What follows belongs to an exercise in optimizing a design on an open flow for small area, a short achievable clock period and few clock cycles per item; a production flow would make more cautious choices.
In this exercise RTL edits were held to simulation tests only and were not proved equivalent to the original.
Some runs may be left out. An edit can pass the tests and still lose a function that they never use.

<file path="flow/design.v">
module md5_core(a_i, b_i, c_i, d_i, round_i, m_i, s_i, t_i, a_o);
	input [0:31] a_i, b_i, c_i, d_i;
	input [0:1] round_i;	 
	input [0:31] m_i;	 
	input [0:4] s_i;	 
	input [0:31] t_i;	 
	output [0:31] a_o;	 
	wire [0:31] a_i, b_i, c_i, d_i;
	wire [0:1] round_i;
	wire [0:31] a_o, tmp;
	reg [0:31] f;
	function [0:31] F;
	input [0:31] x, y, z;
	begin
		F = (x & y) | ((~x) & z);
	end
	endfunction
	function [0:31] G;
	input [0:31] x, y, z;
	begin
		G = (x & z) | ((~z) & y);
	end
	endfunction
	function [0:31] H;
	input [0:31] x, y, z;
	begin
		H = (x ^ y ^ z);
	end
	endfunction
	function [0:31] I;
	input [0:31] x, y, z;
	begin
		I = (y ^ (x | (~z)));
	end
	endfunction
	assign tmp = a_i + f + m_i + t_i;
	assign a_o = b_i + ((tmp << s_i) | (tmp >> (32 - s_i)));
	always @ (a_i, b_i, c_i, d_i, round_i, m_i, s_i, t_i)
	begin
		case (round_i)
		2'b00:
		begin
			f = F(b_i, c_i, d_i);
		end
		2'b01:
		begin
			f = G(b_i, c_i, d_i);
		end
		2'b10:
		begin
			f = H(b_i, c_i, d_i);
		end
		2'b11:
		begin
			f = I(b_i, c_i, d_i);
		end
		endcase
	end
endmodule
module slut(round_i, s_o);
	input [0:5] round_i;	 
	output [0:4] s_o;	 
	reg [0:4] s_o;
	always @ (round_i)
	begin
		case (round_i)
		00: s_o = 5'd7;
		01: s_o = 5'd12;
		02: s_o = 5'd17;
		03: s_o = 5'd22;
		04: s_o = 5'd7;
		05: s_o = 5'd12;
		06: s_o = 5'd17;
		07: s_o = 5'd22;
		08: s_o = 5'd7;
		09: s_o = 5'd12;
		10: s_o = 5'd17;
		11: s_o = 5'd22;
		12: s_o = 5'd7;
		13: s_o = 5'd12;
		14: s_o = 5'd17;
		15: s_o = 5'd22;
		16: s_o = 5'd5;
		17: s_o = 5'd9;
		18: s_o = 5'd14;
		19: s_o = 5'd20;
		20: s_o = 5'd5;
		21: s_o = 5'd9;
		22: s_o = 5'd14;
		23: s_o = 5'd20;
		24: s_o = 5'd5;
		25: s_o = 5'd9;
		26: s_o = 5'd14;
		27: s_o = 5'd20;
		28: s_o = 5'd5;
		29: s_o = 5'd9;
		30: s_o = 5'd14;
		31: s_o = 5'd20;
		32: s_o = 5'd4;
		33: s_o = 5'd11;
		34: s_o = 5'd16;
		35: s_o = 5'd23;
		36: s_o = 5'd4;
		37: s_o = 5'd11;
		38: s_o = 5'd16;
		39: s_o = 5'd23;
		40: s_o = 5'd4;
		41: s_o = 5'd11;
		42: s_o = 5'd16;
		43: s_o = 5'd23;
		44: s_o = 5'd4;
		45: s_o = 5'd11;
		46: s_o = 5'd16;
		47: s_o = 5'd23;
		48: s_o = 5'd6;
		49: s_o = 5'd10;
		50: s_o = 5'd15;
		51: s_o = 5'd21;
		52: s_o = 5'd6;
		53: s_o = 5'd10;
		54: s_o = 5'd15;
		55: s_o = 5'd21;
		56: s_o = 5'd6;
		57: s_o = 5'd10;
		58: s_o = 5'd15;
		59: s_o = 5'd21;
		60: s_o = 5'd6;
		61: s_o = 5'd10;
		62: s_o = 5'd15;
		63: s_o = 5'd21;
		endcase
	end
endmodule
module tlut(round_i, t_o);
	input [0:5] round_i;	 
	output [0:31] t_o;	 
	reg [0:31] t_o;
	always @ (round_i)
	begin
		case (round_i)
		00: t_o = 32'hd76aa478  ;
		01: t_o = 32'he8c7b756  ;
		02: t_o = 32'h242070db  ;
		03: t_o = 32'hc1bdceee  ;
		04: t_o = 32'hf57c0faf  ;
		05: t_o = 32'h4787c62a  ;
		06: t_o = 32'ha8304613  ;
		07: t_o = 32'hfd469501  ;
		08: t_o = 32'h698098d8  ;
		09: t_o = 32'h8b44f7af  ;
		10: t_o = 32'hffff5bb1  ;
		11: t_o = 32'h895cd7be  ;
		12: t_o = 32'h6b901122  ;
		13: t_o = 32'hfd987193  ;
		14: t_o = 32'ha679438e  ;
		15: t_o = 32'h49b40821  ;
		16: t_o = 32'hf61e2562  ;
		17: t_o = 32'hc040b340  ;
		18: t_o = 32'h265e5a51  ;
		19: t_o = 32'he9b6c7aa  ;
		20: t_o = 32'hd62f105d  ;
		21: t_o = 32'h02441453  ;
		22: t_o = 32'hd8a1e681  ;
		23: t_o = 32'he7d3fbc8  ;
		24: t_o = 32'h21e1cde6  ;
		25: t_o = 32'hc33707d6  ;
		26: t_o = 32'hf4d50d87  ;
		27: t_o = 32'h455a14ed  ;
		28: t_o = 32'ha9e3e905  ;
		29: t_o = 32'hfcefa3f8  ;
		30: t_o = 32'h676f02d9  ;
		31: t_o = 32'h8d2a4c8a  ;
		32: t_o = 32'hfffa3942  ;
		33: t_o = 32'h8771f681  ;
		34: t_o = 32'h6d9d6122  ;
		35: t_o = 32'hfde5380c  ;
		36: t_o = 32'ha4beea44  ;
		37: t_o = 32'h4bdecfa9  ;
		38: t_o = 32'hf6bb4b60  ;
		39: t_o = 32'hbebfbc70  ;
		40: t_o = 32'h289b7ec6  ;
		41: t_o = 32'heaa127fa  ;
		42: t_o = 32'hd4ef3085  ;
		43: t_o = 32'h04881d05  ;
		44: t_o = 32'hd9d4d039  ;
		45: t_o = 32'he6db99e5  ;
		46: t_o = 32'h1fa27cf8  ;
		47: t_o = 32'hc4ac5665  ;
		48: t_o = 32'hf4292244  ;
		49: t_o = 32'h432aff97  ;
		50: t_o = 32'hab9423a7  ;
		51: t_o = 32'hfc93a039  ;
		52: t_o = 32'h655b59c3  ;
		53: t_o = 32'h8f0ccc92  ;
		54: t_o = 32'hffeff47d  ;
		55: t_o = 32'h85845dd1  ;
		56: t_o = 32'h6fa87e4f  ;
		57: t_o = 32'hfe2ce6e0  ;
		58: t_o = 32'ha3014314  ;
		59: t_o = 32'h4e0811a1  ;
		60: t_o = 32'hf7537e82  ;
		61: t_o = 32'hbd3af235  ;
		62: t_o = 32'h2ad7d2bb  ;
		63: t_o = 32'heb86d391  ;
		endcase
	end
endmodule
module ilut(round_i, i_o);
	input [0:5] round_i;	 
	output [0:3] i_o;	 
	reg [0:3] i_o;
	always @*
	begin
		case (round_i)
		00: i_o = 00;
		01: i_o = 01;
		02: i_o = 02;
		03: i_o = 03;
		04: i_o = 04;
		05: i_o = 05;
		06: i_o = 06;
		07: i_o = 07;
		08: i_o = 08;
		09: i_o = 09;
		10: i_o = 10;
		11: i_o = 11;
		12: i_o = 12;
		13: i_o = 13;
		14: i_o = 14;
		15: i_o = 15;
		16: i_o = 01;
		17: i_o = 06;
		18: i_o = 11;
		19: i_o = 00;
		20: i_o = 05;
		21: i_o = 10;
		22: i_o = 15;
		23: i_o = 04;
		24: i_o = 09;
		25: i_o = 14;
		26: i_o = 03;
		27: i_o = 08;
		28: i_o = 13;
		29: i_o = 02;
		30: i_o = 07;
		31: i_o = 12;
		32: i_o = 05;
		33: i_o = 08;
		34: i_o = 11;
		35: i_o = 14;
		36: i_o = 01;
		37: i_o = 04;
		38: i_o = 07;
		39: i_o = 10;
		40: i_o = 13;
		41: i_o = 00;
		42: i_o = 03;
		43: i_o = 06;
		44: i_o = 09;
		45: i_o = 12;
		46: i_o = 15;
		47: i_o = 02;
		48: i_o = 00;
		49: i_o = 07;
		50: i_o = 14;
		51: i_o = 05;
		52: i_o = 12;
		53: i_o = 03;
		54: i_o = 10;
		55: i_o = 01;
		56: i_o = 08;
		57: i_o = 15;
		58: i_o = 06;
		59: i_o = 13;
		60: i_o = 04;
		61: i_o = 11;
		62: i_o = 02;
		63: i_o = 09;
		endcase
	end
endmodule
module sram(clk_i, rst_i, en_i, we_i, addr_i, data_i, data_o);
	parameter aw = 6;	 
	parameter dw = 32;	 
	parameter readdelay = 1;	 
	parameter writedelay = 1;	 
	input clk_i;
	input rst_i;
	input en_i;		 
	input we_i;		 
	input [0:aw - 1] addr_i;
	input [0:dw - 1] data_i;
	output [0:dw - 1] data_o;
	wire clk_i, rst_i, en_i, we_i;
	wire [0:aw - 1] addr_i;
	wire [0:dw - 1] data_o, data_i;
	reg [0:dw - 1] mem [0:(1 << aw) - 1];
	reg [0:dw - 1] out;
	reg [0:dw - 1] wrbuf0;
	reg [0:aw - 1] wraddr0;
	reg wr;
	assign data_o = out;
	always @ (posedge clk_i)
	begin
		if (rst_i == 1) begin
			wr <= 0;
		end else if (en_i != 0) begin
			out <= mem[addr_i];
			if (we_i != 0)
			begin
				wrbuf0 <= data_i;
				wraddr0 <= addr_i;
				wr <= 1;
			end else begin
				wr <= 0;
			end
		   if (wr != 0) begin
				mem[wraddr0] <= wrbuf0;
		   end
		end
	end
	task dump;
		input [0:aw - 1] from;
		input [0:aw - 1] to;
		integer i;
		begin
			for (i = from; i <= to; i = i + 1)
			begin
				$display("%h:\t%h", i, mem[i]);
			end
		end
	endtask
endmodule
module md5_fsm(clk_i, rdy_i, msg_i, rst_i, hash_o);
	input clk_i;
	input rdy_i;
	input [0:31] msg_i;
	input rst_i;
	output [0:127] hash_o;
	wire clk_i;
	wire rdy_i, rst_i;
	wire [0:31] msg_i;
	wire [0:127] hash_o;
	reg [0:31] core_a, core_b, core_c, core_d;
	reg [0:1] core_round;
	wire [0:31] core_m, core_t;
	wire [0:4] core_s;
	wire [0:31] core_out;
	reg [0:5] round;
	wire [0:4] s_o;
	wire [0:31] t_o;
	reg [0:31] h0, h1, h2, h3;
	reg [0:31] a;
	reg [0:31] b;
	reg [0:31] c;
	reg [0:31] d;
	assign core_m = {msg_i[24:31], msg_i[16:23], msg_i[8:15], msg_i[0:7]};
	assign core_s = s_o;
	assign core_t = t_o;
	assign hash_o = {h0[24:31], h0[16:23], h0[8:15], h0[0:7],
	    h1[24:31], h1[16:23], h1[8:15], h1[0:7],
	    h2[24:31], h2[16:23], h2[8:15], h2[0:7],
	    h3[24:31], h3[16:23], h3[8:15], h3[0:7]};  
	always @ (posedge clk_i)
	begin
		if (rst_i == 1) begin
			round <= 0;
			h0 <= 32'h67452301;
			h1 <= 32'hefcdab89;
			h2 <= 32'h98badcfe;
			h3 <= 32'h10325476;
			a <= 32'h67452301;
			b <= 32'hefcdab89;
			c <= 32'h98badcfe;
			d <= 32'h10325476;
		end else begin
			if (rdy_i == 1) begin
				round <= round + 1;
				case (round)
				0: begin
					a <= core_out;
				end
				1: begin
					d <= core_out;
				end
				2: begin
					c <= core_out;
				end
				3: begin
					b <= core_out;
				end
				4: begin
					a <= core_out;
				end
				5: begin
					d <= core_out;
				end
				6: begin
					c <= core_out;
				end
				7: begin
					b <= core_out;
				end
				8: begin
					a <= core_out;
				end
				9: begin
					d <= core_out;
				end
				10: begin
					c <= core_out;
				end
				11: begin
					b <= core_out;
				end
				12: begin
					a <= core_out;
				end
				13: begin
					d <= core_out;
				end
				14: begin
					c <= core_out;
				end
				15: begin
					b <= core_out;
				end
				16: begin
					a <= core_out;
				end
				17: begin
					d <= core_out;
				end
				18: begin
					c <= core_out;
				end
				19: begin
					b <= core_out;
				end
				20: begin
					a <= core_out;
				end
				21: begin
					d <= core_out;
				end
				22: begin
					c <= core_out;
				end
				23: begin
					b <= core_out;
				end
				24: begin
					a <= core_out;
				end
				25: begin
					d <= core_out;
				end
				26: begin
					c <= core_out;
				end
				27: begin
					b <= core_out;
				end
				28: begin
					a <= core_out;
				end
				29: begin
					d <= core_out;
				end
				30: begin
					c <= core_out;
				end
				31: begin
					b <= core_out;
				end
				32: begin
					a <= core_out;
				end
				33: begin
					d <= core_out;
				end
				34: begin
					c <= core_out;
				end
				35: begin
					b <= core_out;
				end
				36: begin
					a <= core_out;
				end
				37: begin
					d <= core_out;
				end
				38: begin
					c <= core_out;
				end
				39: begin
					b <= core_out;
				end
				40: begin
					a <= core_out;
				end
				41: begin
					d <= core_out;
				end
				42: begin
					c <= core_out;
				end
				43: begin
					b <= core_out;
				end
				44: begin
					a <= core_out;
				end
				45: begin
					d <= core_out;
				end
				46: begin
					c <= core_out;
				end
				47: begin
					b <= core_out;
				end
				48: begin
					a <= core_out;
				end
				49: begin
					d <= core_out;
				end
				50: begin
					c <= core_out;
				end
				51: begin
					b <= core_out;
				end
				52: begin
					a <= core_out;
				end
				53: begin
					d <= core_out;
				end
				54: begin
					c <= core_out;
				end
				55: begin
					b <= core_out;
				end
				56: begin
					a <= core_out;
				end
				57: begin
					d <= core_out;
				end
				58: begin
					c <= core_out;
				end
				59: begin
					b <= core_out;
				end
				60: begin
					a <= core_out;
				end
				61: begin
					d <= core_out;
				end
				62: begin
					c <= core_out;
				end
				63: begin
					h0 <= h0 + a;
					h1 <= h1 + core_out;
					h2 <= h2 + c;
					h3 <= h3 + d;
					a <= h0 + a;
					b <= h1 + core_out;
					c <= h2 + c;
					d <= h3 + d;
				end
				endcase
			end
		end
	end
	always @*
	begin
		case (round)
		0: begin
			core_a = a;
			core_b = b;
			core_c = c;
			core_d = d;
		end
		1: begin
			core_a = d;
			core_b = a;
			core_c = b;
			core_d = c;
		end
		2: begin
			core_a = c;
			core_b = d;
			core_c = a;
			core_d = b;
		end
		3: begin
			core_a = b;
			core_b = c;
			core_c = d;
			core_d = a;
		end
		4: begin
			core_a = a;
			core_b = b;
			core_c = c;
			core_d = d;
		end
		5: begin
			core_a = d;
			core_b = a;
			core_c = b;
			core_d = c;
		end
		6: begin
			core_a = c;
			core_b = d;
			core_c = a;
			core_d = b;
		end
		7: begin
			core_a = b;
			core_b = c;
			core_c = d;
			core_d = a;
		end
		8: begin
			core_a = a;
			core_b = b;
			core_c = c;
			core_d = d;
		end
		9: begin
			core_a = d;
			core_b = a;
			core_c = b;
			core_d = c;
		end
		10: begin
			core_a = c;
			core_b = d;
			core_c = a;
			core_d = b;
		end
		11: begin
			core_a = b;
			core_b = c;
			core_c = d;
			core_d = a;
		end
		12: begin
			core_a = a;
			core_b = b;
			core_c = c;
			core_d = d;
		end
		13: begin
			core_a = d;
			core_b = a;
			core_c = b;
			core_d = c;
		end
		14: begin
			core_a = c;
			core_b = d;
			core_c = a;
			core_d = b;
		end
		15: begin
			core_a = b;
			core_b = c;
			core_c = d;
			core_d = a;
		end
		16: begin
			core_a = a;
			core_b = b;
			core_c = c;
			core_d = d;
		end
		17: begin
			core_a = d;
			core_b = a;
			core_c = b;
			core_d = c;
		end
		18: begin
			core_a = c;
			core_b = d;
			core_c = a;
			core_d = b;
		end
		19: begin
			core_a = b;
			core_b = c;
			core_c = d;
			core_d = a;
		end
		20: begin
			core_a = a;
			core_b = b;
			core_c = c;
			core_d = d;
		end
		21: begin
			core_a = d;
			core_b = a;
			core_c = b;
			core_d = c;
		end
		22: begin
			core_a = c;
			core_b = d;
			core_c = a;
			core_d = b;
		end
		23: begin
			core_a = b;
			core_b = c;
			core_c = d;
			core_d = a;
		end
		24: begin
			core_a = a;
			core_b = b;
			core_c = c;
			core_d = d;
		end
		25: begin
			core_a = d;
			core_b = a;
			core_c = b;
			core_d = c;
		end
		26: begin
			core_a = c;
			core_b = d;
			core_c = a;
			core_d = b;
		end
		27: begin
			core_a = b;
			core_b = c;
			core_c = d;
			core_d = a;
		end
		28: begin
			core_a = a;
			core_b = b;
			core_c = c;
			core_d = d;
		end
		29: begin
			core_a = d;
			core_b = a;
			core_c = b;
			core_d = c;
		end
		30: begin
			core_a = c;
			core_b = d;
			core_c = a;
			core_d = b;
		end
		31: begin
			core_a = b;
			core_b = c;
			core_c = d;
			core_d = a;
		end
		32: begin
			core_a = a;
			core_b = b;
			core_c = c;
			core_d = d;
		end
		33: begin
			core_a = d;
			core_b = a;
			core_c = b;
			core_d = c;
		end
		34: begin
			core_a = c;
			core_b = d;
			core_c = a;
			core_d = b;
		end
		35: begin
			core_a = b;
			core_b = c;
			core_c = d;
			core_d = a;
		end
		36: begin
			core_a = a;
			core_b = b;
			core_c = c;
			core_d = d;
		end
		37: begin
			core_a = d;
			core_b = a;
			core_c = b;
			core_d = c;
		end
		38: begin
			core_a = c;
			core_b = d;
			core_c = a;
			core_d = b;
		end
		39: begin
			core_a = b;
			core_b = c;
			core_c = d;
			core_d = a;
		end
		40: begin
			core_a = a;
			core_b = b;
			core_c = c;
			core_d = d;
		end
		41: begin
			core_a = d;
			core_b = a;
			core_c = b;
			core_d = c;
		end
		42: begin
			core_a = c;
			core_b = d;
			core_c = a;
			core_d = b;
		end
		43: begin
			core_a = b;
			core_b = c;
			core_c = d;
			core_d = a;
		end
		44: begin
			core_a = a;
			core_b = b;
			core_c = c;
			core_d = d;
		end
		45: begin
			core_a = d;
			core_b = a;
			core_c = b;
			core_d = c;
		end
		46: begin
			core_a = c;
			core_b = d;
			core_c = a;
			core_d = b;
		end
		47: begin
			core_a = b;
			core_b = c;
			core_c = d;
			core_d = a;
		end
		48: begin
			core_a = a;
			core_b = b;
			core_c = c;
			core_d = d;
		end
		49: begin
			core_a = d;
			core_b = a;
			core_c = b;
			core_d = c;
		end
		50: begin
			core_a = c;
			core_b = d;
			core_c = a;
			core_d = b;
		end
		51: begin
			core_a = b;
			core_b = c;
			core_c = d;
			core_d = a;
		end
		52: begin
			core_a = a;
			core_b = b;
			core_c = c;
			core_d = d;
		end
		53: begin
			core_a = d;
			core_b = a;
			core_c = b;
			core_d = c;
		end
		54: begin
			core_a = c;
			core_b = d;
			core_c = a;
			core_d = b;
		end
		55: begin
			core_a = b;
			core_b = c;
			core_c = d;
			core_d = a;
		end
		56: begin
			core_a = a;
			core_b = b;
			core_c = c;
			core_d = d;
		end
		57: begin
			core_a = d;
			core_b = a;
			core_c = b;
			core_d = c;
		end
		58: begin
			core_a = c;
			core_b = d;
			core_c = a;
			core_d = b;
		end
		59: begin
			core_a = b;
			core_b = c;
			core_c = d;
			core_d = a;
		end
		60: begin
			core_a = a;
			core_b = b;
			core_c = c;
			core_d = d;
		end
		61: begin
			core_a = d;
			core_b = a;
			core_c = b;
			core_d = c;
		end
		62: begin
			core_a = c;
			core_b = d;
			core_c = a;
			core_d = b;
		end
		63: begin
			core_a = b;
			core_b = c;
			core_c = d;
			core_d = a;
		end
		endcase
	end
	always @* begin
		if (round < 16) begin
			core_round = 0;
		end else if (round < 32) begin
			core_round = 1;
		end else if (round < 48) begin
			core_round = 2;
		end else begin
			core_round = 3;
		end
	end
	md5_core md5_core0(core_a, core_b, core_c, core_d, core_round, core_m,
	    core_s, core_t, core_out);
	slut slut0(round, s_o);
	tlut tlut0(round, t_o);
endmodule
module md5_ctl(clk_i, rdy_i, msg_i, rst_i, hash_o, rdy_o, busy_o);
	input clk_i;
	input rdy_i;
	input [0:31] msg_i;
	input rst_i;
	output [0:127] hash_o;
	output rdy_o;
	output busy_o;
	wire clk_i;
	wire rdy_i, rst_i;
	wire [0:31] msg_i;
	wire [0:127] hash_o;
	reg busy_o;
	reg rdy_o;
	reg msgram0_en;
	reg msgram0_we;
	reg [0:3] msgram0_addr;
	wire [0:31] msgram0_data_i, msgram0_data_o;
	reg [0:31] rambuf, msgreg;
	reg md5fsm_rdy;
	reg [0:31] md5fsm_msg;
	wire [0:127] md5fsm_hash;
	wire [0:3] i_o;
	reg [0:5] md5_round;
	reg [0:5] ilut_md5_round;
	reg rrr;
	assign msgram0_data_i = rambuf;
	assign hash_o = md5fsm_hash;
	always @ (posedge clk_i)
	begin
		if (rst_i == 1) begin
			md5_round <= 0;
			ilut_md5_round <= 0;
			msgram0_addr <= 0;
			msgram0_we <= 0;
			msgram0_en <= 1;
			rrr <= 0;
			rdy_o <= 0;
			busy_o <= 0;
			md5fsm_rdy <= 0;
		end else begin
			if (md5_round == 0)
				rdy_o <= 1;
			else if (md5_round == 1)
				rdy_o <= 0;
			if (md5_round < 15)
				busy_o <= 0;
			else
				busy_o <= 1;
			if (md5_round < 16) begin
				if (rdy_i == 1) begin
					msgram0_we <= 1;
					msgram0_addr <= i_o;
					rambuf <= msg_i;
					msgreg <= msg_i;
					md5fsm_rdy <= 1;
					md5_round <= md5_round + 1;
					ilut_md5_round <= ilut_md5_round + 1;
				end else begin
					msgram0_we <= 0;
					md5fsm_rdy <= 0;
				end
			end else if (md5_round == 16 && rrr == 0) begin
					msgram0_addr <= i_o;
					msgram0_we <= 0;
					md5fsm_rdy <= 0;
					rrr <= 1;
					ilut_md5_round <= ilut_md5_round + 1;
			end else begin
					msgram0_addr <= i_o;
					md5fsm_rdy <= 1;
					msgreg <= msgram0_data_o;
					md5_round <= md5_round + 1;
					ilut_md5_round <= ilut_md5_round + 1;
			end
			if (md5_round == 63)
					ilut_md5_round <= 0;
			if (md5_round == 0)
					rrr <= 0;
		end
	end
	always @*
	begin
		if (rrr == 0)
			md5fsm_msg = msgreg;
		else
			md5fsm_msg = msgram0_data_o;
	end
	md5_fsm md5_fsm0(clk_i, md5fsm_rdy, md5fsm_msg, rst_i, md5fsm_hash);
	sram msgram0(clk_i, rst_i, msgram0_en, msgram0_we, msgram0_addr, msgram0_data_i, msgram0_data_o);
	defparam msgram0.aw = 4;
	ilut ilut0(ilut_md5_round, i_o);
endmodule
</file>
<file path="flow/run.sh">
#!/bin/bash
# synth_recipe.tcl (not shown) runs the flow's synth.tcl, then flattens the netlist and writes it again
# the make line also repeats each setting of config.mk as NAME=value (left out here)
make -C /OpenROAD-flow-scripts/flow DESIGN_CONFIG=/design/flow/config.mk WORK_HOME=/design/flow/orfs CLKGATE_MAP_FILE= SYNTH_SCRIPT=/design/flow/synth_recipe.tcl finish
</file>
<file path="flow/config.mk">
export PLATFORM = sky130hd
export DESIGN_NAME = md5_ctl
export DESIGN_NICKNAME = md5_ctl
export VERILOG_FILES = /design/flow/design.v
export SDC_FILE = /design/flow/constraint.sdc
export NUM_CORES = 4
export LEC_CHECK = 0
export CAP_MARGIN = 20
export CORE_MARGIN = 2
export CORE_UTILIZATION = 30
export SLEW_MARGIN = 20
</file>
<file path="flow/constraint.sdc">
create_clock -name core_clock -period 12.5 [get_ports {clk_i}]
set_input_delay 2.5000 -clock core_clock [delete_from_list [all_inputs] [get_ports {clk_i}]]
set_output_delay 2.5000 -clock core_clock [all_outputs]
set_load 0.01 [all_outputs]
</file>
Figure 1. Metal 1 (run 1).
Supply wires on this layer in grey. Cells faint in the background.
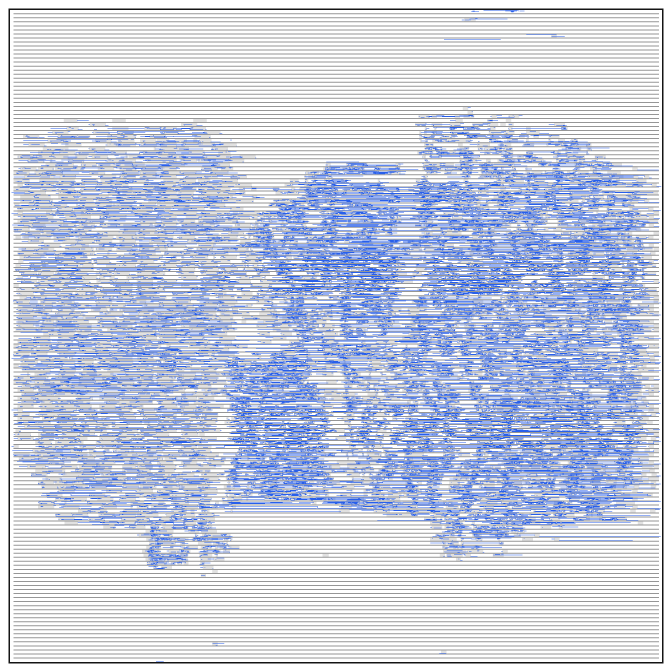
longest straight run = 185 µm
main direction = horizontal
wire length on this layer = 82.9 mm
share of all routed wire = 41%
met1 global-route usage: 26.7%
Vias: 46500
final WL: 201 mm

Figure 2. The metal 2 layer (run 1).
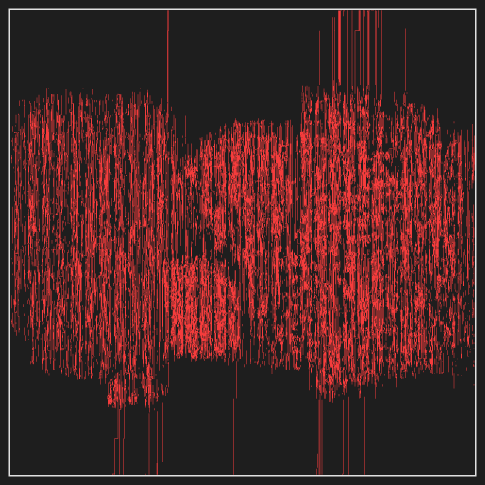
main direction = vertical
wire length on this layer = 91.5 mm
longest straight run = 109 µm
nets with wire on the layer = 4878
GR Util met2: 32.0%

==> results.sh, run 1 <==
export IMPL_crit_end="md5_fsm0.b[0]"
export IMPL_wl_met1_mm=82.9
export IMPL_synthFlopType="edfxtp_1"
export IMPL_hold_depth=0
export IMPL_worstPathArrival_ns=12.71
export IMPL_cp_depth=49
export IMPL_h_tree_depth=3
export IMPL_crit_path_frequent_cell="inv_1"
export IMPL_fin_cells=8196
export IMPL_hold_path_end="msgram0.wrbuf0[28]"
export IMPL_first_pass_iters=15
export IMPL_port_buffers=164
export IMPL_synth_seq_area_share_pct=45.2
export IMPL_maxUsedRoutingLayer="met5"
export IMPL_status="timing/DRC/antenna clean"
export IMPL_hp_class="register to register"
export IMPL_nets=5918
export IMPL_vias_per_cell=5.68
export IMPL_fill_cells=18900
export IMPL_cts_hold_buf=0
export IMPL_crit_path_end_kind="register"
export IMPL_slew_limit_headroom_pct=28.8
export IMPL_grt_pass1_vias=43200
export IMPL_grt_max_degree=133
export IMPL_wl_met2_mm=91.5
export IMPL_clkLatencyLatePin_ns=0.75
export IMPL_startpoint_type="register"
export IMPL_worstSetupPathType="register to register"
export IMPL_initial_core_util_pct=30.1
export IMPL_syn_area_mm2=0.0572
export IMPL_fin_crit_sh_pct=96.4
export IMPL_drtAntennaViolNets=0
export IMPL_wire_per_inst_um=24.5
export IMPL_hold_start="rambuf[28]"
export IMPL_rr_startpoint="md5_fsm0.round[5]"
export IMPL_grt_pass1_wl_mm=291
export IMPL_root_buffer="clkbuf_16"
export IMPL_num_rows=160
export IMPL_r2r_cells=49
Testbench counts for the RTL of run 1, summed over its fixed seeds: cycles 30,084, blocks 450.
Figure 3. M3 wires (run 1).
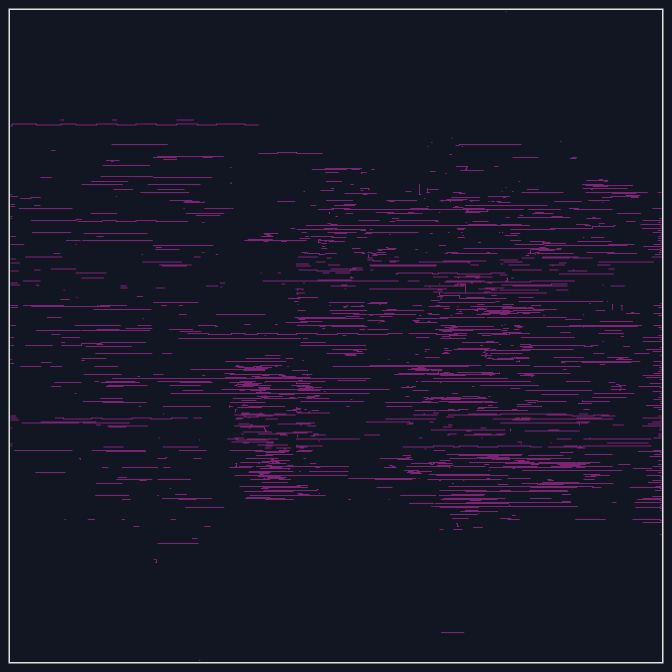
longest straight run = 174 µm
nets with wire on the layer = 725
share of all routed wire = 8.4%
met3 usage: 3.30%

## run 1: cell usage after synthesis, types with 74 or more instances
cell,count,share of area (%)
nand3_1,106,0.93
edfxtp_1,644,34
a211oi_1,74,0.97
nor2_1,523,3.4
ha_1,218,4.8
nand2_1,498,3.3
mux4_2,166,6.5
dfxtp_1,325,11
clkbuf_1,322,2.1
a222oi_1,129,2.3
o211ai_1,116,1.5
mux2i_1,103,1.8
nor3_1,89,0.78
inv_1,222,1.5
a21oi_1,565,4.9
xor2_1,102,1.6
xnor2_1,121,1.9
o21ai_0,292,2.6
## run 1: registers in the layout (all words and copies together), names as in the netlist, 5 cells and up
signal                  flops
ilut_md5_round              6
md5_fsm0.a                 32
md5_fsm0.b                 32
md5_fsm0.c                 32
md5_fsm0.d                 32
md5_fsm0.h0                32
md5_fsm0.h1                32
md5_fsm0.h2                32
md5_fsm0.h3                32
md5_fsm0.md5_core0.s_i      5
md5_fsm0.md5_core0.t_i     32
md5_fsm0.round              6
md5_round                   6
msgram0.mem               512
msgram0.out                32
msgram0.wrbuf0             32
msgreg                     32
rambuf                     32
## run 1: through the flow
step | util (%) | worst slack (ns) | setup TNS, ns | cell area, µm² | hold slack, ns
global placement | 32.7 | 0.358 | 0 | 62100 | 0.402
finish | 34.6 | 0.454 | 0 | 65800 | 0.411
global route | 34.6 | -0.117 | -0.293 | 65800 | 0.426
floorplan | - | 1.17 | 0 | 57200 | 0.400
detailed placement | 32.7 | 0.128 | 0 | 62100 | 0.405
CTS | 34.5 | 0.0758 | 0 | 65500 | 0.410
## run 1: cell type report
class | count | area, µm² | share of cell area, %
tap | 2511 | 3140 | 4.78
inverter | 229 | 865 | 1.31
antenna | 2 | 5.00 | 0.00761
clock buffer | 124 | 2610 | 3.97
timing repair buffer | 332 | 3010 | 4.58
sequential | 969 | 25900 | 39.3
multi-input combinational | 3969 | 29500 | 44.8
clock inverter | 60 | 785 | 1.19
## run 1: repair_timing
item	CTS	global route
endpoints found under the hold margin	0	0
resized for setup	0	58
setup buffers	0	4
setup endpoints to repair	0	19
## run 1: layer usage
metal	GRT usage, %	vias to the layer above
met1	26.7	22900
li1	-	21100
met3	3.30	360
met2	32.0	2242
met4	8.32	4
met5	0	-
Figure 4. The routed nets (run 1).
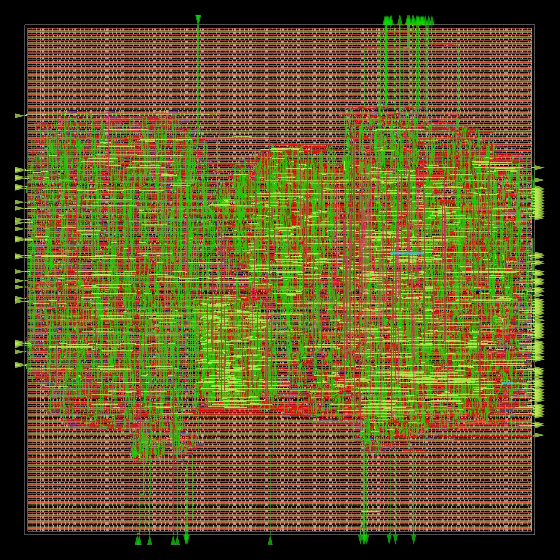

==> run 2: a larger rewrite; changed files in full <==
==> flow/design.v <==
module md5_ctl(clk_i, rdy_i, msg_i, rst_i, hash_o, rdy_o, busy_o);
	input clk_i;
	input rdy_i;
	input [0:31] msg_i;
	input rst_i;
	output [0:127] hash_o;
	output rdy_o;
	output busy_o;
	reg idle, run, last, fin;
	reg [5:0] k;		 
	reg go;			 
	reg [4:0] sh;		 
	reg [2:0] rsel;		 
	reg [31:0] pre;
	reg [31:0] a, b, c, d;
	reg [31:0] h0, h1, h2, h3;
	reg [511:0] mq;		 
	wire [31:0] msg = msg_i;
	wire [31:0] m_in = {msg[7:0], msg[15:8], msg[23:16], msg[31:24]};
	wire accept = rdy_i & ~run & ~last & ~fin;
	wire do_pre = accept | run;
	wire [5:0] k_n = do_pre ? k + 6'd1 : k;
	wire shift = accept | (run & (k != 6'd47));
	wire [63:0] kdec = 64'd1 << k;
	wire [31:0] tk;
	assign tk[0] = |(kdec & 64'he9debc225c74a6d4);
	assign tk[1] = |(kdec & 64'h5136030587297a7e);
	assign tk[2] = |(kdec & 64'h2547ad181f104a1a);
	assign tk[3] = |(kdec & 64'h41485228e8984b3d);
	assign tk[4] = |(kdec & 64'he4ea528062342d47);
	assign tk[5] = |(kdec & 64'h6a4cf2e429099e39);
	assign tk[6] = |(kdec & 64'h03d1e3d16bb7010f);
	assign tk[7] = |(kdec & 64'hdab66722efc86f1c);
	assign tk[8] = |(kdec & 64'h8c962a65378b7e92);
	assign tk[9] = |(kdec & 64'hf707837262ce4e7a);
	assign tk[10] = |(kdec & 64'h13e2cba28f690afb);
	assign tk[11] = |(kdec & 64'h11b269f995848518);
	assign tk[12] = |(kdec & 64'hf9d2fd8b08b63f86);
	assign tk[13] = |(kdec & 64'h334f479f30c32207);
	assign tk[14] = |(kdec & 64'hf7f2d17691cc6e6c);
	assign tk[15] = |(kdec & 64'he26a30b231ca0bab);
	assign tk[16] = |(kdec & 64'h545927ce77d0442a);
	assign tk[17] = |(kdec & 64'hf05a65f1fa9d04a3);
	assign tk[18] = |(kdec & 64'hc2e494bc663d8eba);
	assign tk[19] = |(kdec & 64'h2b73adf5e8156c19);
	assign tk[20] = |(kdec & 64'h701c31f70e8dfc58);
	assign tk[21] = |(kdec & 64'h2343c6dbf358c45d);
	assign tk[22] = |(kdec & 64'h5050342b7da64e93);
	assign tk[23] = |(kdec & 64'hc1ccfffd35c8b52a);
	assign tk[24] = |(kdec & 64'hb5f6502fdb88bfb9);
	assign tk[25] = |(kdec & 64'hdf6662e342b55621);
	assign tk[26] = |(kdec & 64'h3bf9ecdfec9564b5);
	assign tk[27] = |(kdec & 64'heb6c53adb048bfc2);
	assign tk[28] = |(kdec & 64'h324954c924512491);
	assign tk[29] = |(kdec & 64'hf75d23dd758d75d6);
	assign tk[30] = |(kdec & 64'h9b5bb66d6edbb5bb);
	assign tk[31] = |(kdec & 64'hb6edb6dbb6db6edb);
	reg [2:0] rn;
	always @* begin
		case (k_n)
		6'd0: rn = 3'd0;
		6'd1: rn = 3'd0;
		6'd2: rn = 3'd0;
		6'd3: rn = 3'd0;
		6'd4: rn = 3'd0;
		6'd5: rn = 3'd0;
		6'd6: rn = 3'd0;
		6'd7: rn = 3'd0;
		6'd8: rn = 3'd0;
		6'd9: rn = 3'd0;
		6'd10: rn = 3'd0;
		6'd11: rn = 3'd0;
		6'd12: rn = 3'd0;
		6'd13: rn = 3'd0;
		6'd14: rn = 3'd0;
		6'd15: rn = 3'd0;
		6'd16: rn = 3'd0;
		6'd17: rn = 3'd2;
		6'd18: rn = 3'd4;
		6'd19: rn = 3'd6;
		6'd20: rn = 3'd0;
		6'd21: rn = 3'd2;
		6'd22: rn = 3'd4;
		6'd23: rn = 3'd6;
		6'd24: rn = 3'd0;
		6'd25: rn = 3'd2;
		6'd26: rn = 3'd4;
		6'd27: rn = 3'd6;
		6'd28: rn = 3'd0;
		6'd29: rn = 3'd2;
		6'd30: rn = 3'd4;
		6'd31: rn = 3'd6;
		6'd32: rn = 3'd2;
		6'd33: rn = 3'd3;
		6'd34: rn = 3'd4;
		6'd35: rn = 3'd5;
		6'd36: rn = 3'd6;
		6'd37: rn = 3'd7;
		6'd38: rn = 3'd0;
		6'd39: rn = 3'd1;
		6'd40: rn = 3'd2;
		6'd41: rn = 3'd3;
		6'd42: rn = 3'd4;
		6'd43: rn = 3'd5;
		6'd44: rn = 3'd6;
		6'd45: rn = 3'd7;
		6'd46: rn = 3'd0;
		6'd47: rn = 3'd1;
		6'd48: rn = 3'd0;
		6'd49: rn = 3'd3;
		6'd50: rn = 3'd6;
		6'd51: rn = 3'd1;
		6'd52: rn = 3'd4;
		6'd53: rn = 3'd7;
		6'd54: rn = 3'd2;
		6'd55: rn = 3'd5;
		6'd56: rn = 3'd0;
		6'd57: rn = 3'd3;
		6'd58: rn = 3'd6;
		6'd59: rn = 3'd1;
		6'd60: rn = 3'd4;
		6'd61: rn = 3'd7;
		6'd62: rn = 3'd2;
		6'd63: rn = 3'd5;
		endcase
	end
	reg [4:0] sk;
	always @* begin
		case ({k[5:4], k[1:0]})
		4'd0: sk = 5'd7;
		4'd1: sk = 5'd12;
		4'd2: sk = 5'd17;
		4'd3: sk = 5'd22;
		4'd4: sk = 5'd5;
		4'd5: sk = 5'd9;
		4'd6: sk = 5'd14;
		4'd7: sk = 5'd20;
		4'd8: sk = 5'd4;
		4'd9: sk = 5'd11;
		4'd10: sk = 5'd16;
		4'd11: sk = 5'd23;
		4'd12: sk = 5'd6;
		4'd13: sk = 5'd10;
		4'd14: sk = 5'd15;
		4'd15: sk = 5'd21;
		endcase
	end
	reg [31:0] mr;
	always @* begin
		case (rsel)
		3'd0: mr = mq[63:32];
		3'd1: mr = mq[127:96];
		3'd2: mr = mq[191:160];
		3'd3: mr = mq[255:224];
		3'd4: mr = mq[319:288];
		3'd5: mr = mq[383:352];
		3'd6: mr = mq[447:416];
		3'd7: mr = mq[511:480];
		endcase
	end
	wire [31:0] msel = run ? mr : m_in;
	wire [31:0] asel = go ? d : a;
	wire [31:0] pre_n = asel + msel + tk;
	reg [31:0] x1, x0;
	reg [31:0] x1_n, x0_n;
	wire [31:0] c_n, d_n;
	always @* begin
		case (k[5:4])
		2'd0: begin x1_n = c_n; x0_n = d_n; end
		2'd1: begin x1_n = c_n | d_n; x0_n = c_n & ~d_n; end
		2'd2: begin x1_n = ~(c_n ^ d_n); x0_n = c_n ^ d_n; end
		default: begin x1_n = ~c_n; x0_n = ~(c_n ^ d_n); end
		endcase
	end
	wire [31:0] f = (b & x1) | (~b & x0);
	wire [31:0] x = pre + f;
	wire [31:0] r0 = sh[0] ? {x[30:0], x[31]} : x;
	wire [31:0] r1 = sh[1] ? {r0[29:0], r0[31:30]} : r0;
	wire [31:0] r2 = sh[2] ? {r1[27:0], r1[31:28]} : r1;
	wire [31:0] r3 = sh[3] ? {r2[23:0], r2[31:24]} : r2;
	wire [31:0] r4 = sh[4] ? {r3[15:0], r3[31:16]} : r3;
	wire [31:0] nb = b + r4;
	wire hstep = (run & (k[5:1] == 5'b11111)) | last | fin;
	wire [31:0] hsum = h0 + b;
	always @(posedge clk_i) begin
		if (shift)
			mq <= {run ? mq[31:0] : m_in, mq[511:32]};
	end
	always @(posedge clk_i) begin
		if (rst_i) begin
			idle <= 1'b1;
			run <= 1'b0;
			last <= 1'b0;
			fin <= 1'b0;
			k <= 6'd0;
			go <= 1'b0;
		end else begin
			if (accept)
				idle <= 1'b0;
			else if (fin)
				idle <= 1'b1;
			if (accept && k == 6'd15)
				run <= 1'b1;
			else if (k == 6'd63)
				run <= 1'b0;
			last <= run && k == 6'd63;
			fin <= last;
			go <= do_pre;
			k <= k_n;
		end
	end
	always @(posedge clk_i) begin
		pre <= pre_n;
		sh <= sk;
		rsel <= rn;
	end
	assign c_n = rst_i ? 32'h98badcfe : go ? b : fin ? h3 : c;
	assign d_n = rst_i ? 32'h10325476 : go ? c : fin ? h2 : d;
	always @(posedge clk_i) begin
		if (rst_i) begin
			a <= 32'h67452301;
			b <= 32'hefcdab89;
		end else if (go) begin
			a <= d;
			b <= nb;
		end else if (fin) begin
			a <= h1;
			b <= hsum;
		end
		c <= c_n;
		d <= d_n;
		x1 <= x1_n;
		x0 <= x0_n;
	end
	always @(posedge clk_i) begin
		if (rst_i) begin
			h0 <= 32'h67452301;
			h1 <= 32'h10325476;
			h2 <= 32'h98badcfe;
			h3 <= 32'hefcdab89;
		end else if (hstep) begin
			h0 <= h1;
			h1 <= h2;
			h2 <= h3;
			h3 <= hsum;
		end
	end
	assign hash_o = {h0[7:0], h0[15:8], h0[23:16], h0[31:24],
	    h3[7:0], h3[15:8], h3[23:16], h3[31:24],
	    h2[7:0], h2[15:8], h2[23:16], h2[31:24],
	    h1[7:0], h1[15:8], h1[23:16], h1[31:24]};
	assign rdy_o = idle;
	assign busy_o = ~idle;
endmodule
==> flow/config.mk <==
export PLATFORM = sky130hd
export DESIGN_NAME = md5_ctl
export DESIGN_NICKNAME = md5_ctl
export VERILOG_FILES = /design/flow/design.v
export SDC_FILE = /design/flow/constraint.sdc
export NUM_CORES = 4
export LEC_CHECK = 0
export ABC_AREA = 1
export CAP_MARGIN = 20
export CORE_MARGIN = 2
export CORE_UTILIZATION = 30
export SETUP_SLACK_MARGIN = 5
export SLEW_MARGIN = 20
Figure 5. The routed nets (run 2).
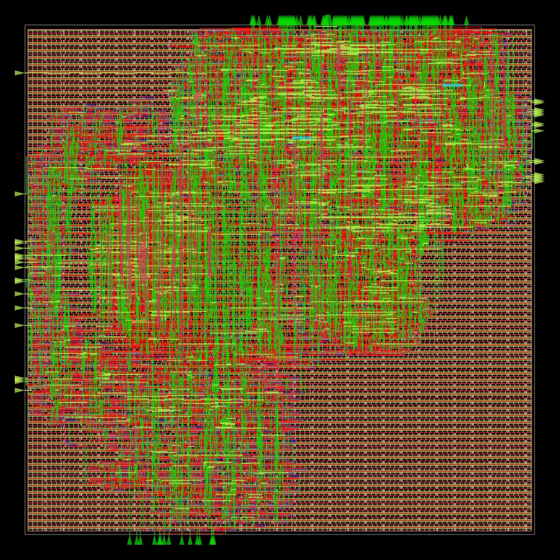
Vias: 39500
gr usage total: 22.3%

Figure 6. The clock tree on the layout (run 2).
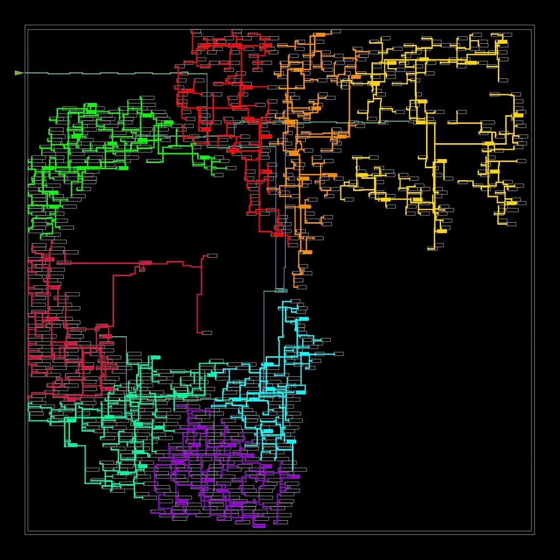
Num Clock Sinks: 883
total clock buffers created by CTS: 96

Figure 7. The metal 4 layer (run 2).
Bar = 100 µm. Supply wires on this layer in grey. Cells faint in the background.
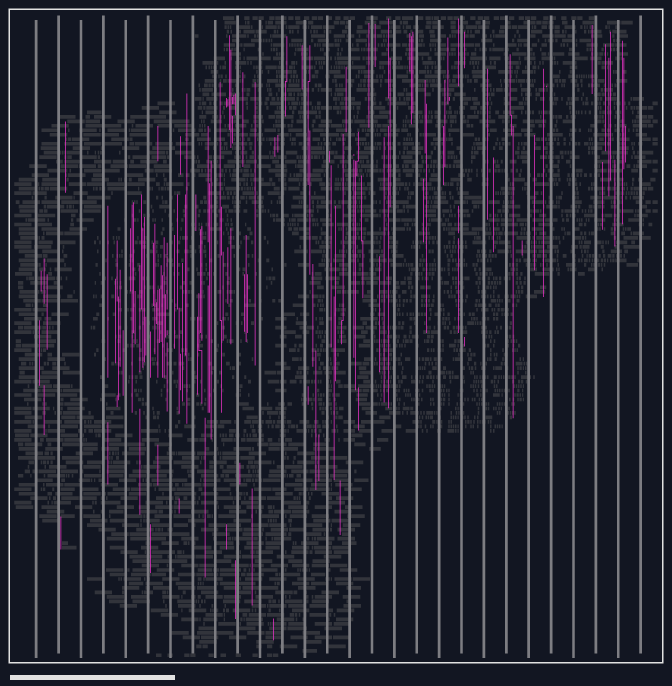
longest straight run = 200 µm
main direction = vertical
nets with wire on the layer = 111
final WL: 180 mm

Figure 8. Metal 1 (run 2).
Supply wires on this layer in grey. Cells faint in the background.
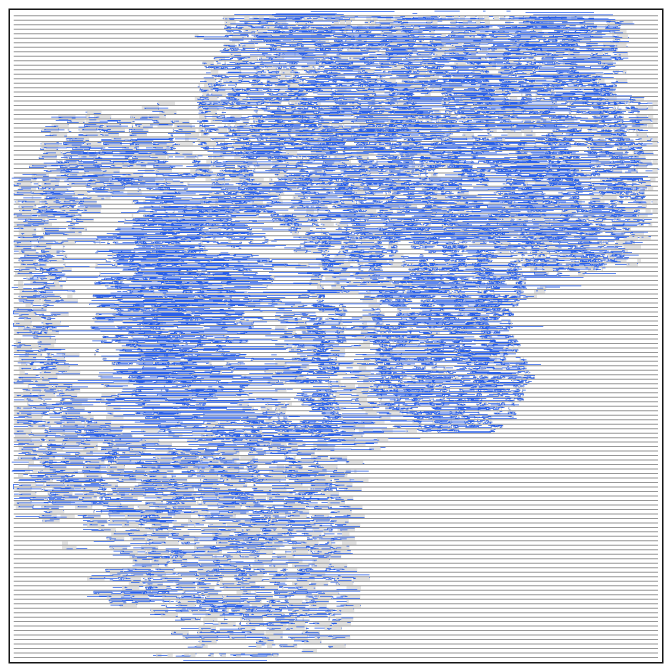
longest straight run = 116 µm
share of all routed wire = 44%
nets with wire on the layer = 5446
wire length on this layer = 79.2 mm
met1 global-route usage: 30.8%

==> run 2 against run 1 <==
Sequential cell count shrank 86. Still clean. Utilization rose by 0.42 points. Clock-buffer cell count did not move. Routed wire length shrank 10%.
==> results.sh, run 2 <==
export IMPL_multi_input_area_mm2=0.0201
export IMPL_grt_pass1_vias=37100
export IMPL_synth_seq_area_share_pct=49.7
export IMPL_fin_crit_ns=6.29
export IMPL_num_rows=143
export IMPL_antenna_cells=0
export IMPL_drtAntennaViolNets=0
export IMPL_initial_core_util_pct=30.2
export IMPL_synth_most_common_cell="nand2_1"
export IMPL_synth_commonest_cells="nand2_1, inv_1, edfxtp_1, nor2_1, nand3_1"
export IMPL_nets=5710
export IMPL_yosysTopAreaCellShare_pct=33.5
export IMPL_placed_cell_area_mm2=0.0499
export IMPL_port_buffers=164
export IMPL_synthTopCellsByArea="edfxtp_1, dfxtp_1, nand2_1, ha_1, inv_1"
export IMPL_fin_crit_sh_pct=50.3
export IMPL_syn_area_mm2=0.0459
export IMPL_fill_cells=15500
export IMPL_fin_cells=7554
export IMPL_fin_ws_ns=6.21
export IMPL_hp_class="register to register"
export IMPL_fin_area_mm2=0.0533
export IMPL_first_pass_iters=6
export IMPL_h_tree_depth=3
export IMPL_worstPathArrival_ns=6.89
export IMPL_muxShareOfSynthArea_pct=0.853
export IMPL_cts_repair_resized=0
export IMPL_grt_pass1_wl_mm=258
export IMPL_synth_top_family_by_area="simple AND/OR/NAND/NOR gates"
export IMPL_grt_max_degree=188
export IMPL_crit_path_end_kind="register"
export IMPL_root_buffer="clkbuf_16"
export IMPL_largest_reg_flops=512
export IMPL_startpoint_type="register"
export IMPL_slew_limit_headroom_pct=19.2
export IMPL_vias_per_cell=5.23
export IMPL_regArea_mm2=0.0228
export IMPL_cts_hold_buf=0
export IMPL_worstSetupPathType="register to register"
export IMPL_status="timing/DRC/antenna clean"
export IMPL_clkLatencyLatePin_ns=0.75
Testbench counts for the RTL of run 2, summed over its fixed seeds: cycles 29,892, blocks 450.
[run 2: cell count changes in the layout (fill, tap and decap cells not counted), sizes merged, moves of 97 or more]
| cell | change |
|---|---|
| a222oi | -129 |
| a21oi | -341 |
| mux4 | -166 |
| buf | -97 |
| edfxtp | -132 |
| inv | +349 |
| nand2 | +822 |
| nand3 | +307 |
[run 2: per-layer routing]
metal	GRT usage [%]	vias up	wire length (µm)
li1	-	18400	-
met1	30.8	19200	79200
met2	34.4	1674	79600
met3	3.62	324	12700
met4	9.51	4	8220
met5	0	-	25
[run 2: critical path: stages, from the launching register on]
cell and delay (ns):
dfxtp_1 0.51, nand2_4 0.75, inv_2 0.61, nand2_2 0.30
inv_1 0.20, nor2_1 0.21, nand3_1 0.18, nor4b_1 1.00
nand4_1 0.27, fa_1 0.52, ha_1 0.38, inv_1 0.12
nor3_1 0.28, nor3b_1 0.35, nand2_1 0.09, o21ai_0 0.22
xor2_1 0.17
[run 2: logic make-up after synthesis]
group | after synthesis
multiplexers | 36
adder cells (fa/ha/maj) | 234
AND/OR/NAND/NOR | 2466
flip-flops | 883
XOR/XNOR | 82
AO/OA/AOI/OAI | 825
buffers and inverters | 801
[run 2: through the flow]
stage | utilization (%) | hold slack, ns
after global placement | 32.8 | 0.401
final | 35.1 | 0.390
after detailed placement | 32.8 | 0.405
after floorplan | - | 0.400
after global routing | 35.1 | 0.400
after CTS | 35.1 | 0.388
[run 2: path summary, 6_finish.rpt]
check                             start  slack, ns  cells after the start  endpoint
worst min-delay path            mq[394]       0.39                      0   mq[362]
worst max-delay path               k[5]       6.21                     16   pre[30]
worst max register to register     k[5]       6.21                     16   pre[30]
worst min register to register  mq[394]       0.39                      0   mq[362]
[run 2: cell type report]
type	instances	area share, %
clock buffers	124	4.99
inverters	583	4.14
repair buffers	234	4.11
multi-input cells	3643	37.8
clock inverters	57	1.40
flip-flops and latches	883	42.8
well taps	2030	4.77
Figure 9. The metal 2 layer (run 2).
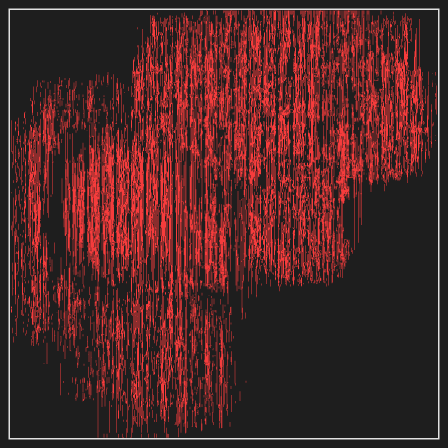

--- run 3 (diff from run 2) ---
==> flow/flow/run.sh (new file) <==
#!/bin/bash
set -euo pipefail
bash standard.sh SETUP_SLACK_MARGIN=8 finish > make_finish.log 2>&1
==> flow/standard.sh (new file) <==
#!/bin/bash
# synth_recipe.tcl (not shown) runs the flow's synth.tcl, then flattens the netlist and writes it again
# the make line also repeats each setting of config.mk as NAME=value (left out here)
make -C /OpenROAD-flow-scripts/flow DESIGN_CONFIG=/design/flow/config.mk WORK_HOME=/design/flow/orfs CLKGATE_MAP_FILE= SYNTH_SCRIPT=/design/flow/synth_recipe.tcl "${@:-finish}"
--- a/flow/config.mk
+++ b/flow/config.mk
@@ -9,5 +9,4 @@
 export CAP_MARGIN = 20
 export CORE_MARGIN = 2
 export CORE_UTILIZATION = 30
-export SETUP_SLACK_MARGIN = 5
 export SLEW_MARGIN = 20
removed: flow/run.sh
Figure 10. The metal 2 layer (run 3).
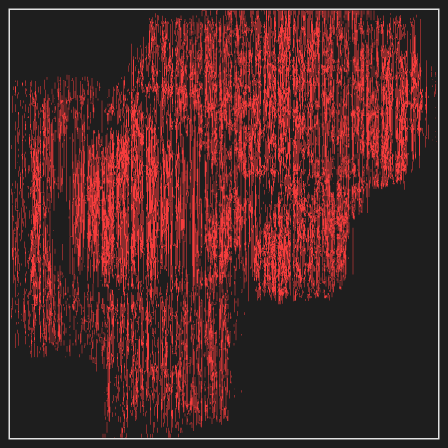
main direction = vertical
share of all routed wire = 44%
final WL: 193 mm
GR Util met2: 36.0%
Vias: 41600

Figure 11. The metal 4 layer (run 3).
Bar = 100 µm. Supply wires on this layer in grey. Cells faint in the background.
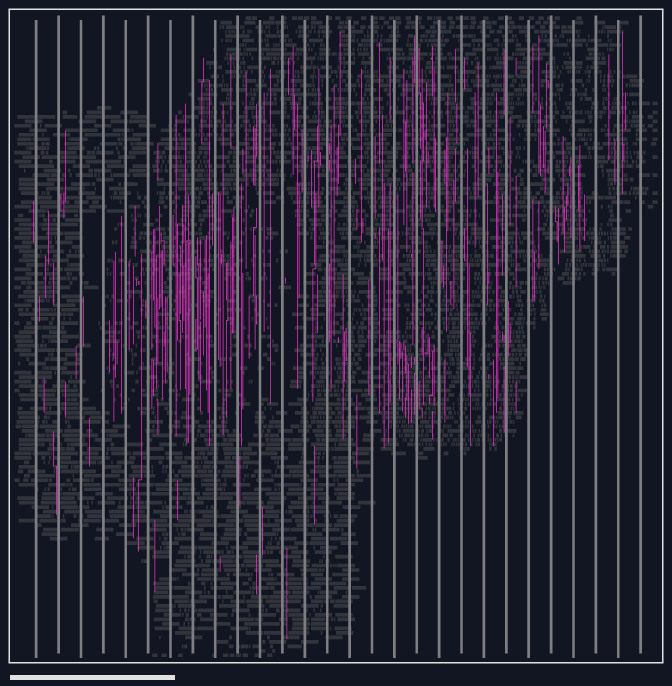

==> run 3 against run 2 <==
Sequential cell count is the same. Critical path depth increased by 20. Utilization rose by 4.1 points. Final cell count is 2.6% higher. First-iteration DRC count is 4.0% higher.
==> results.sh, run 3 <==
export IMPL_status="timing/DRC/antenna clean"
export IMPL_grt_pass1_vias=38800
export IMPL_num_rows=143
export IMPL_largest_reg_flops=512
export IMPL_fin_ws_ns=7.52
export IMPL_slowest_delay_ns=0.39
export IMPL_hp_class="register to register"
export IMPL_port_buffers=164
export IMPL_fin_crit_sh_pct=39.8
export IMPL_yosysTopAreaCellShare_pct=33.5
export IMPL_nets=5907
export IMPL_hold_viol_final=0
export IMPL_synthTopCellsByArea="edfxtp_1, dfxtp_1, nand2_1, ha_1, inv_1"
export IMPL_initial_core_util_pct=30.2
export IMPL_worstPathArrival_ns=5.59
export IMPL_cts_hold_buf=0
export IMPL_final_util_pct=39.2
export IMPL_fin_crit_ns=4.98
export IMPL_crit_path_frequent_cell="nand2_1"
export IMPL_cp_slowest_cell="fa_2"
export IMPL_worstSetupPathType="register to register"
export IMPL_startpoint_type="register"
export IMPL_synth_seq_area_share_pct=49.7
export IMPL_vias_per_cell=5.37
export IMPL_tns_ns=0
export IMPL_synth_commonest_cells="nand2_1, inv_1, edfxtp_1, nor2_1, nand3_1"
export IMPL_crit_path_end_kind="register"
export IMPL_wl_met2_mm=84.4
export IMPL_clkLatencyLatePin_ns=0.78
export IMPL_die_w_um=395
export IMPL_hold_slack_ns=0.373
export IMPL_wl_met1_mm=81.1
export IMPL_cts_buffers=95
export IMPL_drtAntennaViolNets=0
export IMPL_slew_limit_headroom_pct=27.6
export IMPL_clock_sinks=883
export IMPL_synth_most_common_cell="nand2_1"
export IMPL_grt_max_degree=99
export IMPL_syn_area_mm2=0.0459
export IMPL_grt_pass1_wl_mm=272
export IMPL_grtUsageTotal_pct=23.6
export IMPL_first_pass_iters=7
Figure 12. The clock tree on the layout (run 3).
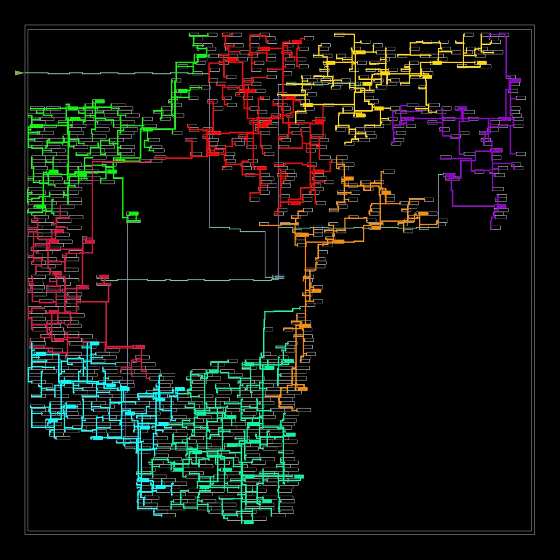
H-tree lvl count: 3
FFs & Latches: 883

Figure 13. M3 wires (run 3).
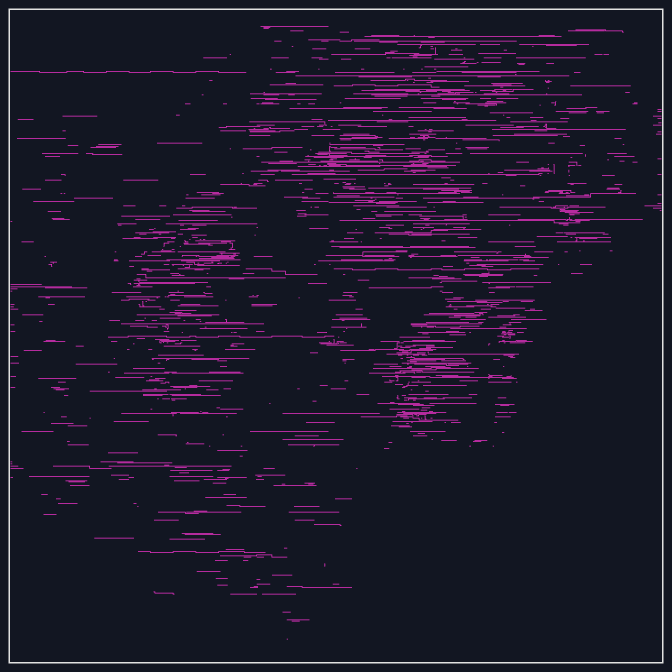
met3 usage: 4.00%

-- run 3: final cells by class --
type / instances / area [µm²] / area share [%]
multi-input combinational: 3648 / 24400 / 41.0
sequential: 883 / 22900 / 38.5
timing repair buffer: 427 / 4130 / 6.94
tap: 2030 / 2540 / 4.27
clock buffer: 118 / 2510 / 4.22
inverter: 583 / 2260 / 3.79
clock inverter: 54 / 731 / 1.23
antenna: 4 / 10.0 / 0.0168
-- run 3: logic make-up (layout without fill, tap and decap cells) --
kind of cell	after synthesis	count (layout)	share of synthesized area (%)
AOI/OAI and AO/OA	825	825	11.1
xor gates and xnor gates	82	82	1.58
adders and majority gates	234	234	6.95
buffers and inverters	801	1182	6.71
DFF	883	883	49.7
muxes	36	36	0.853
other	0	4	0
and+or+nand+nor	2466	2471	23.1
-- run 3: worst max-delay path: cells and delay by family, from the launching register on --
kind                       cells  cell delay (ns)
xor gates and xnor gates       1             0.15
DFF                            1             0.35
buffers and inverters          4             0.34
and+or+nand+nor               19             1.82
muxes                          1             0.25
AOI/OAI and AO/OA              7             0.87
adders and majority gates      4             1.07
-- run 3: path summary, 6_finish.rpt --
kind / start / end / slack (ns) / cells past startpoint
setup / recovery: b[0] / b[12] / 7.52 / 36
hold / removal: mq[390] / mq[358] / 0.37 / 0
setup reg to reg: b[0] / b[12] / 7.52 / 36
hold reg to reg: mq[390] / mq[358] / 0.37 / 0
-- run 3: per-stage QoR --
stage          instances  instance area [µm²]
2_1_floorplan       5327                46100
3_3_place_gp        7377                50000
3_5_place_dp        7377                50000
4_1_cts             7639                56900
5_1_grt             7743                59500
6_report            7747                59500
-- run 3: repair_timing --
item | in CTS | in global routing
endpoints found under the setup margin | 407 | 289
gates resized for setup | 698 | 451
pin swaps | 142 | 229
setup buffers | 78 | 102
gates cloned | 12 | 1
-- run 3: layer usage --
metal	vias up	GRT usage, %
li1	18800	-
met1	20200	32.0
met2	2055	36.0
met3	540	4.00
met4	4	12.7
met5	-	0
Figure 14. Metal 1 (run 3).
Supply wires on this layer in grey. Cells faint in the background.
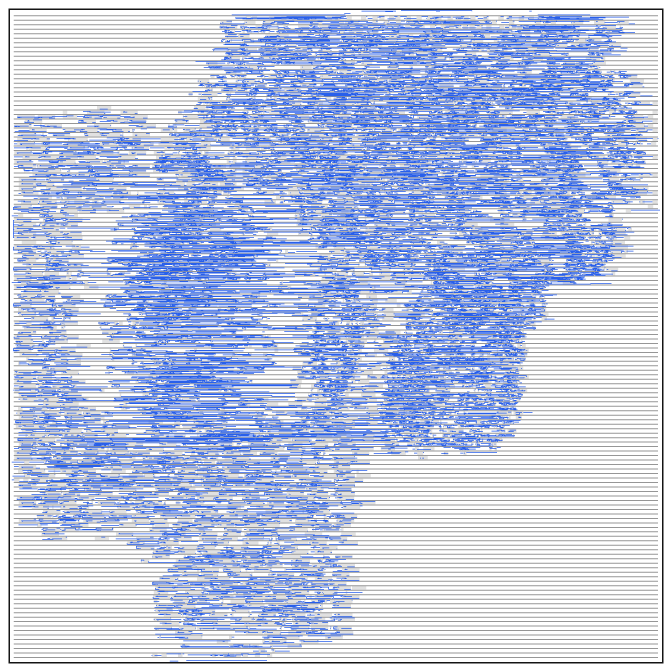

--- run 4 (diff from run 3) ---
==> flow/flow/run.sh (replaced) <==
#!/bin/bash
# The standard layout (standard.sh: the standard synthesis and ORFS flow) with three
# changes to how the layout is made; the clock period and constraints are the design's:
#  - the clock tree is built from clkbuf_16 with up to 25 sinks per cluster and no dummy loads;
#  - every input and output port still gets its own buffer, a buf_1.
set -euo pipefail
bash standard.sh SETUP_SLACK_MARGIN=8 \
  "CTS_ARGS=-sink_clustering_enable -repair_clock_nets -dont_use_dummy_load -buf_list sky130_fd_sc_hd__clkbuf_16 -sink_clustering_size 25 -sink_clustering_max_diameter 80" \
  "BUFFER_PORTS_ARGS=-buffer_cell sky130_fd_sc_hd__buf_1" \
  finish > make_finish.log 2>&1
Figure 15. Metal 1 (run 4).
Supply wires on this layer in grey. Cells faint in the background.
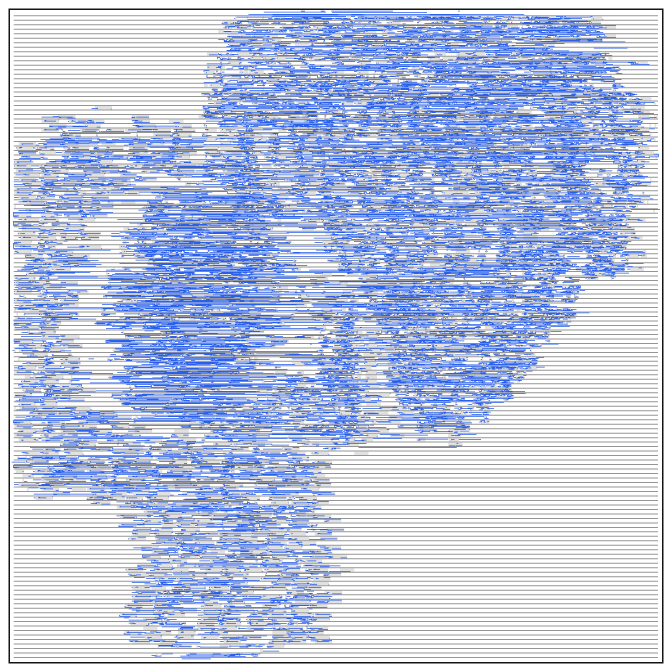
share of all routed wire = 43%
wire length on this layer = 78.9 mm
main direction = horizontal
nets with wire on the layer = 5569
final WL: 185 mm
met1 global-route usage: 31.2%

Figure 16. M3 wires (run 4).
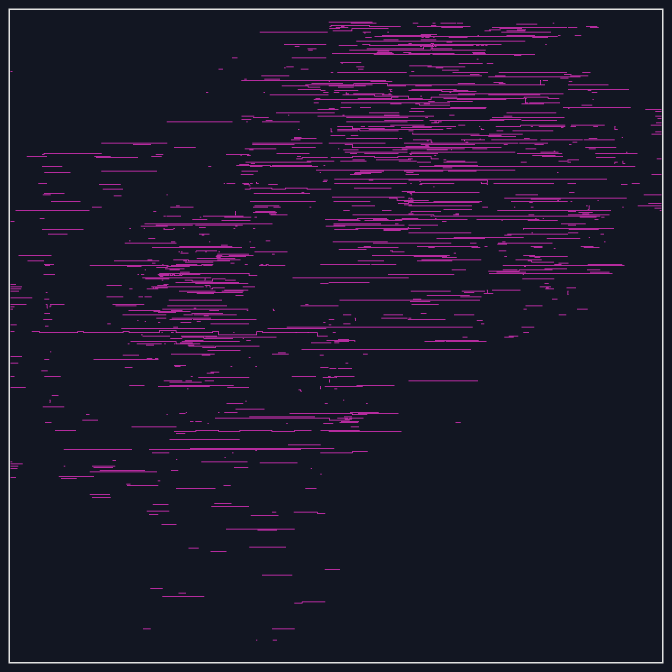
share of all routed wire = 7.6%
longest straight run = 165 µm
main direction = horizontal
Vias: 40700
met3 usage: 3.38%

Figure 17. The clock tree on the layout (run 4).
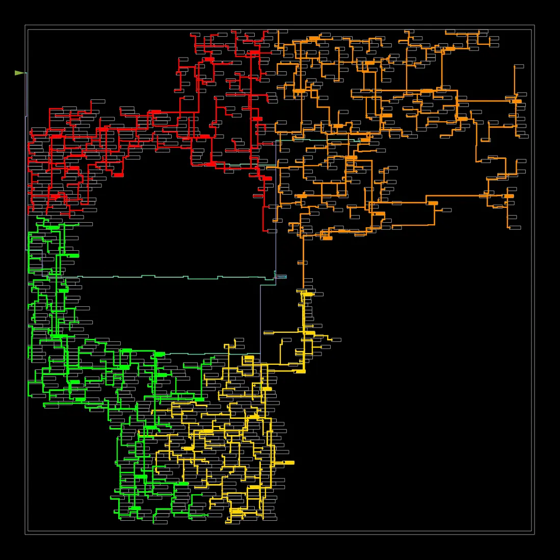
clock root buffer: clkbuf_16
H-tree lvl count: 2
total clock buffers created by CTS: 55

Figure 18. The metal 2 layer (run 4).
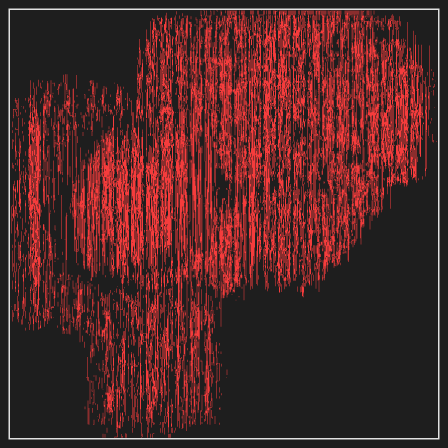
wire length on this layer = 82.4 mm
main direction = vertical
share of all routed wire = 45%
GR Util met2: 35.6%

==> run 4 against run 3 <==
Final cell count down 1.4%. Die area unchanged. Sequential share of layout area grew 2.3 points. Still clean on timing, DRC and antenna. Critical path type unchanged. Synthesized area stayed put.
==> results.sh, run 4 <==
export IMPL_status="timing/DRC/antenna clean"
export IMPL_first_pass_iters=6
export IMPL_synth_commonest_cells="nand2_1, inv_1, edfxtp_1, nor2_1, nand3_1"
export IMPL_yosysTopAreaCellShare_pct=33.5
export IMPL_muxShareOfSynthArea_pct=0.853
export IMPL_synthAdderAreaFrac_pct=6.95
export IMPL_num_rows=143
export IMPL_synth_seq_area_share_pct=49.7
export IMPL_final_util_pct=36.9
export IMPL_port_buffers=164
export IMPL_die_w_um=395
export IMPL_grt_pass1_wl_mm=264
export IMPL_cp_top_family="simple AND/OR/NAND/NOR gates"
export IMPL_worstPathArrival_ns=5.52
export IMPL_initial_core_util_pct=30.2
export IMPL_drtAntennaViolNets=0
export IMPL_cp_slowest_cell="mux2_4"
export IMPL_clkLatencyLatePin_ns=0.75
export IMPL_tns_ns=0
export IMPL_fin_area_mm2=0.0561
export IMPL_nets=5876
export IMPL_worstSetupPathType="register to register"
export IMPL_hold_viol_final=0
export IMPL_cp_num_buf_inv=3
export IMPL_synthSimpleGateAreaFrac_pct=23.1
export IMPL_slowest_delay_ns=0.37
run 4: final cells by class:
cell class,count,area (µm²),area share (%)
diodes,1,2.50,0.00446
flip-flops and latches,883,22900,40.8
well taps,2030,2540,4.53
inverters,583,2250,4.01
clock buffers,55,1380,2.45
repair buffers,435,3120,5.55
multi-input cells,3649,23900,42.6
run 4: kinds of logic after synthesis:
| group | count (synthesis) |
|---|---|
| simple gates | 2466 |
| buf+inv | 801 |
| fa+ha+maj | 234 |
| mux | 36 |
| flops | 883 |
| compound gates | 825 |
| xor+xnor | 82 |
run 4: stage by stage:
step	setup slack [ns]	hold slack (ns)	cells
global route	7.39	0.366	7635
global placement	6.01	0.400	7385
CTS	7.70	0.364	7575
finish	7.61	0.363	7636
detailed placement	5.98	0.405	7385
floorplan	0.505	0.400	5327
run 4: timing repair:
action | 4_1_cts | 5_1_grt
pin swaps | 140 | 156
resized for setup | 638 | 346
cloned | 10 | 0
buffers inserted | 125 | 60
endpoints found under the setup margin | 503 | 72
run 4: worst paths after layout:
path / start / end / slack, ns / cells after the start
max reg2reg: b[2] / b[20] / 7.61 / 37
min reg2reg: mq[89] / mq[57] / 0.36 / 0
min: mq[89] / mq[57] / 0.36 / 0
max: b[2] / b[20] / 7.61 / 37
run 4: per-layer routing:
metal,vias up,share of wire [%],track usage [%],routed length [µm]
met4,6,5.2,9.75,9620
met2,1666,45,35.6,82400
met1,19900,43,31.2,78900
met5,-,0.031,0,57
li1,18700,-,-,-
met3,392,7.6,3.38,14100
Figure 19. The routed nets (run 4).
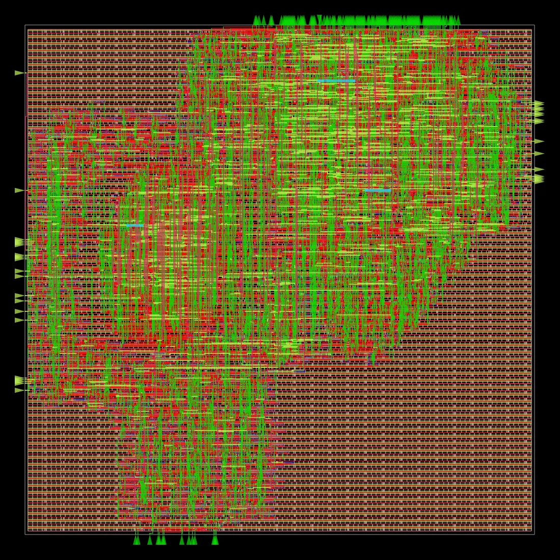

--- run 5 (diff from run 4) ---
--- a/flow/design.v
+++ b/flow/design.v
@@ -7,9 +7,11 @@
 	output rdy_o;
 	output busy_o;
 	reg idle, run, last, fin;
+	reg rst_d;		 
 	reg [5:0] k;		 
 	reg go;			 
-	reg [4:0] sh;		 
+	reg [3:0] rr;		 
+	reg [5:0] rq;		 
 	reg [2:0] rsel;		 
 	reg [31:0] pre;
 	reg [31:0] a, b, c, d;
@@ -124,25 +126,44 @@
 		6'd63: rn = 3'd5;
 		endcase
 	end
-	reg [4:0] sk;
+	reg [3:0] rrn;
+	reg [5:0] rqn;
 	always @* begin
 		case ({k[5:4], k[1:0]})
-		4'd0: sk = 5'd7;
-		4'd1: sk = 5'd12;
-		4'd2: sk = 5'd17;
-		4'd3: sk = 5'd22;
-		4'd4: sk = 5'd5;
-		4'd5: sk = 5'd9;
-		4'd6: sk = 5'd14;
-		4'd7: sk = 5'd20;
-		4'd8: sk = 5'd4;
-		4'd9: sk = 5'd11;
-		4'd10: sk = 5'd16;
-		4'd11: sk = 5'd23;
-		4'd12: sk = 5'd6;
-		4'd13: sk = 5'd10;
-		4'd14: sk = 5'd15;
-		4'd15: sk = 5'd21;
+		4'd0: rrn = 4'd8;
+		4'd1: rrn = 4'd1;
+		4'd2: rrn = 4'd2;
+		4'd3: rrn = 4'd4;
+		4'd4: rrn = 4'd2;
+		4'd5: rrn = 4'd2;
+		4'd6: rrn = 4'd4;
+		4'd7: rrn = 4'd1;
+		4'd8: rrn = 4'd1;
+		4'd9: rrn = 4'd8;
+		4'd10: rrn = 4'd1;
+		4'd11: rrn = 4'd8;
+		4'd12: rrn = 4'd4;
+		4'd13: rrn = 4'd4;
+		4'd14: rrn = 4'd8;
+		4'd15: rrn = 4'd2;
+		endcase
+		case ({k[5:4], k[1:0]})
+		4'd0: rqn = 6'd2;
+		4'd1: rqn = 6'd8;
+		4'd2: rqn = 6'd16;
+		4'd3: rqn = 6'd32;
+		4'd4: rqn = 6'd2;
+		4'd5: rqn = 6'd4;
+		4'd6: rqn = 6'd8;
+		4'd7: rqn = 6'd32;
+		4'd8: rqn = 6'd2;
+		4'd9: rqn = 6'd4;
+		4'd10: rqn = 6'd16;
+		4'd11: rqn = 6'd32;
+		4'd12: rqn = 6'd2;
+		4'd13: rqn = 6'd4;
+		4'd14: rqn = 6'd8;
+		4'd15: rqn = 6'd32;
 		endcase
 	end
 	reg [31:0] mr;
@@ -159,7 +180,7 @@
 		endcase
 	end
 	wire [31:0] msel = run ? mr : m_in;
-	wire [31:0] asel = go ? d : a;
+	wire [31:0] asel = go ? d : idle ? h0 : a;
 	wire [31:0] pre_n = asel + msel + tk;
 	reg [31:0] x1, x0;
 	reg [31:0] x1_n, x0_n;
@@ -174,12 +195,18 @@
 	end
 	wire [31:0] f = (b & x1) | (~b & x0);
 	wire [31:0] x = pre + f;
-	wire [31:0] r0 = sh[0] ? {x[30:0], x[31]} : x;
-	wire [31:0] r1 = sh[1] ? {r0[29:0], r0[31:30]} : r0;
-	wire [31:0] r2 = sh[2] ? {r1[27:0], r1[31:28]} : r1;
-	wire [31:0] r3 = sh[3] ? {r2[23:0], r2[31:24]} : r2;
-	wire [31:0] r4 = sh[4] ? {r3[15:0], r3[31:16]} : r3;
-	wire [31:0] nb = b + r4;
+	wire [31:0] y1 = ({32{rr[0]}} & x) |
+	    ({32{rr[1]}} & {x[30:0], x[31:31]}) |
+	    ({32{rr[2]}} & {x[29:0], x[31:30]}) |
+	    ({32{rr[3]}} & {x[28:0], x[31:29]});
+	wire [31:0] r4 = ({32{rq[0]}} & y1) |
+	    ({32{rq[1]}} & {y1[27:0], y1[31:28]}) |
+	    ({32{rq[2]}} & {y1[23:0], y1[31:24]}) |
+	    ({32{rq[3]}} & {y1[19:0], y1[31:20]}) |
+	    ({32{rq[4]}} & {y1[15:0], y1[31:16]}) |
+	    ({32{rq[5]}} & {y1[11:0], y1[31:12]});
+	wire [31:0] bq = rst_d ? 32'hefcdab89 : b;
+	wire [31:0] nb = bq + r4;
 	wire hstep = (run & (k[5:1] == 5'b11111)) | last | fin;
 	wire [31:0] hsum = h0 + b;
 	always @(posedge clk_i) begin
@@ -210,27 +237,22 @@
 		end
 	end
 	always @(posedge clk_i) begin
-		pre <= pre_n;
-		sh <= sk;
+		pre <= rst_i ? 32'd0 : do_pre ? pre_n : last ? h1 : 32'd0;
+		rr <= last ? 4'd1 : rrn;
+		rq <= last ? 6'd1 : rqn;
 		rsel <= rn;
 	end
-	assign c_n = rst_i ? 32'h98badcfe : go ? b : fin ? h3 : c;
-	assign d_n = rst_i ? 32'h10325476 : go ? c : fin ? h2 : d;
-	always @(posedge clk_i) begin
-		if (rst_i) begin
-			a <= 32'h67452301;
-			b <= 32'hefcdab89;
-		end else if (go) begin
+	assign c_n = go ? b : idle ? h2 : c;
+	assign d_n = go ? c : idle ? h1 : d;
+	always @(posedge clk_i) begin
+		if (go)
 			a <= d;
-			b <= nb;
-		end else if (fin) begin
-			a <= h1;
-			b <= hsum;
-		end
+		b <= nb;
 		c <= c_n;
 		d <= d_n;
-		x1 <= x1_n;
-		x0 <= x0_n;
+		x1 <= do_pre & ~rst_i ? x1_n : 32'd0;
+		x0 <= do_pre & ~rst_i ? x0_n : 32'd0;
+		rst_d <= rst_i;
 	end
 	always @(posedge clk_i) begin
 		if (rst_i) begin
Figure 20. The routed nets (run 5).
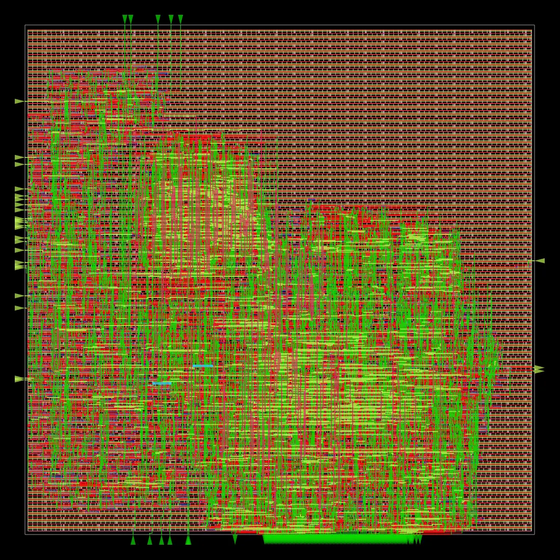
final WL: 191 mm
WL met3: 16.9 mm
Vias: 42000
DR top layer: met5
gr usage total: 23.2%

Figure 21. The metal 4 layer (run 5).
Bar = 100 µm. Supply wires on this layer in grey. Cells faint in the background.
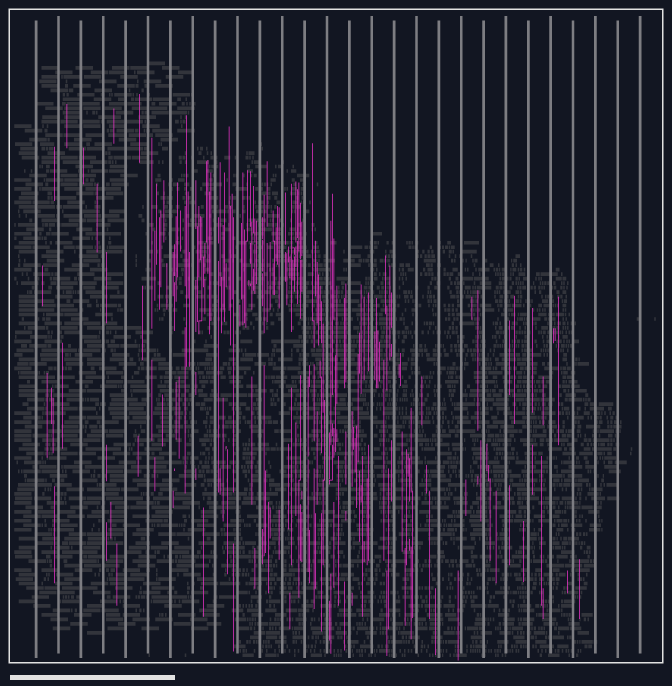
nets with wire on the layer = 197
wire length on this layer = 10700 µm

Figure 22. M3 wires (run 5).
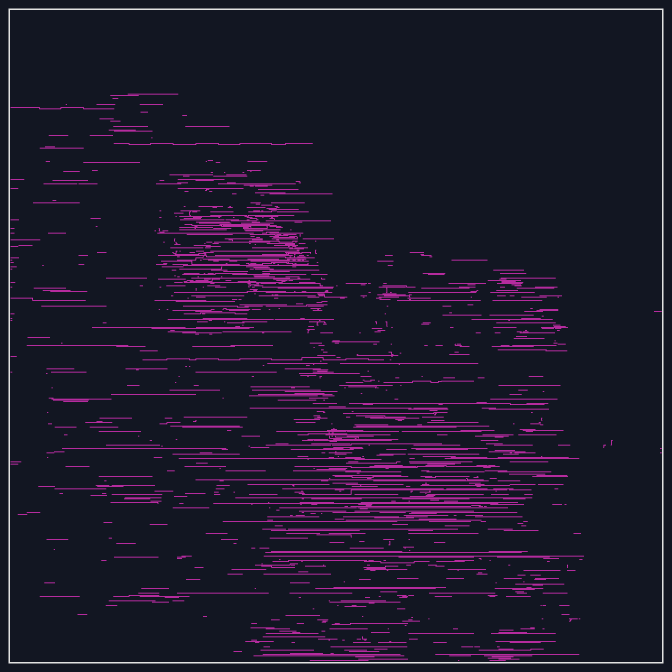
main direction = horizontal
nets with wire on the layer = 684
met3 usage: 5.00%

Figure 23. The metal 2 layer (run 5).
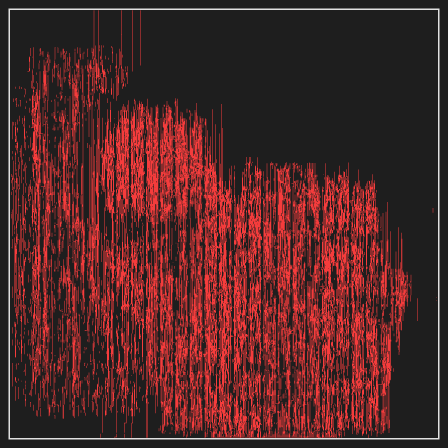
main direction = vertical
share of all routed wire = 45%
nets with wire on the layer = 4928
wire length on this layer = 85.1 mm
longest straight run = 198 µm
GR Util met2: 35.9%

==> run 5 against run 4 <==
Final cell count grew 1.3%. First-iteration DRC count is 12% higher. Routed wire length is 3.3% higher. Maximum frequency increased by 5.0%. Final area increased by 1.3%. Register-to-register slack better by 0.23 ns. Setup slack improved by 0.23 ns. Clock skew down 0.052 ns.
==> results.sh, run 5 <==
export IMPL_rr_startpoint="b[2]"
export IMPL_yosysTopAreaCellShare_pct=35.5
export IMPL_grtUsageMet1_pct=30.7
export IMPL_grt_pass1_wl_mm=271
export IMPL_nets=5968
export IMPL_die_h_um=396
export IMPL_hold_viol_final=0
export IMPL_drtIter0Drc=4799
export IMPL_cp_slowest_cell="dfxtp_4"
export IMPL_tns_ns=0
export IMPL_cts_buffers=52
export IMPL_synth_commonest_cells="nand2_1, edfxtp_1, nor2_1, inv_1, nand3_1"
export IMPL_hold_depth=0
export IMPL_slowest_delay_ns=0.40
export IMPL_root_buffer="clkbuf_16"
export IMPL_layout_drive_gt1_share_pct=20.8
export IMPL_dp_cells=7424
export IMPL_r2r_cells=30
export IMPL_worstSetupPathType="register to register"
export IMPL_port_buffers=164
export IMPL_die_w_um=396
export IMPL_drtAntennaViolNets=0
export IMPL_regMostFlops="mq"
export IMPL_initial_core_util_pct=30.2
export IMPL_hold_start="mq[286]"
export IMPL_h_tree_depth=2
export IMPL_clkLatencyLatePin_ns=0.71
export IMPL_synth_seq_area_share_pct=50.5
export IMPL_num_rows=143
export IMPL_coreArea_mm2=0.152
export IMPL_status="timing/DRC/antenna clean"
export IMPL_first_pass_iters=6
export IMPL_worstPathArrival_ns=5.15
export IMPL_crit_start="b[2]"
export IMPL_grt_overflow_total=0
export IMPL_hold_slack_ns=0.382
export IMPL_gr_max_usage_layer="met2"
export IMPL_fin_cells=7735
export IMPL_syn_inst=5388
export IMPL_fill_cells=15400
export IMPL_final_cell_mix="nand2_1, edfxtp_1, inv_1"
export IMPL_synthFlopType="edfxtp_1"
Testbench counts for the RTL of run 5, summed over its fixed seeds: cycles 29,892, blocks 450.
[run 5: metal layers]
| layer | share of wire [%] | vias to the layer above |
|---|---|---|
| li1 | - | 18900 |
| met2 | 45 | 2010 |
| met5 | 0.014 | - |
| met4 | 5.6 | 4 |
| met3 | 8.8 | 523 |
| met1 | 41 | 20500 |
[run 5: kinds of logic after synthesis]
logic type / share of synthesized area, %
xor+xnor: 1.18
fa+ha+maj: 6.83
simple gates: 23.8
compound gates: 11.3
flops: 50.5
buf+inv: 6.29
mux: 0.0245
[run 5: worst paths after layout]
| check | to | slack (ns) |
|---|---|---|
| worst min register to register | mq[254] | 0.38 |
| worst min-delay path | mq[254] | 0.38 |
| worst max register to register | b[27] | 7.84 |
| worst max-delay path | b[27] | 7.84 |
[run 5: repair_timing]
item                       CTS  global route
pin swaps                  139           209
cloned                       6             3
buffers inserted           144           102
resized for setup          586           482
setup endpoints to repair  543           419
hold buffers                 0             0
[run 5: layout make-up]
| type | instances | area (µm²) | area share [%] |
|---|---|---|---|
| Timing Repair Buffer | 461 | 3260 | 5.74 |
| Multi-Input combinational cell | 3747 | 24100 | 42.4 |
| Inverter | 550 | 2250 | 3.95 |
| Sequential cell | 889 | 23400 | 41.1 |
| Clock buffer | 52 | 1300 | 2.29 |
| Antenna cell | 4 | 10.0 | 0.0176 |
| Tap cell | 2030 | 2540 | 4.47 |
| Timing Repair inverter | 2 | 17.5 | 0.0308 |
[run 5: critical path, delay by kind of cell (launching register included)]
kind                       cells  cell delay, ns
and+or+nand+nor               16            1.72
adders and majority gates      2            0.57
AOI/OAI and AO/OA              6            0.84
xor gates and xnor gates       1            0.15
DFF                            1            0.40
buffers and inverters          5            0.82
[run 5: metrics by stage]
stage / utilization [%] / worst slack, ns / area [µm²]
2_1_floorplan: - / 1.59 / 46300
3_3_place_gp: 32.2 / 6.51 / 49000
3_5_place_dp: 32.2 / 6.50 / 49000
4_1_cts: 35.5 / 7.64 / 54000
5_1_grt: 37.4 / 7.65 / 56800
6_report: 37.4 / 7.84 / 56800
Figure 24. Metal 1 (run 5).
Supply wires on this layer in grey. Cells faint in the background.
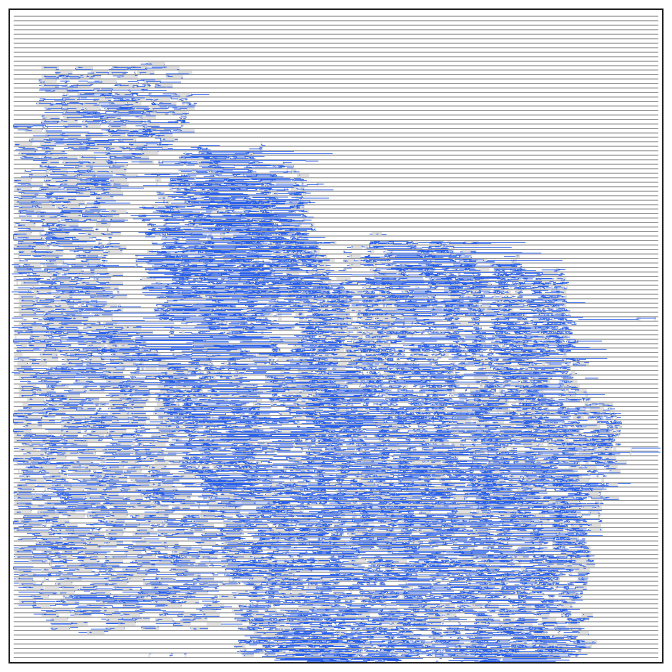

--- run 6 (diff from run 5) ---
--- a/flow/config.mk
+++ b/flow/config.mk
@@ -9,4 +9,6 @@
 export CAP_MARGIN = 20
 export CORE_MARGIN = 2
 export CORE_UTILIZATION = 30
+export GPL_ROUTABILITY_DRIVEN = 0
+export PLACE_DENSITY = 0.45
 export SLEW_MARGIN = 20
Figure 25. Metal 1 (run 6).
Supply wires on this layer in grey. Cells faint in the background.
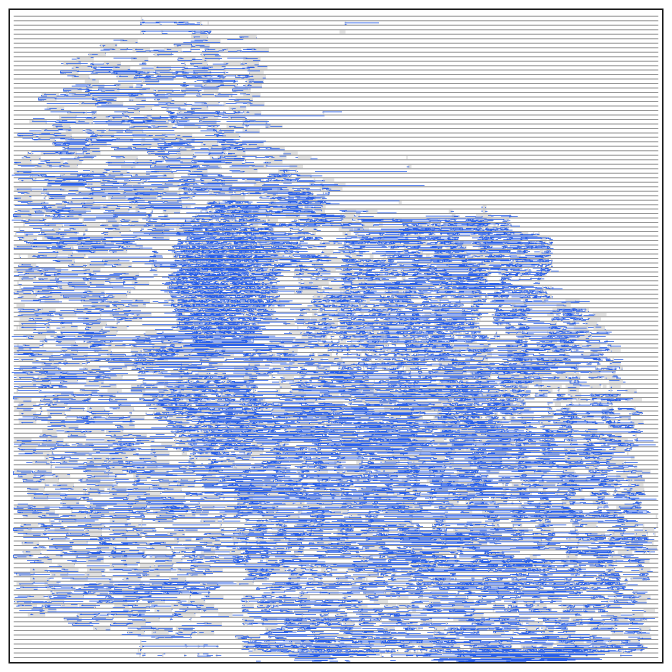
wire length on this layer = 80.8 mm
nets with wire on the layer = 5677
main direction = horizontal
share of all routed wire = 43%
met1 global-route usage: 30.7%
final WL: 187 mm
Vias: 41300

Figure 26. M3 wires (run 6).
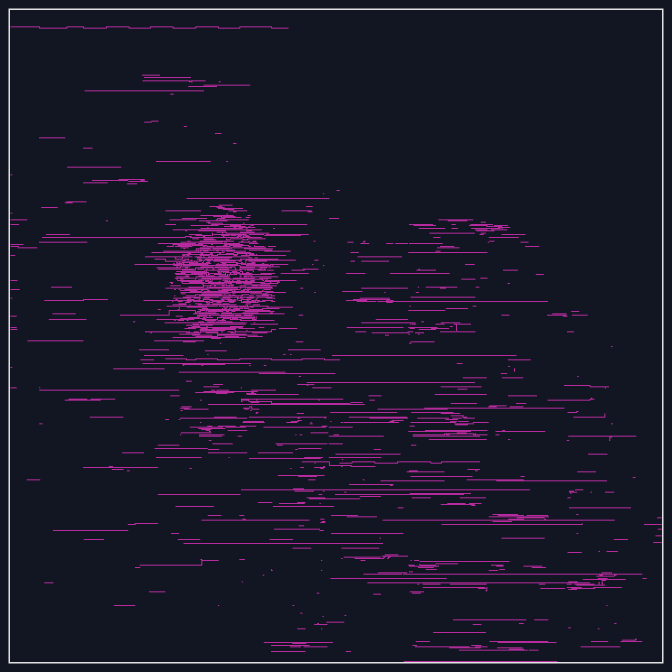
share of all routed wire = 7.0%
main direction = horizontal
wire length on this layer = 13000 µm
longest straight run = 175 µm
met3 usage: 4.16%

Figure 27. The routed nets (run 6).
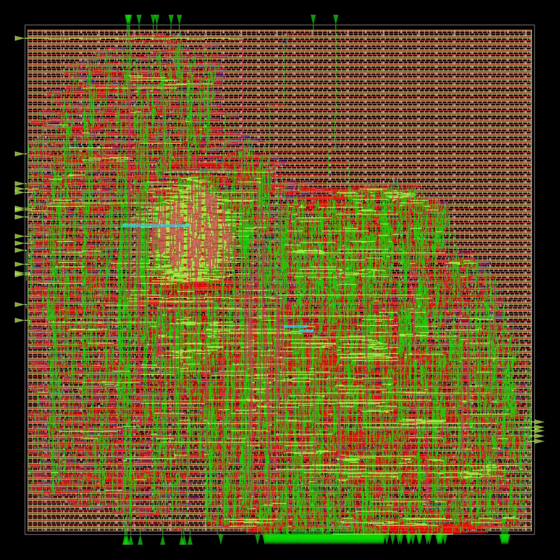
Avg WL per Cell: 24.2 µm
wl on met1: 80.8 mm

Figure 28. The clock tree on the layout (run 6).
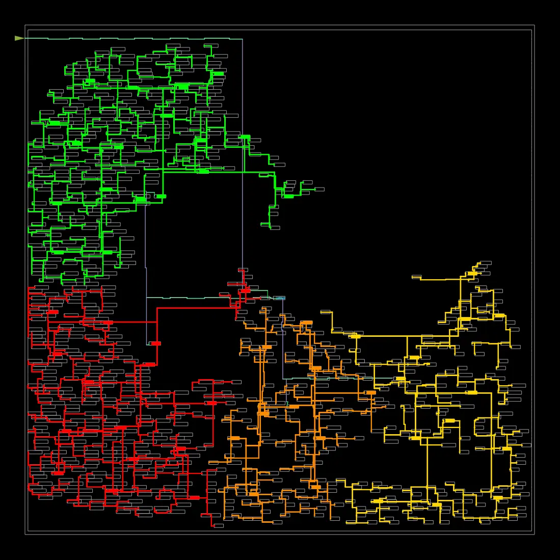
FFs & Latches: 889
Num Clock Sinks: 889

==> run 6 against run 5 <==
Still clean on timing, DRC and antenna. Critical path depth decreased by 17. Worst hold slack got worse by 0.021 ns.
==> results.sh, run 6 <==
export IMPL_synthFlopType="edfxtp_1"
export IMPL_rr_startpoint="k[0]"
export IMPL_die_h_um=396
export IMPL_grt_overflow_total=0
export IMPL_yosysTopAreaCellShare_pct=35.5
export IMPL_nets=5963
export IMPL_h_tree_depth=2
export IMPL_crit_path_frequent_cell="nand2_1"
export IMPL_hold_viol_final=0
export IMPL_root_buffer="clkbuf_16"
export IMPL_initial_core_util_pct=30.2
export IMPL_cts_buffers=57
export IMPL_fin_ws_ns=7.82
export IMPL_coreArea_mm2=0.152
export IMPL_drtIter0Drc=4824
export IMPL_hold_start="d[31]"
export IMPL_cp_slowest_cell="fa_1"
export IMPL_grt_pass1_wl_mm=262
export IMPL_worstSetupPathType="input port to register"
export IMPL_syn_inst=5388
export IMPL_worstPathArrival_ns=5.22
export IMPL_drtAntennaViolNets=0
export IMPL_dp_slack_ns=6.46
export IMPL_first_pass_iters=20
export IMPL_synth_seq_area_share_pct=50.5
export IMPL_synth_commonest_cells="nand2_1, edfxtp_1, nor2_1, inv_1, nand3_1"
export IMPL_tns_ns=0
export IMPL_pin_count=165
export IMPL_status="timing/DRC/antenna clean"
export IMPL_regMostFlops="mq"
export IMPL_ys_async_sr_fraction_pct=0
export IMPL_clkLatencyLatePin_ns=0.72
export IMPL_setup_viol=0
export IMPL_layout_drive_gt1_share_pct=21.3
export IMPL_crit_start="msg_i[8]"
export IMPL_vias_per_cell=5.34
export IMPL_port_buffers=164
export IMPL_dpl_hpwl_mm=129
export IMPL_grtUsageTotal_pct=22.5
export IMPL_die_w_um=396
export IMPL_num_rows=143
export IMPL_dieArea_mm2=0.156
export IMPL_final_cell_mix="nand2_1, edfxtp_1, inv_1"
export IMPL_slowest_delay_ns=0.48
run 6: cell counts after synthesis:
Identical to the previous run, type by type.
run 6: cell families after synthesis:
family / count (synthesis) / share of synthesized area, %
compound gates: 866 / 11.3
xor+xnor: 62 / 1.18
fa+ha+maj: 230 / 6.83
buf+inv: 754 / 6.29
flops: 889 / 50.5
mux: 1 / 0.0245
simple gates: 2586 / 23.8
run 6: worst max-delay path: cells and delay by family:
family | cells | cell delay [ns]
xor+xnor | 1 | 0.48
buf+inv | 3 | 0.33
fa+ha+maj | 2 | 0.81
compound gates | 3 | 0.47
simple gates | 4 | 0.62
run 6: layer usage:
metal / up-vias / wire length, µm / track usage, %
met5: - / 75 / 0.246
met4: 6 / 8730 / 8.70
met3: 521 / 13000 / 4.16
met2: 1689 / 84100 / 35.1
met1: 20200 / 80800 / 30.7
li1: 18900 / - / -
run 6: final timing paths:
path	endpoint	slack, ns	cells after the start
setup / recovery	pre[16]	7.82	13
hold / removal	a[31]	0.36	0
setup reg to reg	pre[16]	7.85	20
hold reg to reg	a[31]	0.36	0
run 6: area by class of cell:
type	count	area [µm²]
diodes	1	2.50
repair inverters	2	17.5
clock buffers	57	1430
multi-input cells	3746	24200
inverters	550	2200
repair buffers	452	3190
flip-flops and latches	889	23400
fillers	15500	95100
well taps	2030	2540
run 6: repair_timing:
| action | CTS | global route |
|---|---|---|
| pin swaps | 117 | 285 |
| gates resized for setup | 555 | 556 |
| hold endpoints to repair | 0 | 0 |
| gates cloned | 4 | 4 |
| endpoints found under the setup margin | 220 | 194 |
| buffers inserted | 100 | 129 |
| hold buffers | 0 | 0 |
run 6: per-stage QoR:
stage	hold WS [ns]	std cells	util, %	instance area, µm²
after floorplan	0.400	5388	-	46300
after global placement	0.400	7432	32.3	49100
after detailed placement	0.405	7432	32.3	49100
after CTS	0.331	7593	35.2	53600
after global routing	0.335	7726	37.5	57000
final	0.362	7727	37.5	57000
Figure 29. The metal 2 layer (run 6).
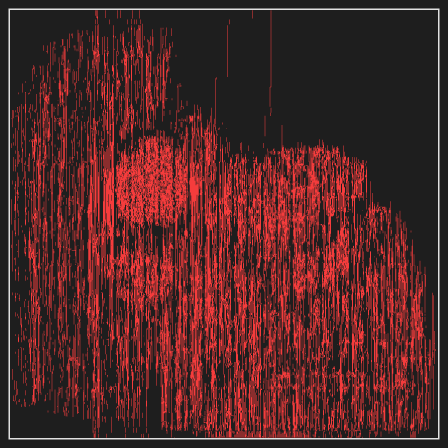

--- run 7 (diff from run 6) ---
--- a/flow/design.v
+++ b/flow/design.v
@@ -8,6 +8,8 @@
 	output busy_o;
 	reg idle, run, last, fin;
 	reg rst_d;		 
+	reg wpend;		 
+	reg [31:0] min;		 
 	reg [5:0] k;		 
 	reg go;			 
 	reg [3:0] rr;		 
@@ -20,9 +22,9 @@
 	wire [31:0] msg = msg_i;
 	wire [31:0] m_in = {msg[7:0], msg[15:8], msg[23:16], msg[31:24]};
 	wire accept = rdy_i & ~run & ~last & ~fin;
-	wire do_pre = accept | run;
+	wire do_pre = wpend | run;
 	wire [5:0] k_n = do_pre ? k + 6'd1 : k;
-	wire shift = accept | (run & (k != 6'd47));
+	wire shift = wpend | (run & (k != 6'd47));
 	wire [63:0] kdec = 64'd1 << k;
 	wire [31:0] tk;
 	assign tk[0] = |(kdec & 64'he9debc225c74a6d4);
@@ -179,8 +181,8 @@
 		3'd7: mr = mq[511:480];
 		endcase
 	end
-	wire [31:0] msel = run ? mr : m_in;
-	wire [31:0] asel = go ? d : idle ? h0 : a;
+	wire [31:0] msel = run ? mr : min;
+	wire [31:0] asel = go ? d : (k == 6'd0) ? h0 : a;
 	wire [31:0] pre_n = asel + msel + tk;
 	reg [31:0] x1, x0;
 	reg [31:0] x1_n, x0_n;
@@ -211,7 +213,7 @@
 	wire [31:0] hsum = h0 + b;
 	always @(posedge clk_i) begin
 		if (shift)
-			mq <= {run ? mq[31:0] : m_in, mq[511:32]};
+			mq <= {run ? mq[31:0] : min, mq[511:32]};
 	end
 	always @(posedge clk_i) begin
 		if (rst_i) begin
@@ -221,12 +223,14 @@
 			fin <= 1'b0;
 			k <= 6'd0;
 			go <= 1'b0;
+			wpend <= 1'b0;
 		end else begin
+			wpend <= accept;
 			if (accept)
 				idle <= 1'b0;
 			else if (fin)
 				idle <= 1'b1;
-			if (accept && k == 6'd15)
+			if (do_pre && k == 6'd15)
 				run <= 1'b1;
 			else if (k == 6'd63)
 				run <= 1'b0;
@@ -241,6 +245,7 @@
 		rr <= last ? 4'd1 : rrn;
 		rq <= last ? 6'd1 : rqn;
 		rsel <= rn;
+		min <= m_in;
 	end
 	assign c_n = go ? b : idle ? h2 : c;
 	assign d_n = go ? c : idle ? h1 : d;
--- a/flow/config.mk
+++ b/flow/config.mk
@@ -9,6 +9,4 @@
 export CAP_MARGIN = 20
 export CORE_MARGIN = 2
 export CORE_UTILIZATION = 30
-export GPL_ROUTABILITY_DRIVEN = 0
-export PLACE_DENSITY = 0.45
 export SLEW_MARGIN = 20
Figure 30. The metal 2 layer (run 7).
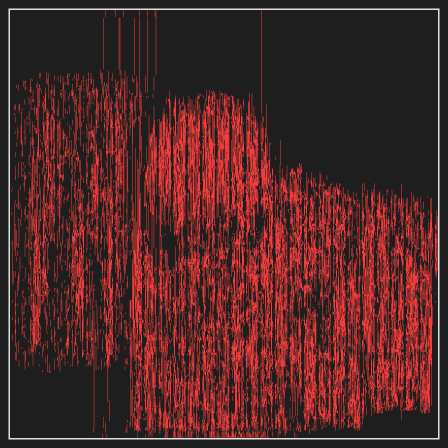
main direction = vertical
wire length on this layer = 83.7 mm
share of all routed wire = 43%
longest straight run = 136 µm
nets with wire on the layer = 4854
Vias: 41800
GR Util met2: 35.0%
final WL: 195 mm

Figure 31. The routed nets (run 7).
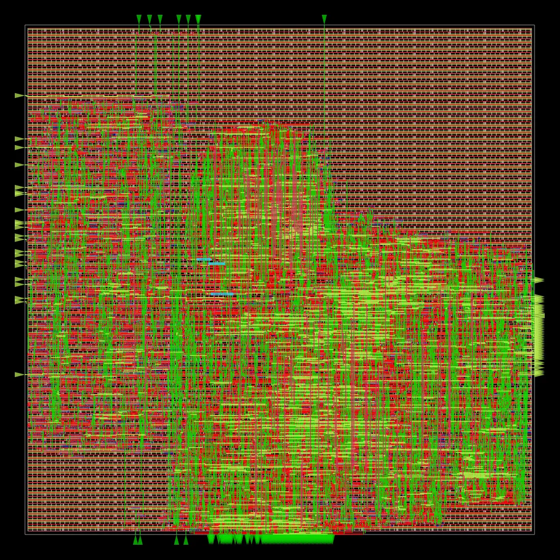
DR WL met2: 83.7 mm
gr usage total: 23.5%
Avg WL per Cell: 25.0 µm
WL met3: 16.5 mm

==> run 7 against run 6 <==
Setup slack gained 0.13 ns. Routed wire length rose by 4.6%. Clock-buffer cell count down 4. Via count rose by 1.2%. Final area down 0.85%. Clock skew down 0.033 ns. Sequential cell count rose by 33. Sequential share of layout area rose by 1.5 points. Maximum frequency rose by 2.8%. Register-to-register slack improved by 0.10 ns. Highest routed layer unchanged. Non-clock buffer count shrank 26.
==> results.sh, run 7 <==
export IMPL_port_buffers=164
export IMPL_coreArea_mm2=0.156
export IMPL_num_rows=145
export IMPL_final_max_slew_viol_count=0
export IMPL_yosysTopAreaCellShare_pct=34.8
export IMPL_drtAntennaViolNets=0
export IMPL_cts_hold_buf=0
export IMPL_first_pass_iters=8
export IMPL_cts_buffers=53
export IMPL_status="timing/DRC/antenna clean"
export IMPL_vias_per_cell=5.36
export IMPL_setup_viol=0
export IMPL_final_cell_mix="nand2_1, edfxtp_1, inv_1"
export IMPL_root_buffer="clkbuf_16"
export IMPL_final_util_pct=36.3
export IMPL_tightest_slew_ns=1.22
export IMPL_fin_crit_sh_pct=36.4
export IMPL_synth_commonest_cells="nand2_1, nor2_1, inv_1, edfxtp_1, nand3_1"
export IMPL_largest_reg_flops=512
export IMPL_dp_cells=7535
export IMPL_synth_seq_area_share_pct=50.9
export IMPL_drtIter0Drc=4827
export IMPL_worstSetupPathType="register to register"
export IMPL_pin_count=165
export IMPL_dpl_hpwl_mm=142
export IMPL_nets=6012
export IMPL_clock_sinks=922
export IMPL_hold_viol_final=0
export IMPL_grt_pass1_wl_mm=275
export IMPL_ys_ff_latch=922
export IMPL_dieArea_mm2=0.160
export IMPL_fin_crit_ns=4.55
export IMPL_initial_core_util_pct=30.2
export IMPL_die_h_um=400
export IMPL_h_tree_depth=2
export IMPL_tns_ns=0
export IMPL_grt_overflow_total=0
export IMPL_fin_cells=7801
export IMPL_layout_drive_gt1_share_pct=18.1
export IMPL_regMostFlops="mq"
export IMPL_ys_async_sr_fraction_pct=0
export IMPL_antenna_cells=0
export IMPL_worstPathArrival_ns=5.16
export IMPL_clkLatencyLatePin_ns=0.70
export IMPL_synthFlopType="edfxtp_1"
Testbench counts for the RTL of run 7, summed over its fixed seeds: cycles 30,342, blocks 450.
Figure 32. Metal 1 (run 7).
Supply wires on this layer in grey. Cells faint in the background.
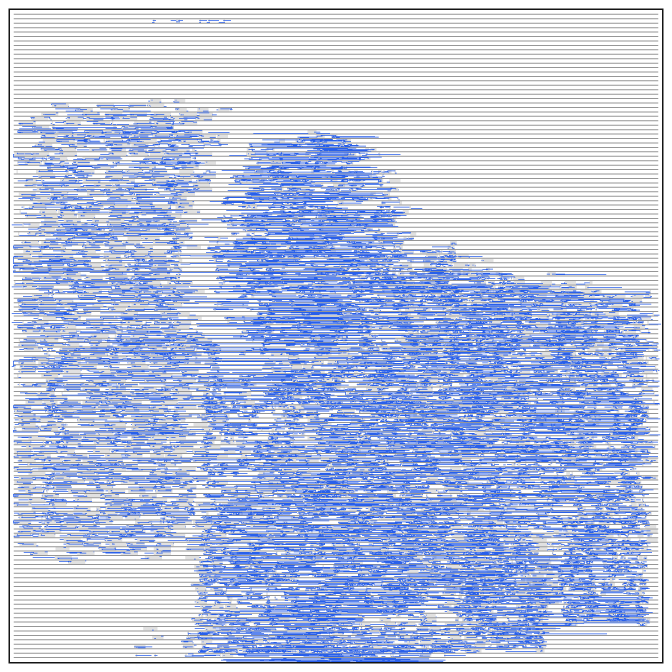
main direction = horizontal
wire length on this layer = 86.4 mm
nets with wire on the layer = 5702
met1 global-route usage: 34.0%

Figure 33. M3 wires (run 7).
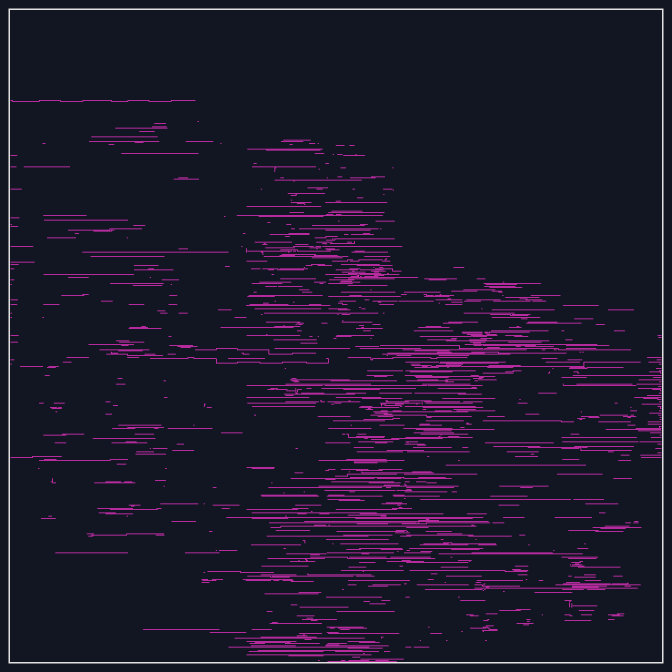
main direction = horizontal
longest straight run = 157 µm
wire length on this layer = 16500 µm
nets with wire on the layer = 647
share of all routed wire = 8.5%
met3 usage: 3.74%

run 7: cells by family (layout without fill, tap and decap cells):
group / after synthesis / count (layout) / synth area share, %
AND/OR/NAND/NOR: 2584 / 2591 / 23.6
buffers and inverters: 788 / 1060 / 6.52
flip-flops: 922 / 922 / 50.9
XOR/XNOR: 55 / 55 / 1.03
AO/OA/AOI/OAI: 881 / 881 / 11.2
adder cells (fa/ha/maj): 232 / 232 / 6.74
multiplexers: 2 / 2 / 0.0479
run 7: cell type report:
type | instances | area, µm²
fill | 16000 | 99300
multi-input combinational | 3761 | 23400
inverter | 581 | 2260
clock buffer | 53 | 1330
timing repair buffer | 426 | 2870
tap | 2058 | 2570
sequential | 922 | 24000
run 7: timing repair:
| item | in CTS | in global routing |
|---|---|---|
| gates resized for setup | 520 | 361 |
| endpoints found under the setup margin | 59 | 47 |
| pin swaps | 116 | 164 |
| setup buffers | 104 | 98 |
| gates cloned | 7 | 3 |
run 7: final timing paths:
check,endpoint,slack [ns],from,cells past startpoint
worst min-delay path,mq[474],0.40,mq[506],0
worst max-delay path,pre[27],7.95,k[0],23
worst max register to register,pre[27],7.95,k[0],23
worst min register to register,mq[474],0.40,mq[506],0
run 7: critical path: stages, from the launching register on:
cell and delay, ns:
dfxtp_4 0.43, inv_6 0.06, ha_4 0.19, inv_4 0.08
nor2_4 0.04, inv_4 0.08, nor2_4 0.05, nor2_4 0.18
clkinvlp_4 0.23, buf_6 0.18, nor4_4 0.40, nand4_1 0.40
fa_2 0.72, ha_4 0.24, a21oi_2 0.13, inv_2 0.07
a21oi_2 0.13, inv_1 0.07, a21oi_2 0.18, nand3_4 0.13
a21o_1 0.19, xor2_1 0.13, nand2_1 0.08, a21oi_2 0.15
run 7: routing by layer:
layer,wire length (µm),GRT usage (%)
met1,86400,34.0
met2,83700,35.0
met3,16500,3.74
met4,8660,9.02
met5,35,0
run 7: stage by stage:
| step | instance area [µm²] | worst slack [ns] | hold WS [ns] |
|---|---|---|---|
| finish | 56500 | 7.95 | 0.402 |
| global route | 56500 | 7.79 | 0.409 |
| CTS | 54200 | 7.95 | 0.397 |
| detailed placement | 49800 | 6.27 | 0.405 |
| global placement | 49800 | 6.35 | 0.400 |
| floorplan | 47100 | 2.71 | 0.400 |

==> layout pictures side by side <==
The metal 4 layer.
Bar = 100 µm. Supply wires on this layer in grey. Cells faint in the background.
Plate I
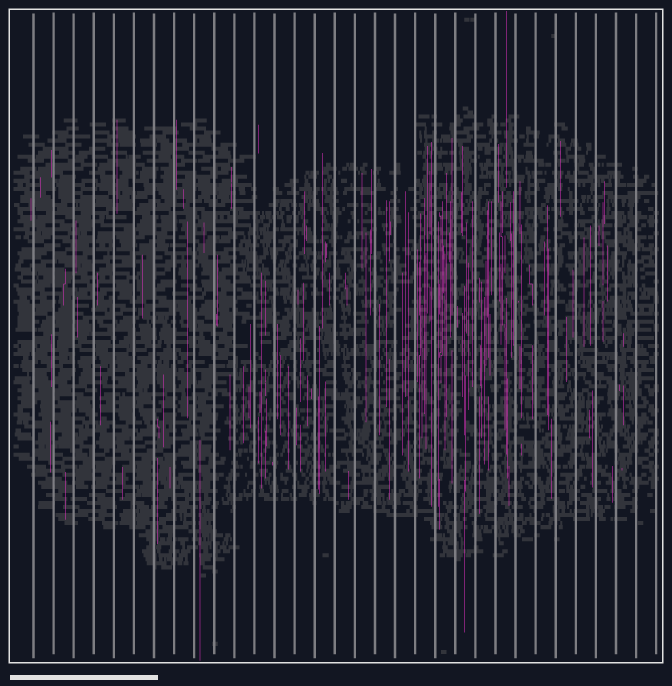
Plate II
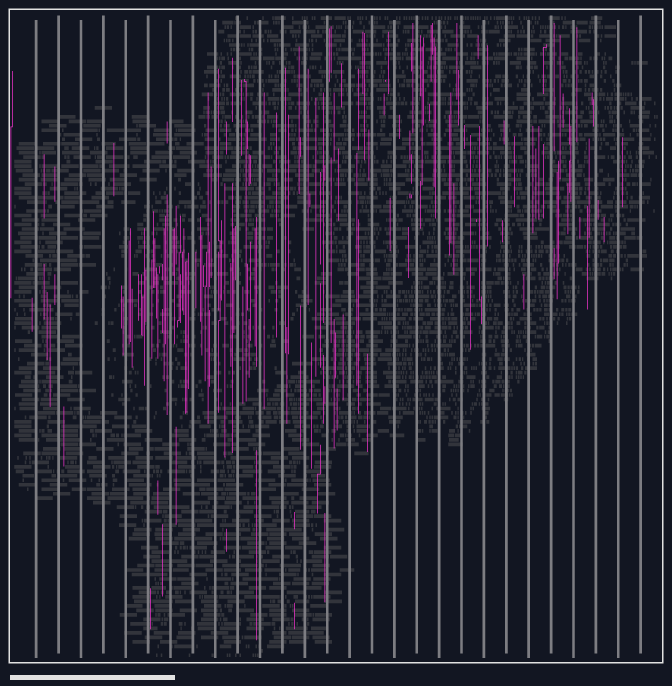
Plate III
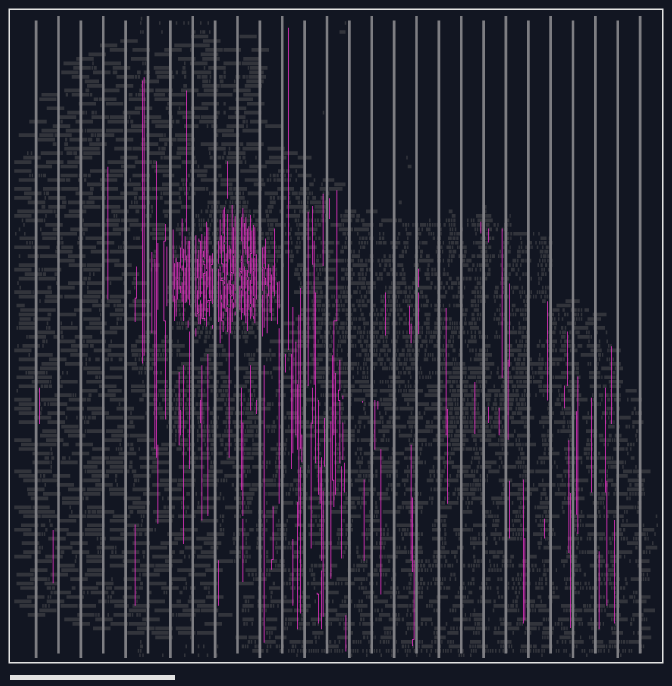
Plate IV
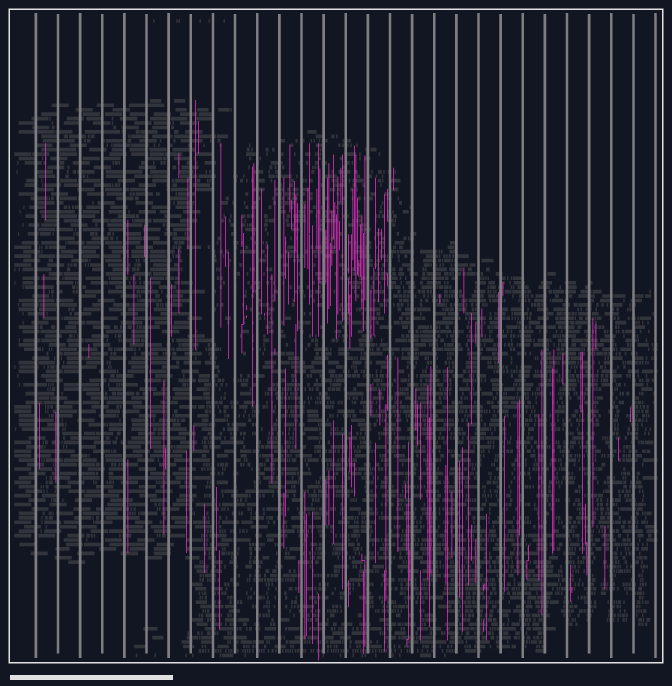
Run 4 is Plate II.
Run 1 is Plate I.
Run 6 is Plate III.
Run 7 is Plate IV.
- largest die: Plate I

-- port drivers added, routing unchanged --
The flow's constraints put no driver on any port. The routed layouts listed below were extracted and timed again, unchanged, in two steps. Step 1, drivers: a clkbuf_16 drives clk_i and a buf_2 each remaining input, both assumed. Step 2 times the ports against the registers' clock, not the clock port: input delays grow and output delays shrink by t, the midpoint of the rising clock arrivals with the driver on. Three values: ideal, step 1, step 2; two values: the first two.
run	t, ns	slack for setup (ns)	hold WS [ns]	worst data-port slew with drivers (ns)	pins driven straight from the clock port
run 1	0.807	0.454 / 0.454 / 0.454	0.411 / 0.411 / 0.411	0.14	1
run 2	0.794	6.212 / 6.212 / 6.031	0.390 / 0.390 / 0.390	0.12	1
run 3	0.811	7.524 / 7.524 / 7.036	0.373 / 0.373 / 0.373	0.06	1
run 4	0.740	7.610 / 7.610 / 6.948	0.363 / 0.363 / 0.363	0.08	1
run 5	0.721	7.843 / 7.843 / 7.322	0.382 / 0.382 / 0.382	0.07	1
run 6	0.738	7.823 / 7.849 / 7.145	0.362 / 0.362 / 0.362	0.06	1
run 7	0.726	7.950 / 7.950 / 7.588	0.402 / 0.402 / 0.402	0.09	1
After both steps every run listed still meets setup and hold. For run 6, which loses most, drivers alone change the setup slack by +0.026 ns; drivers and shift together by -0.678 ns.
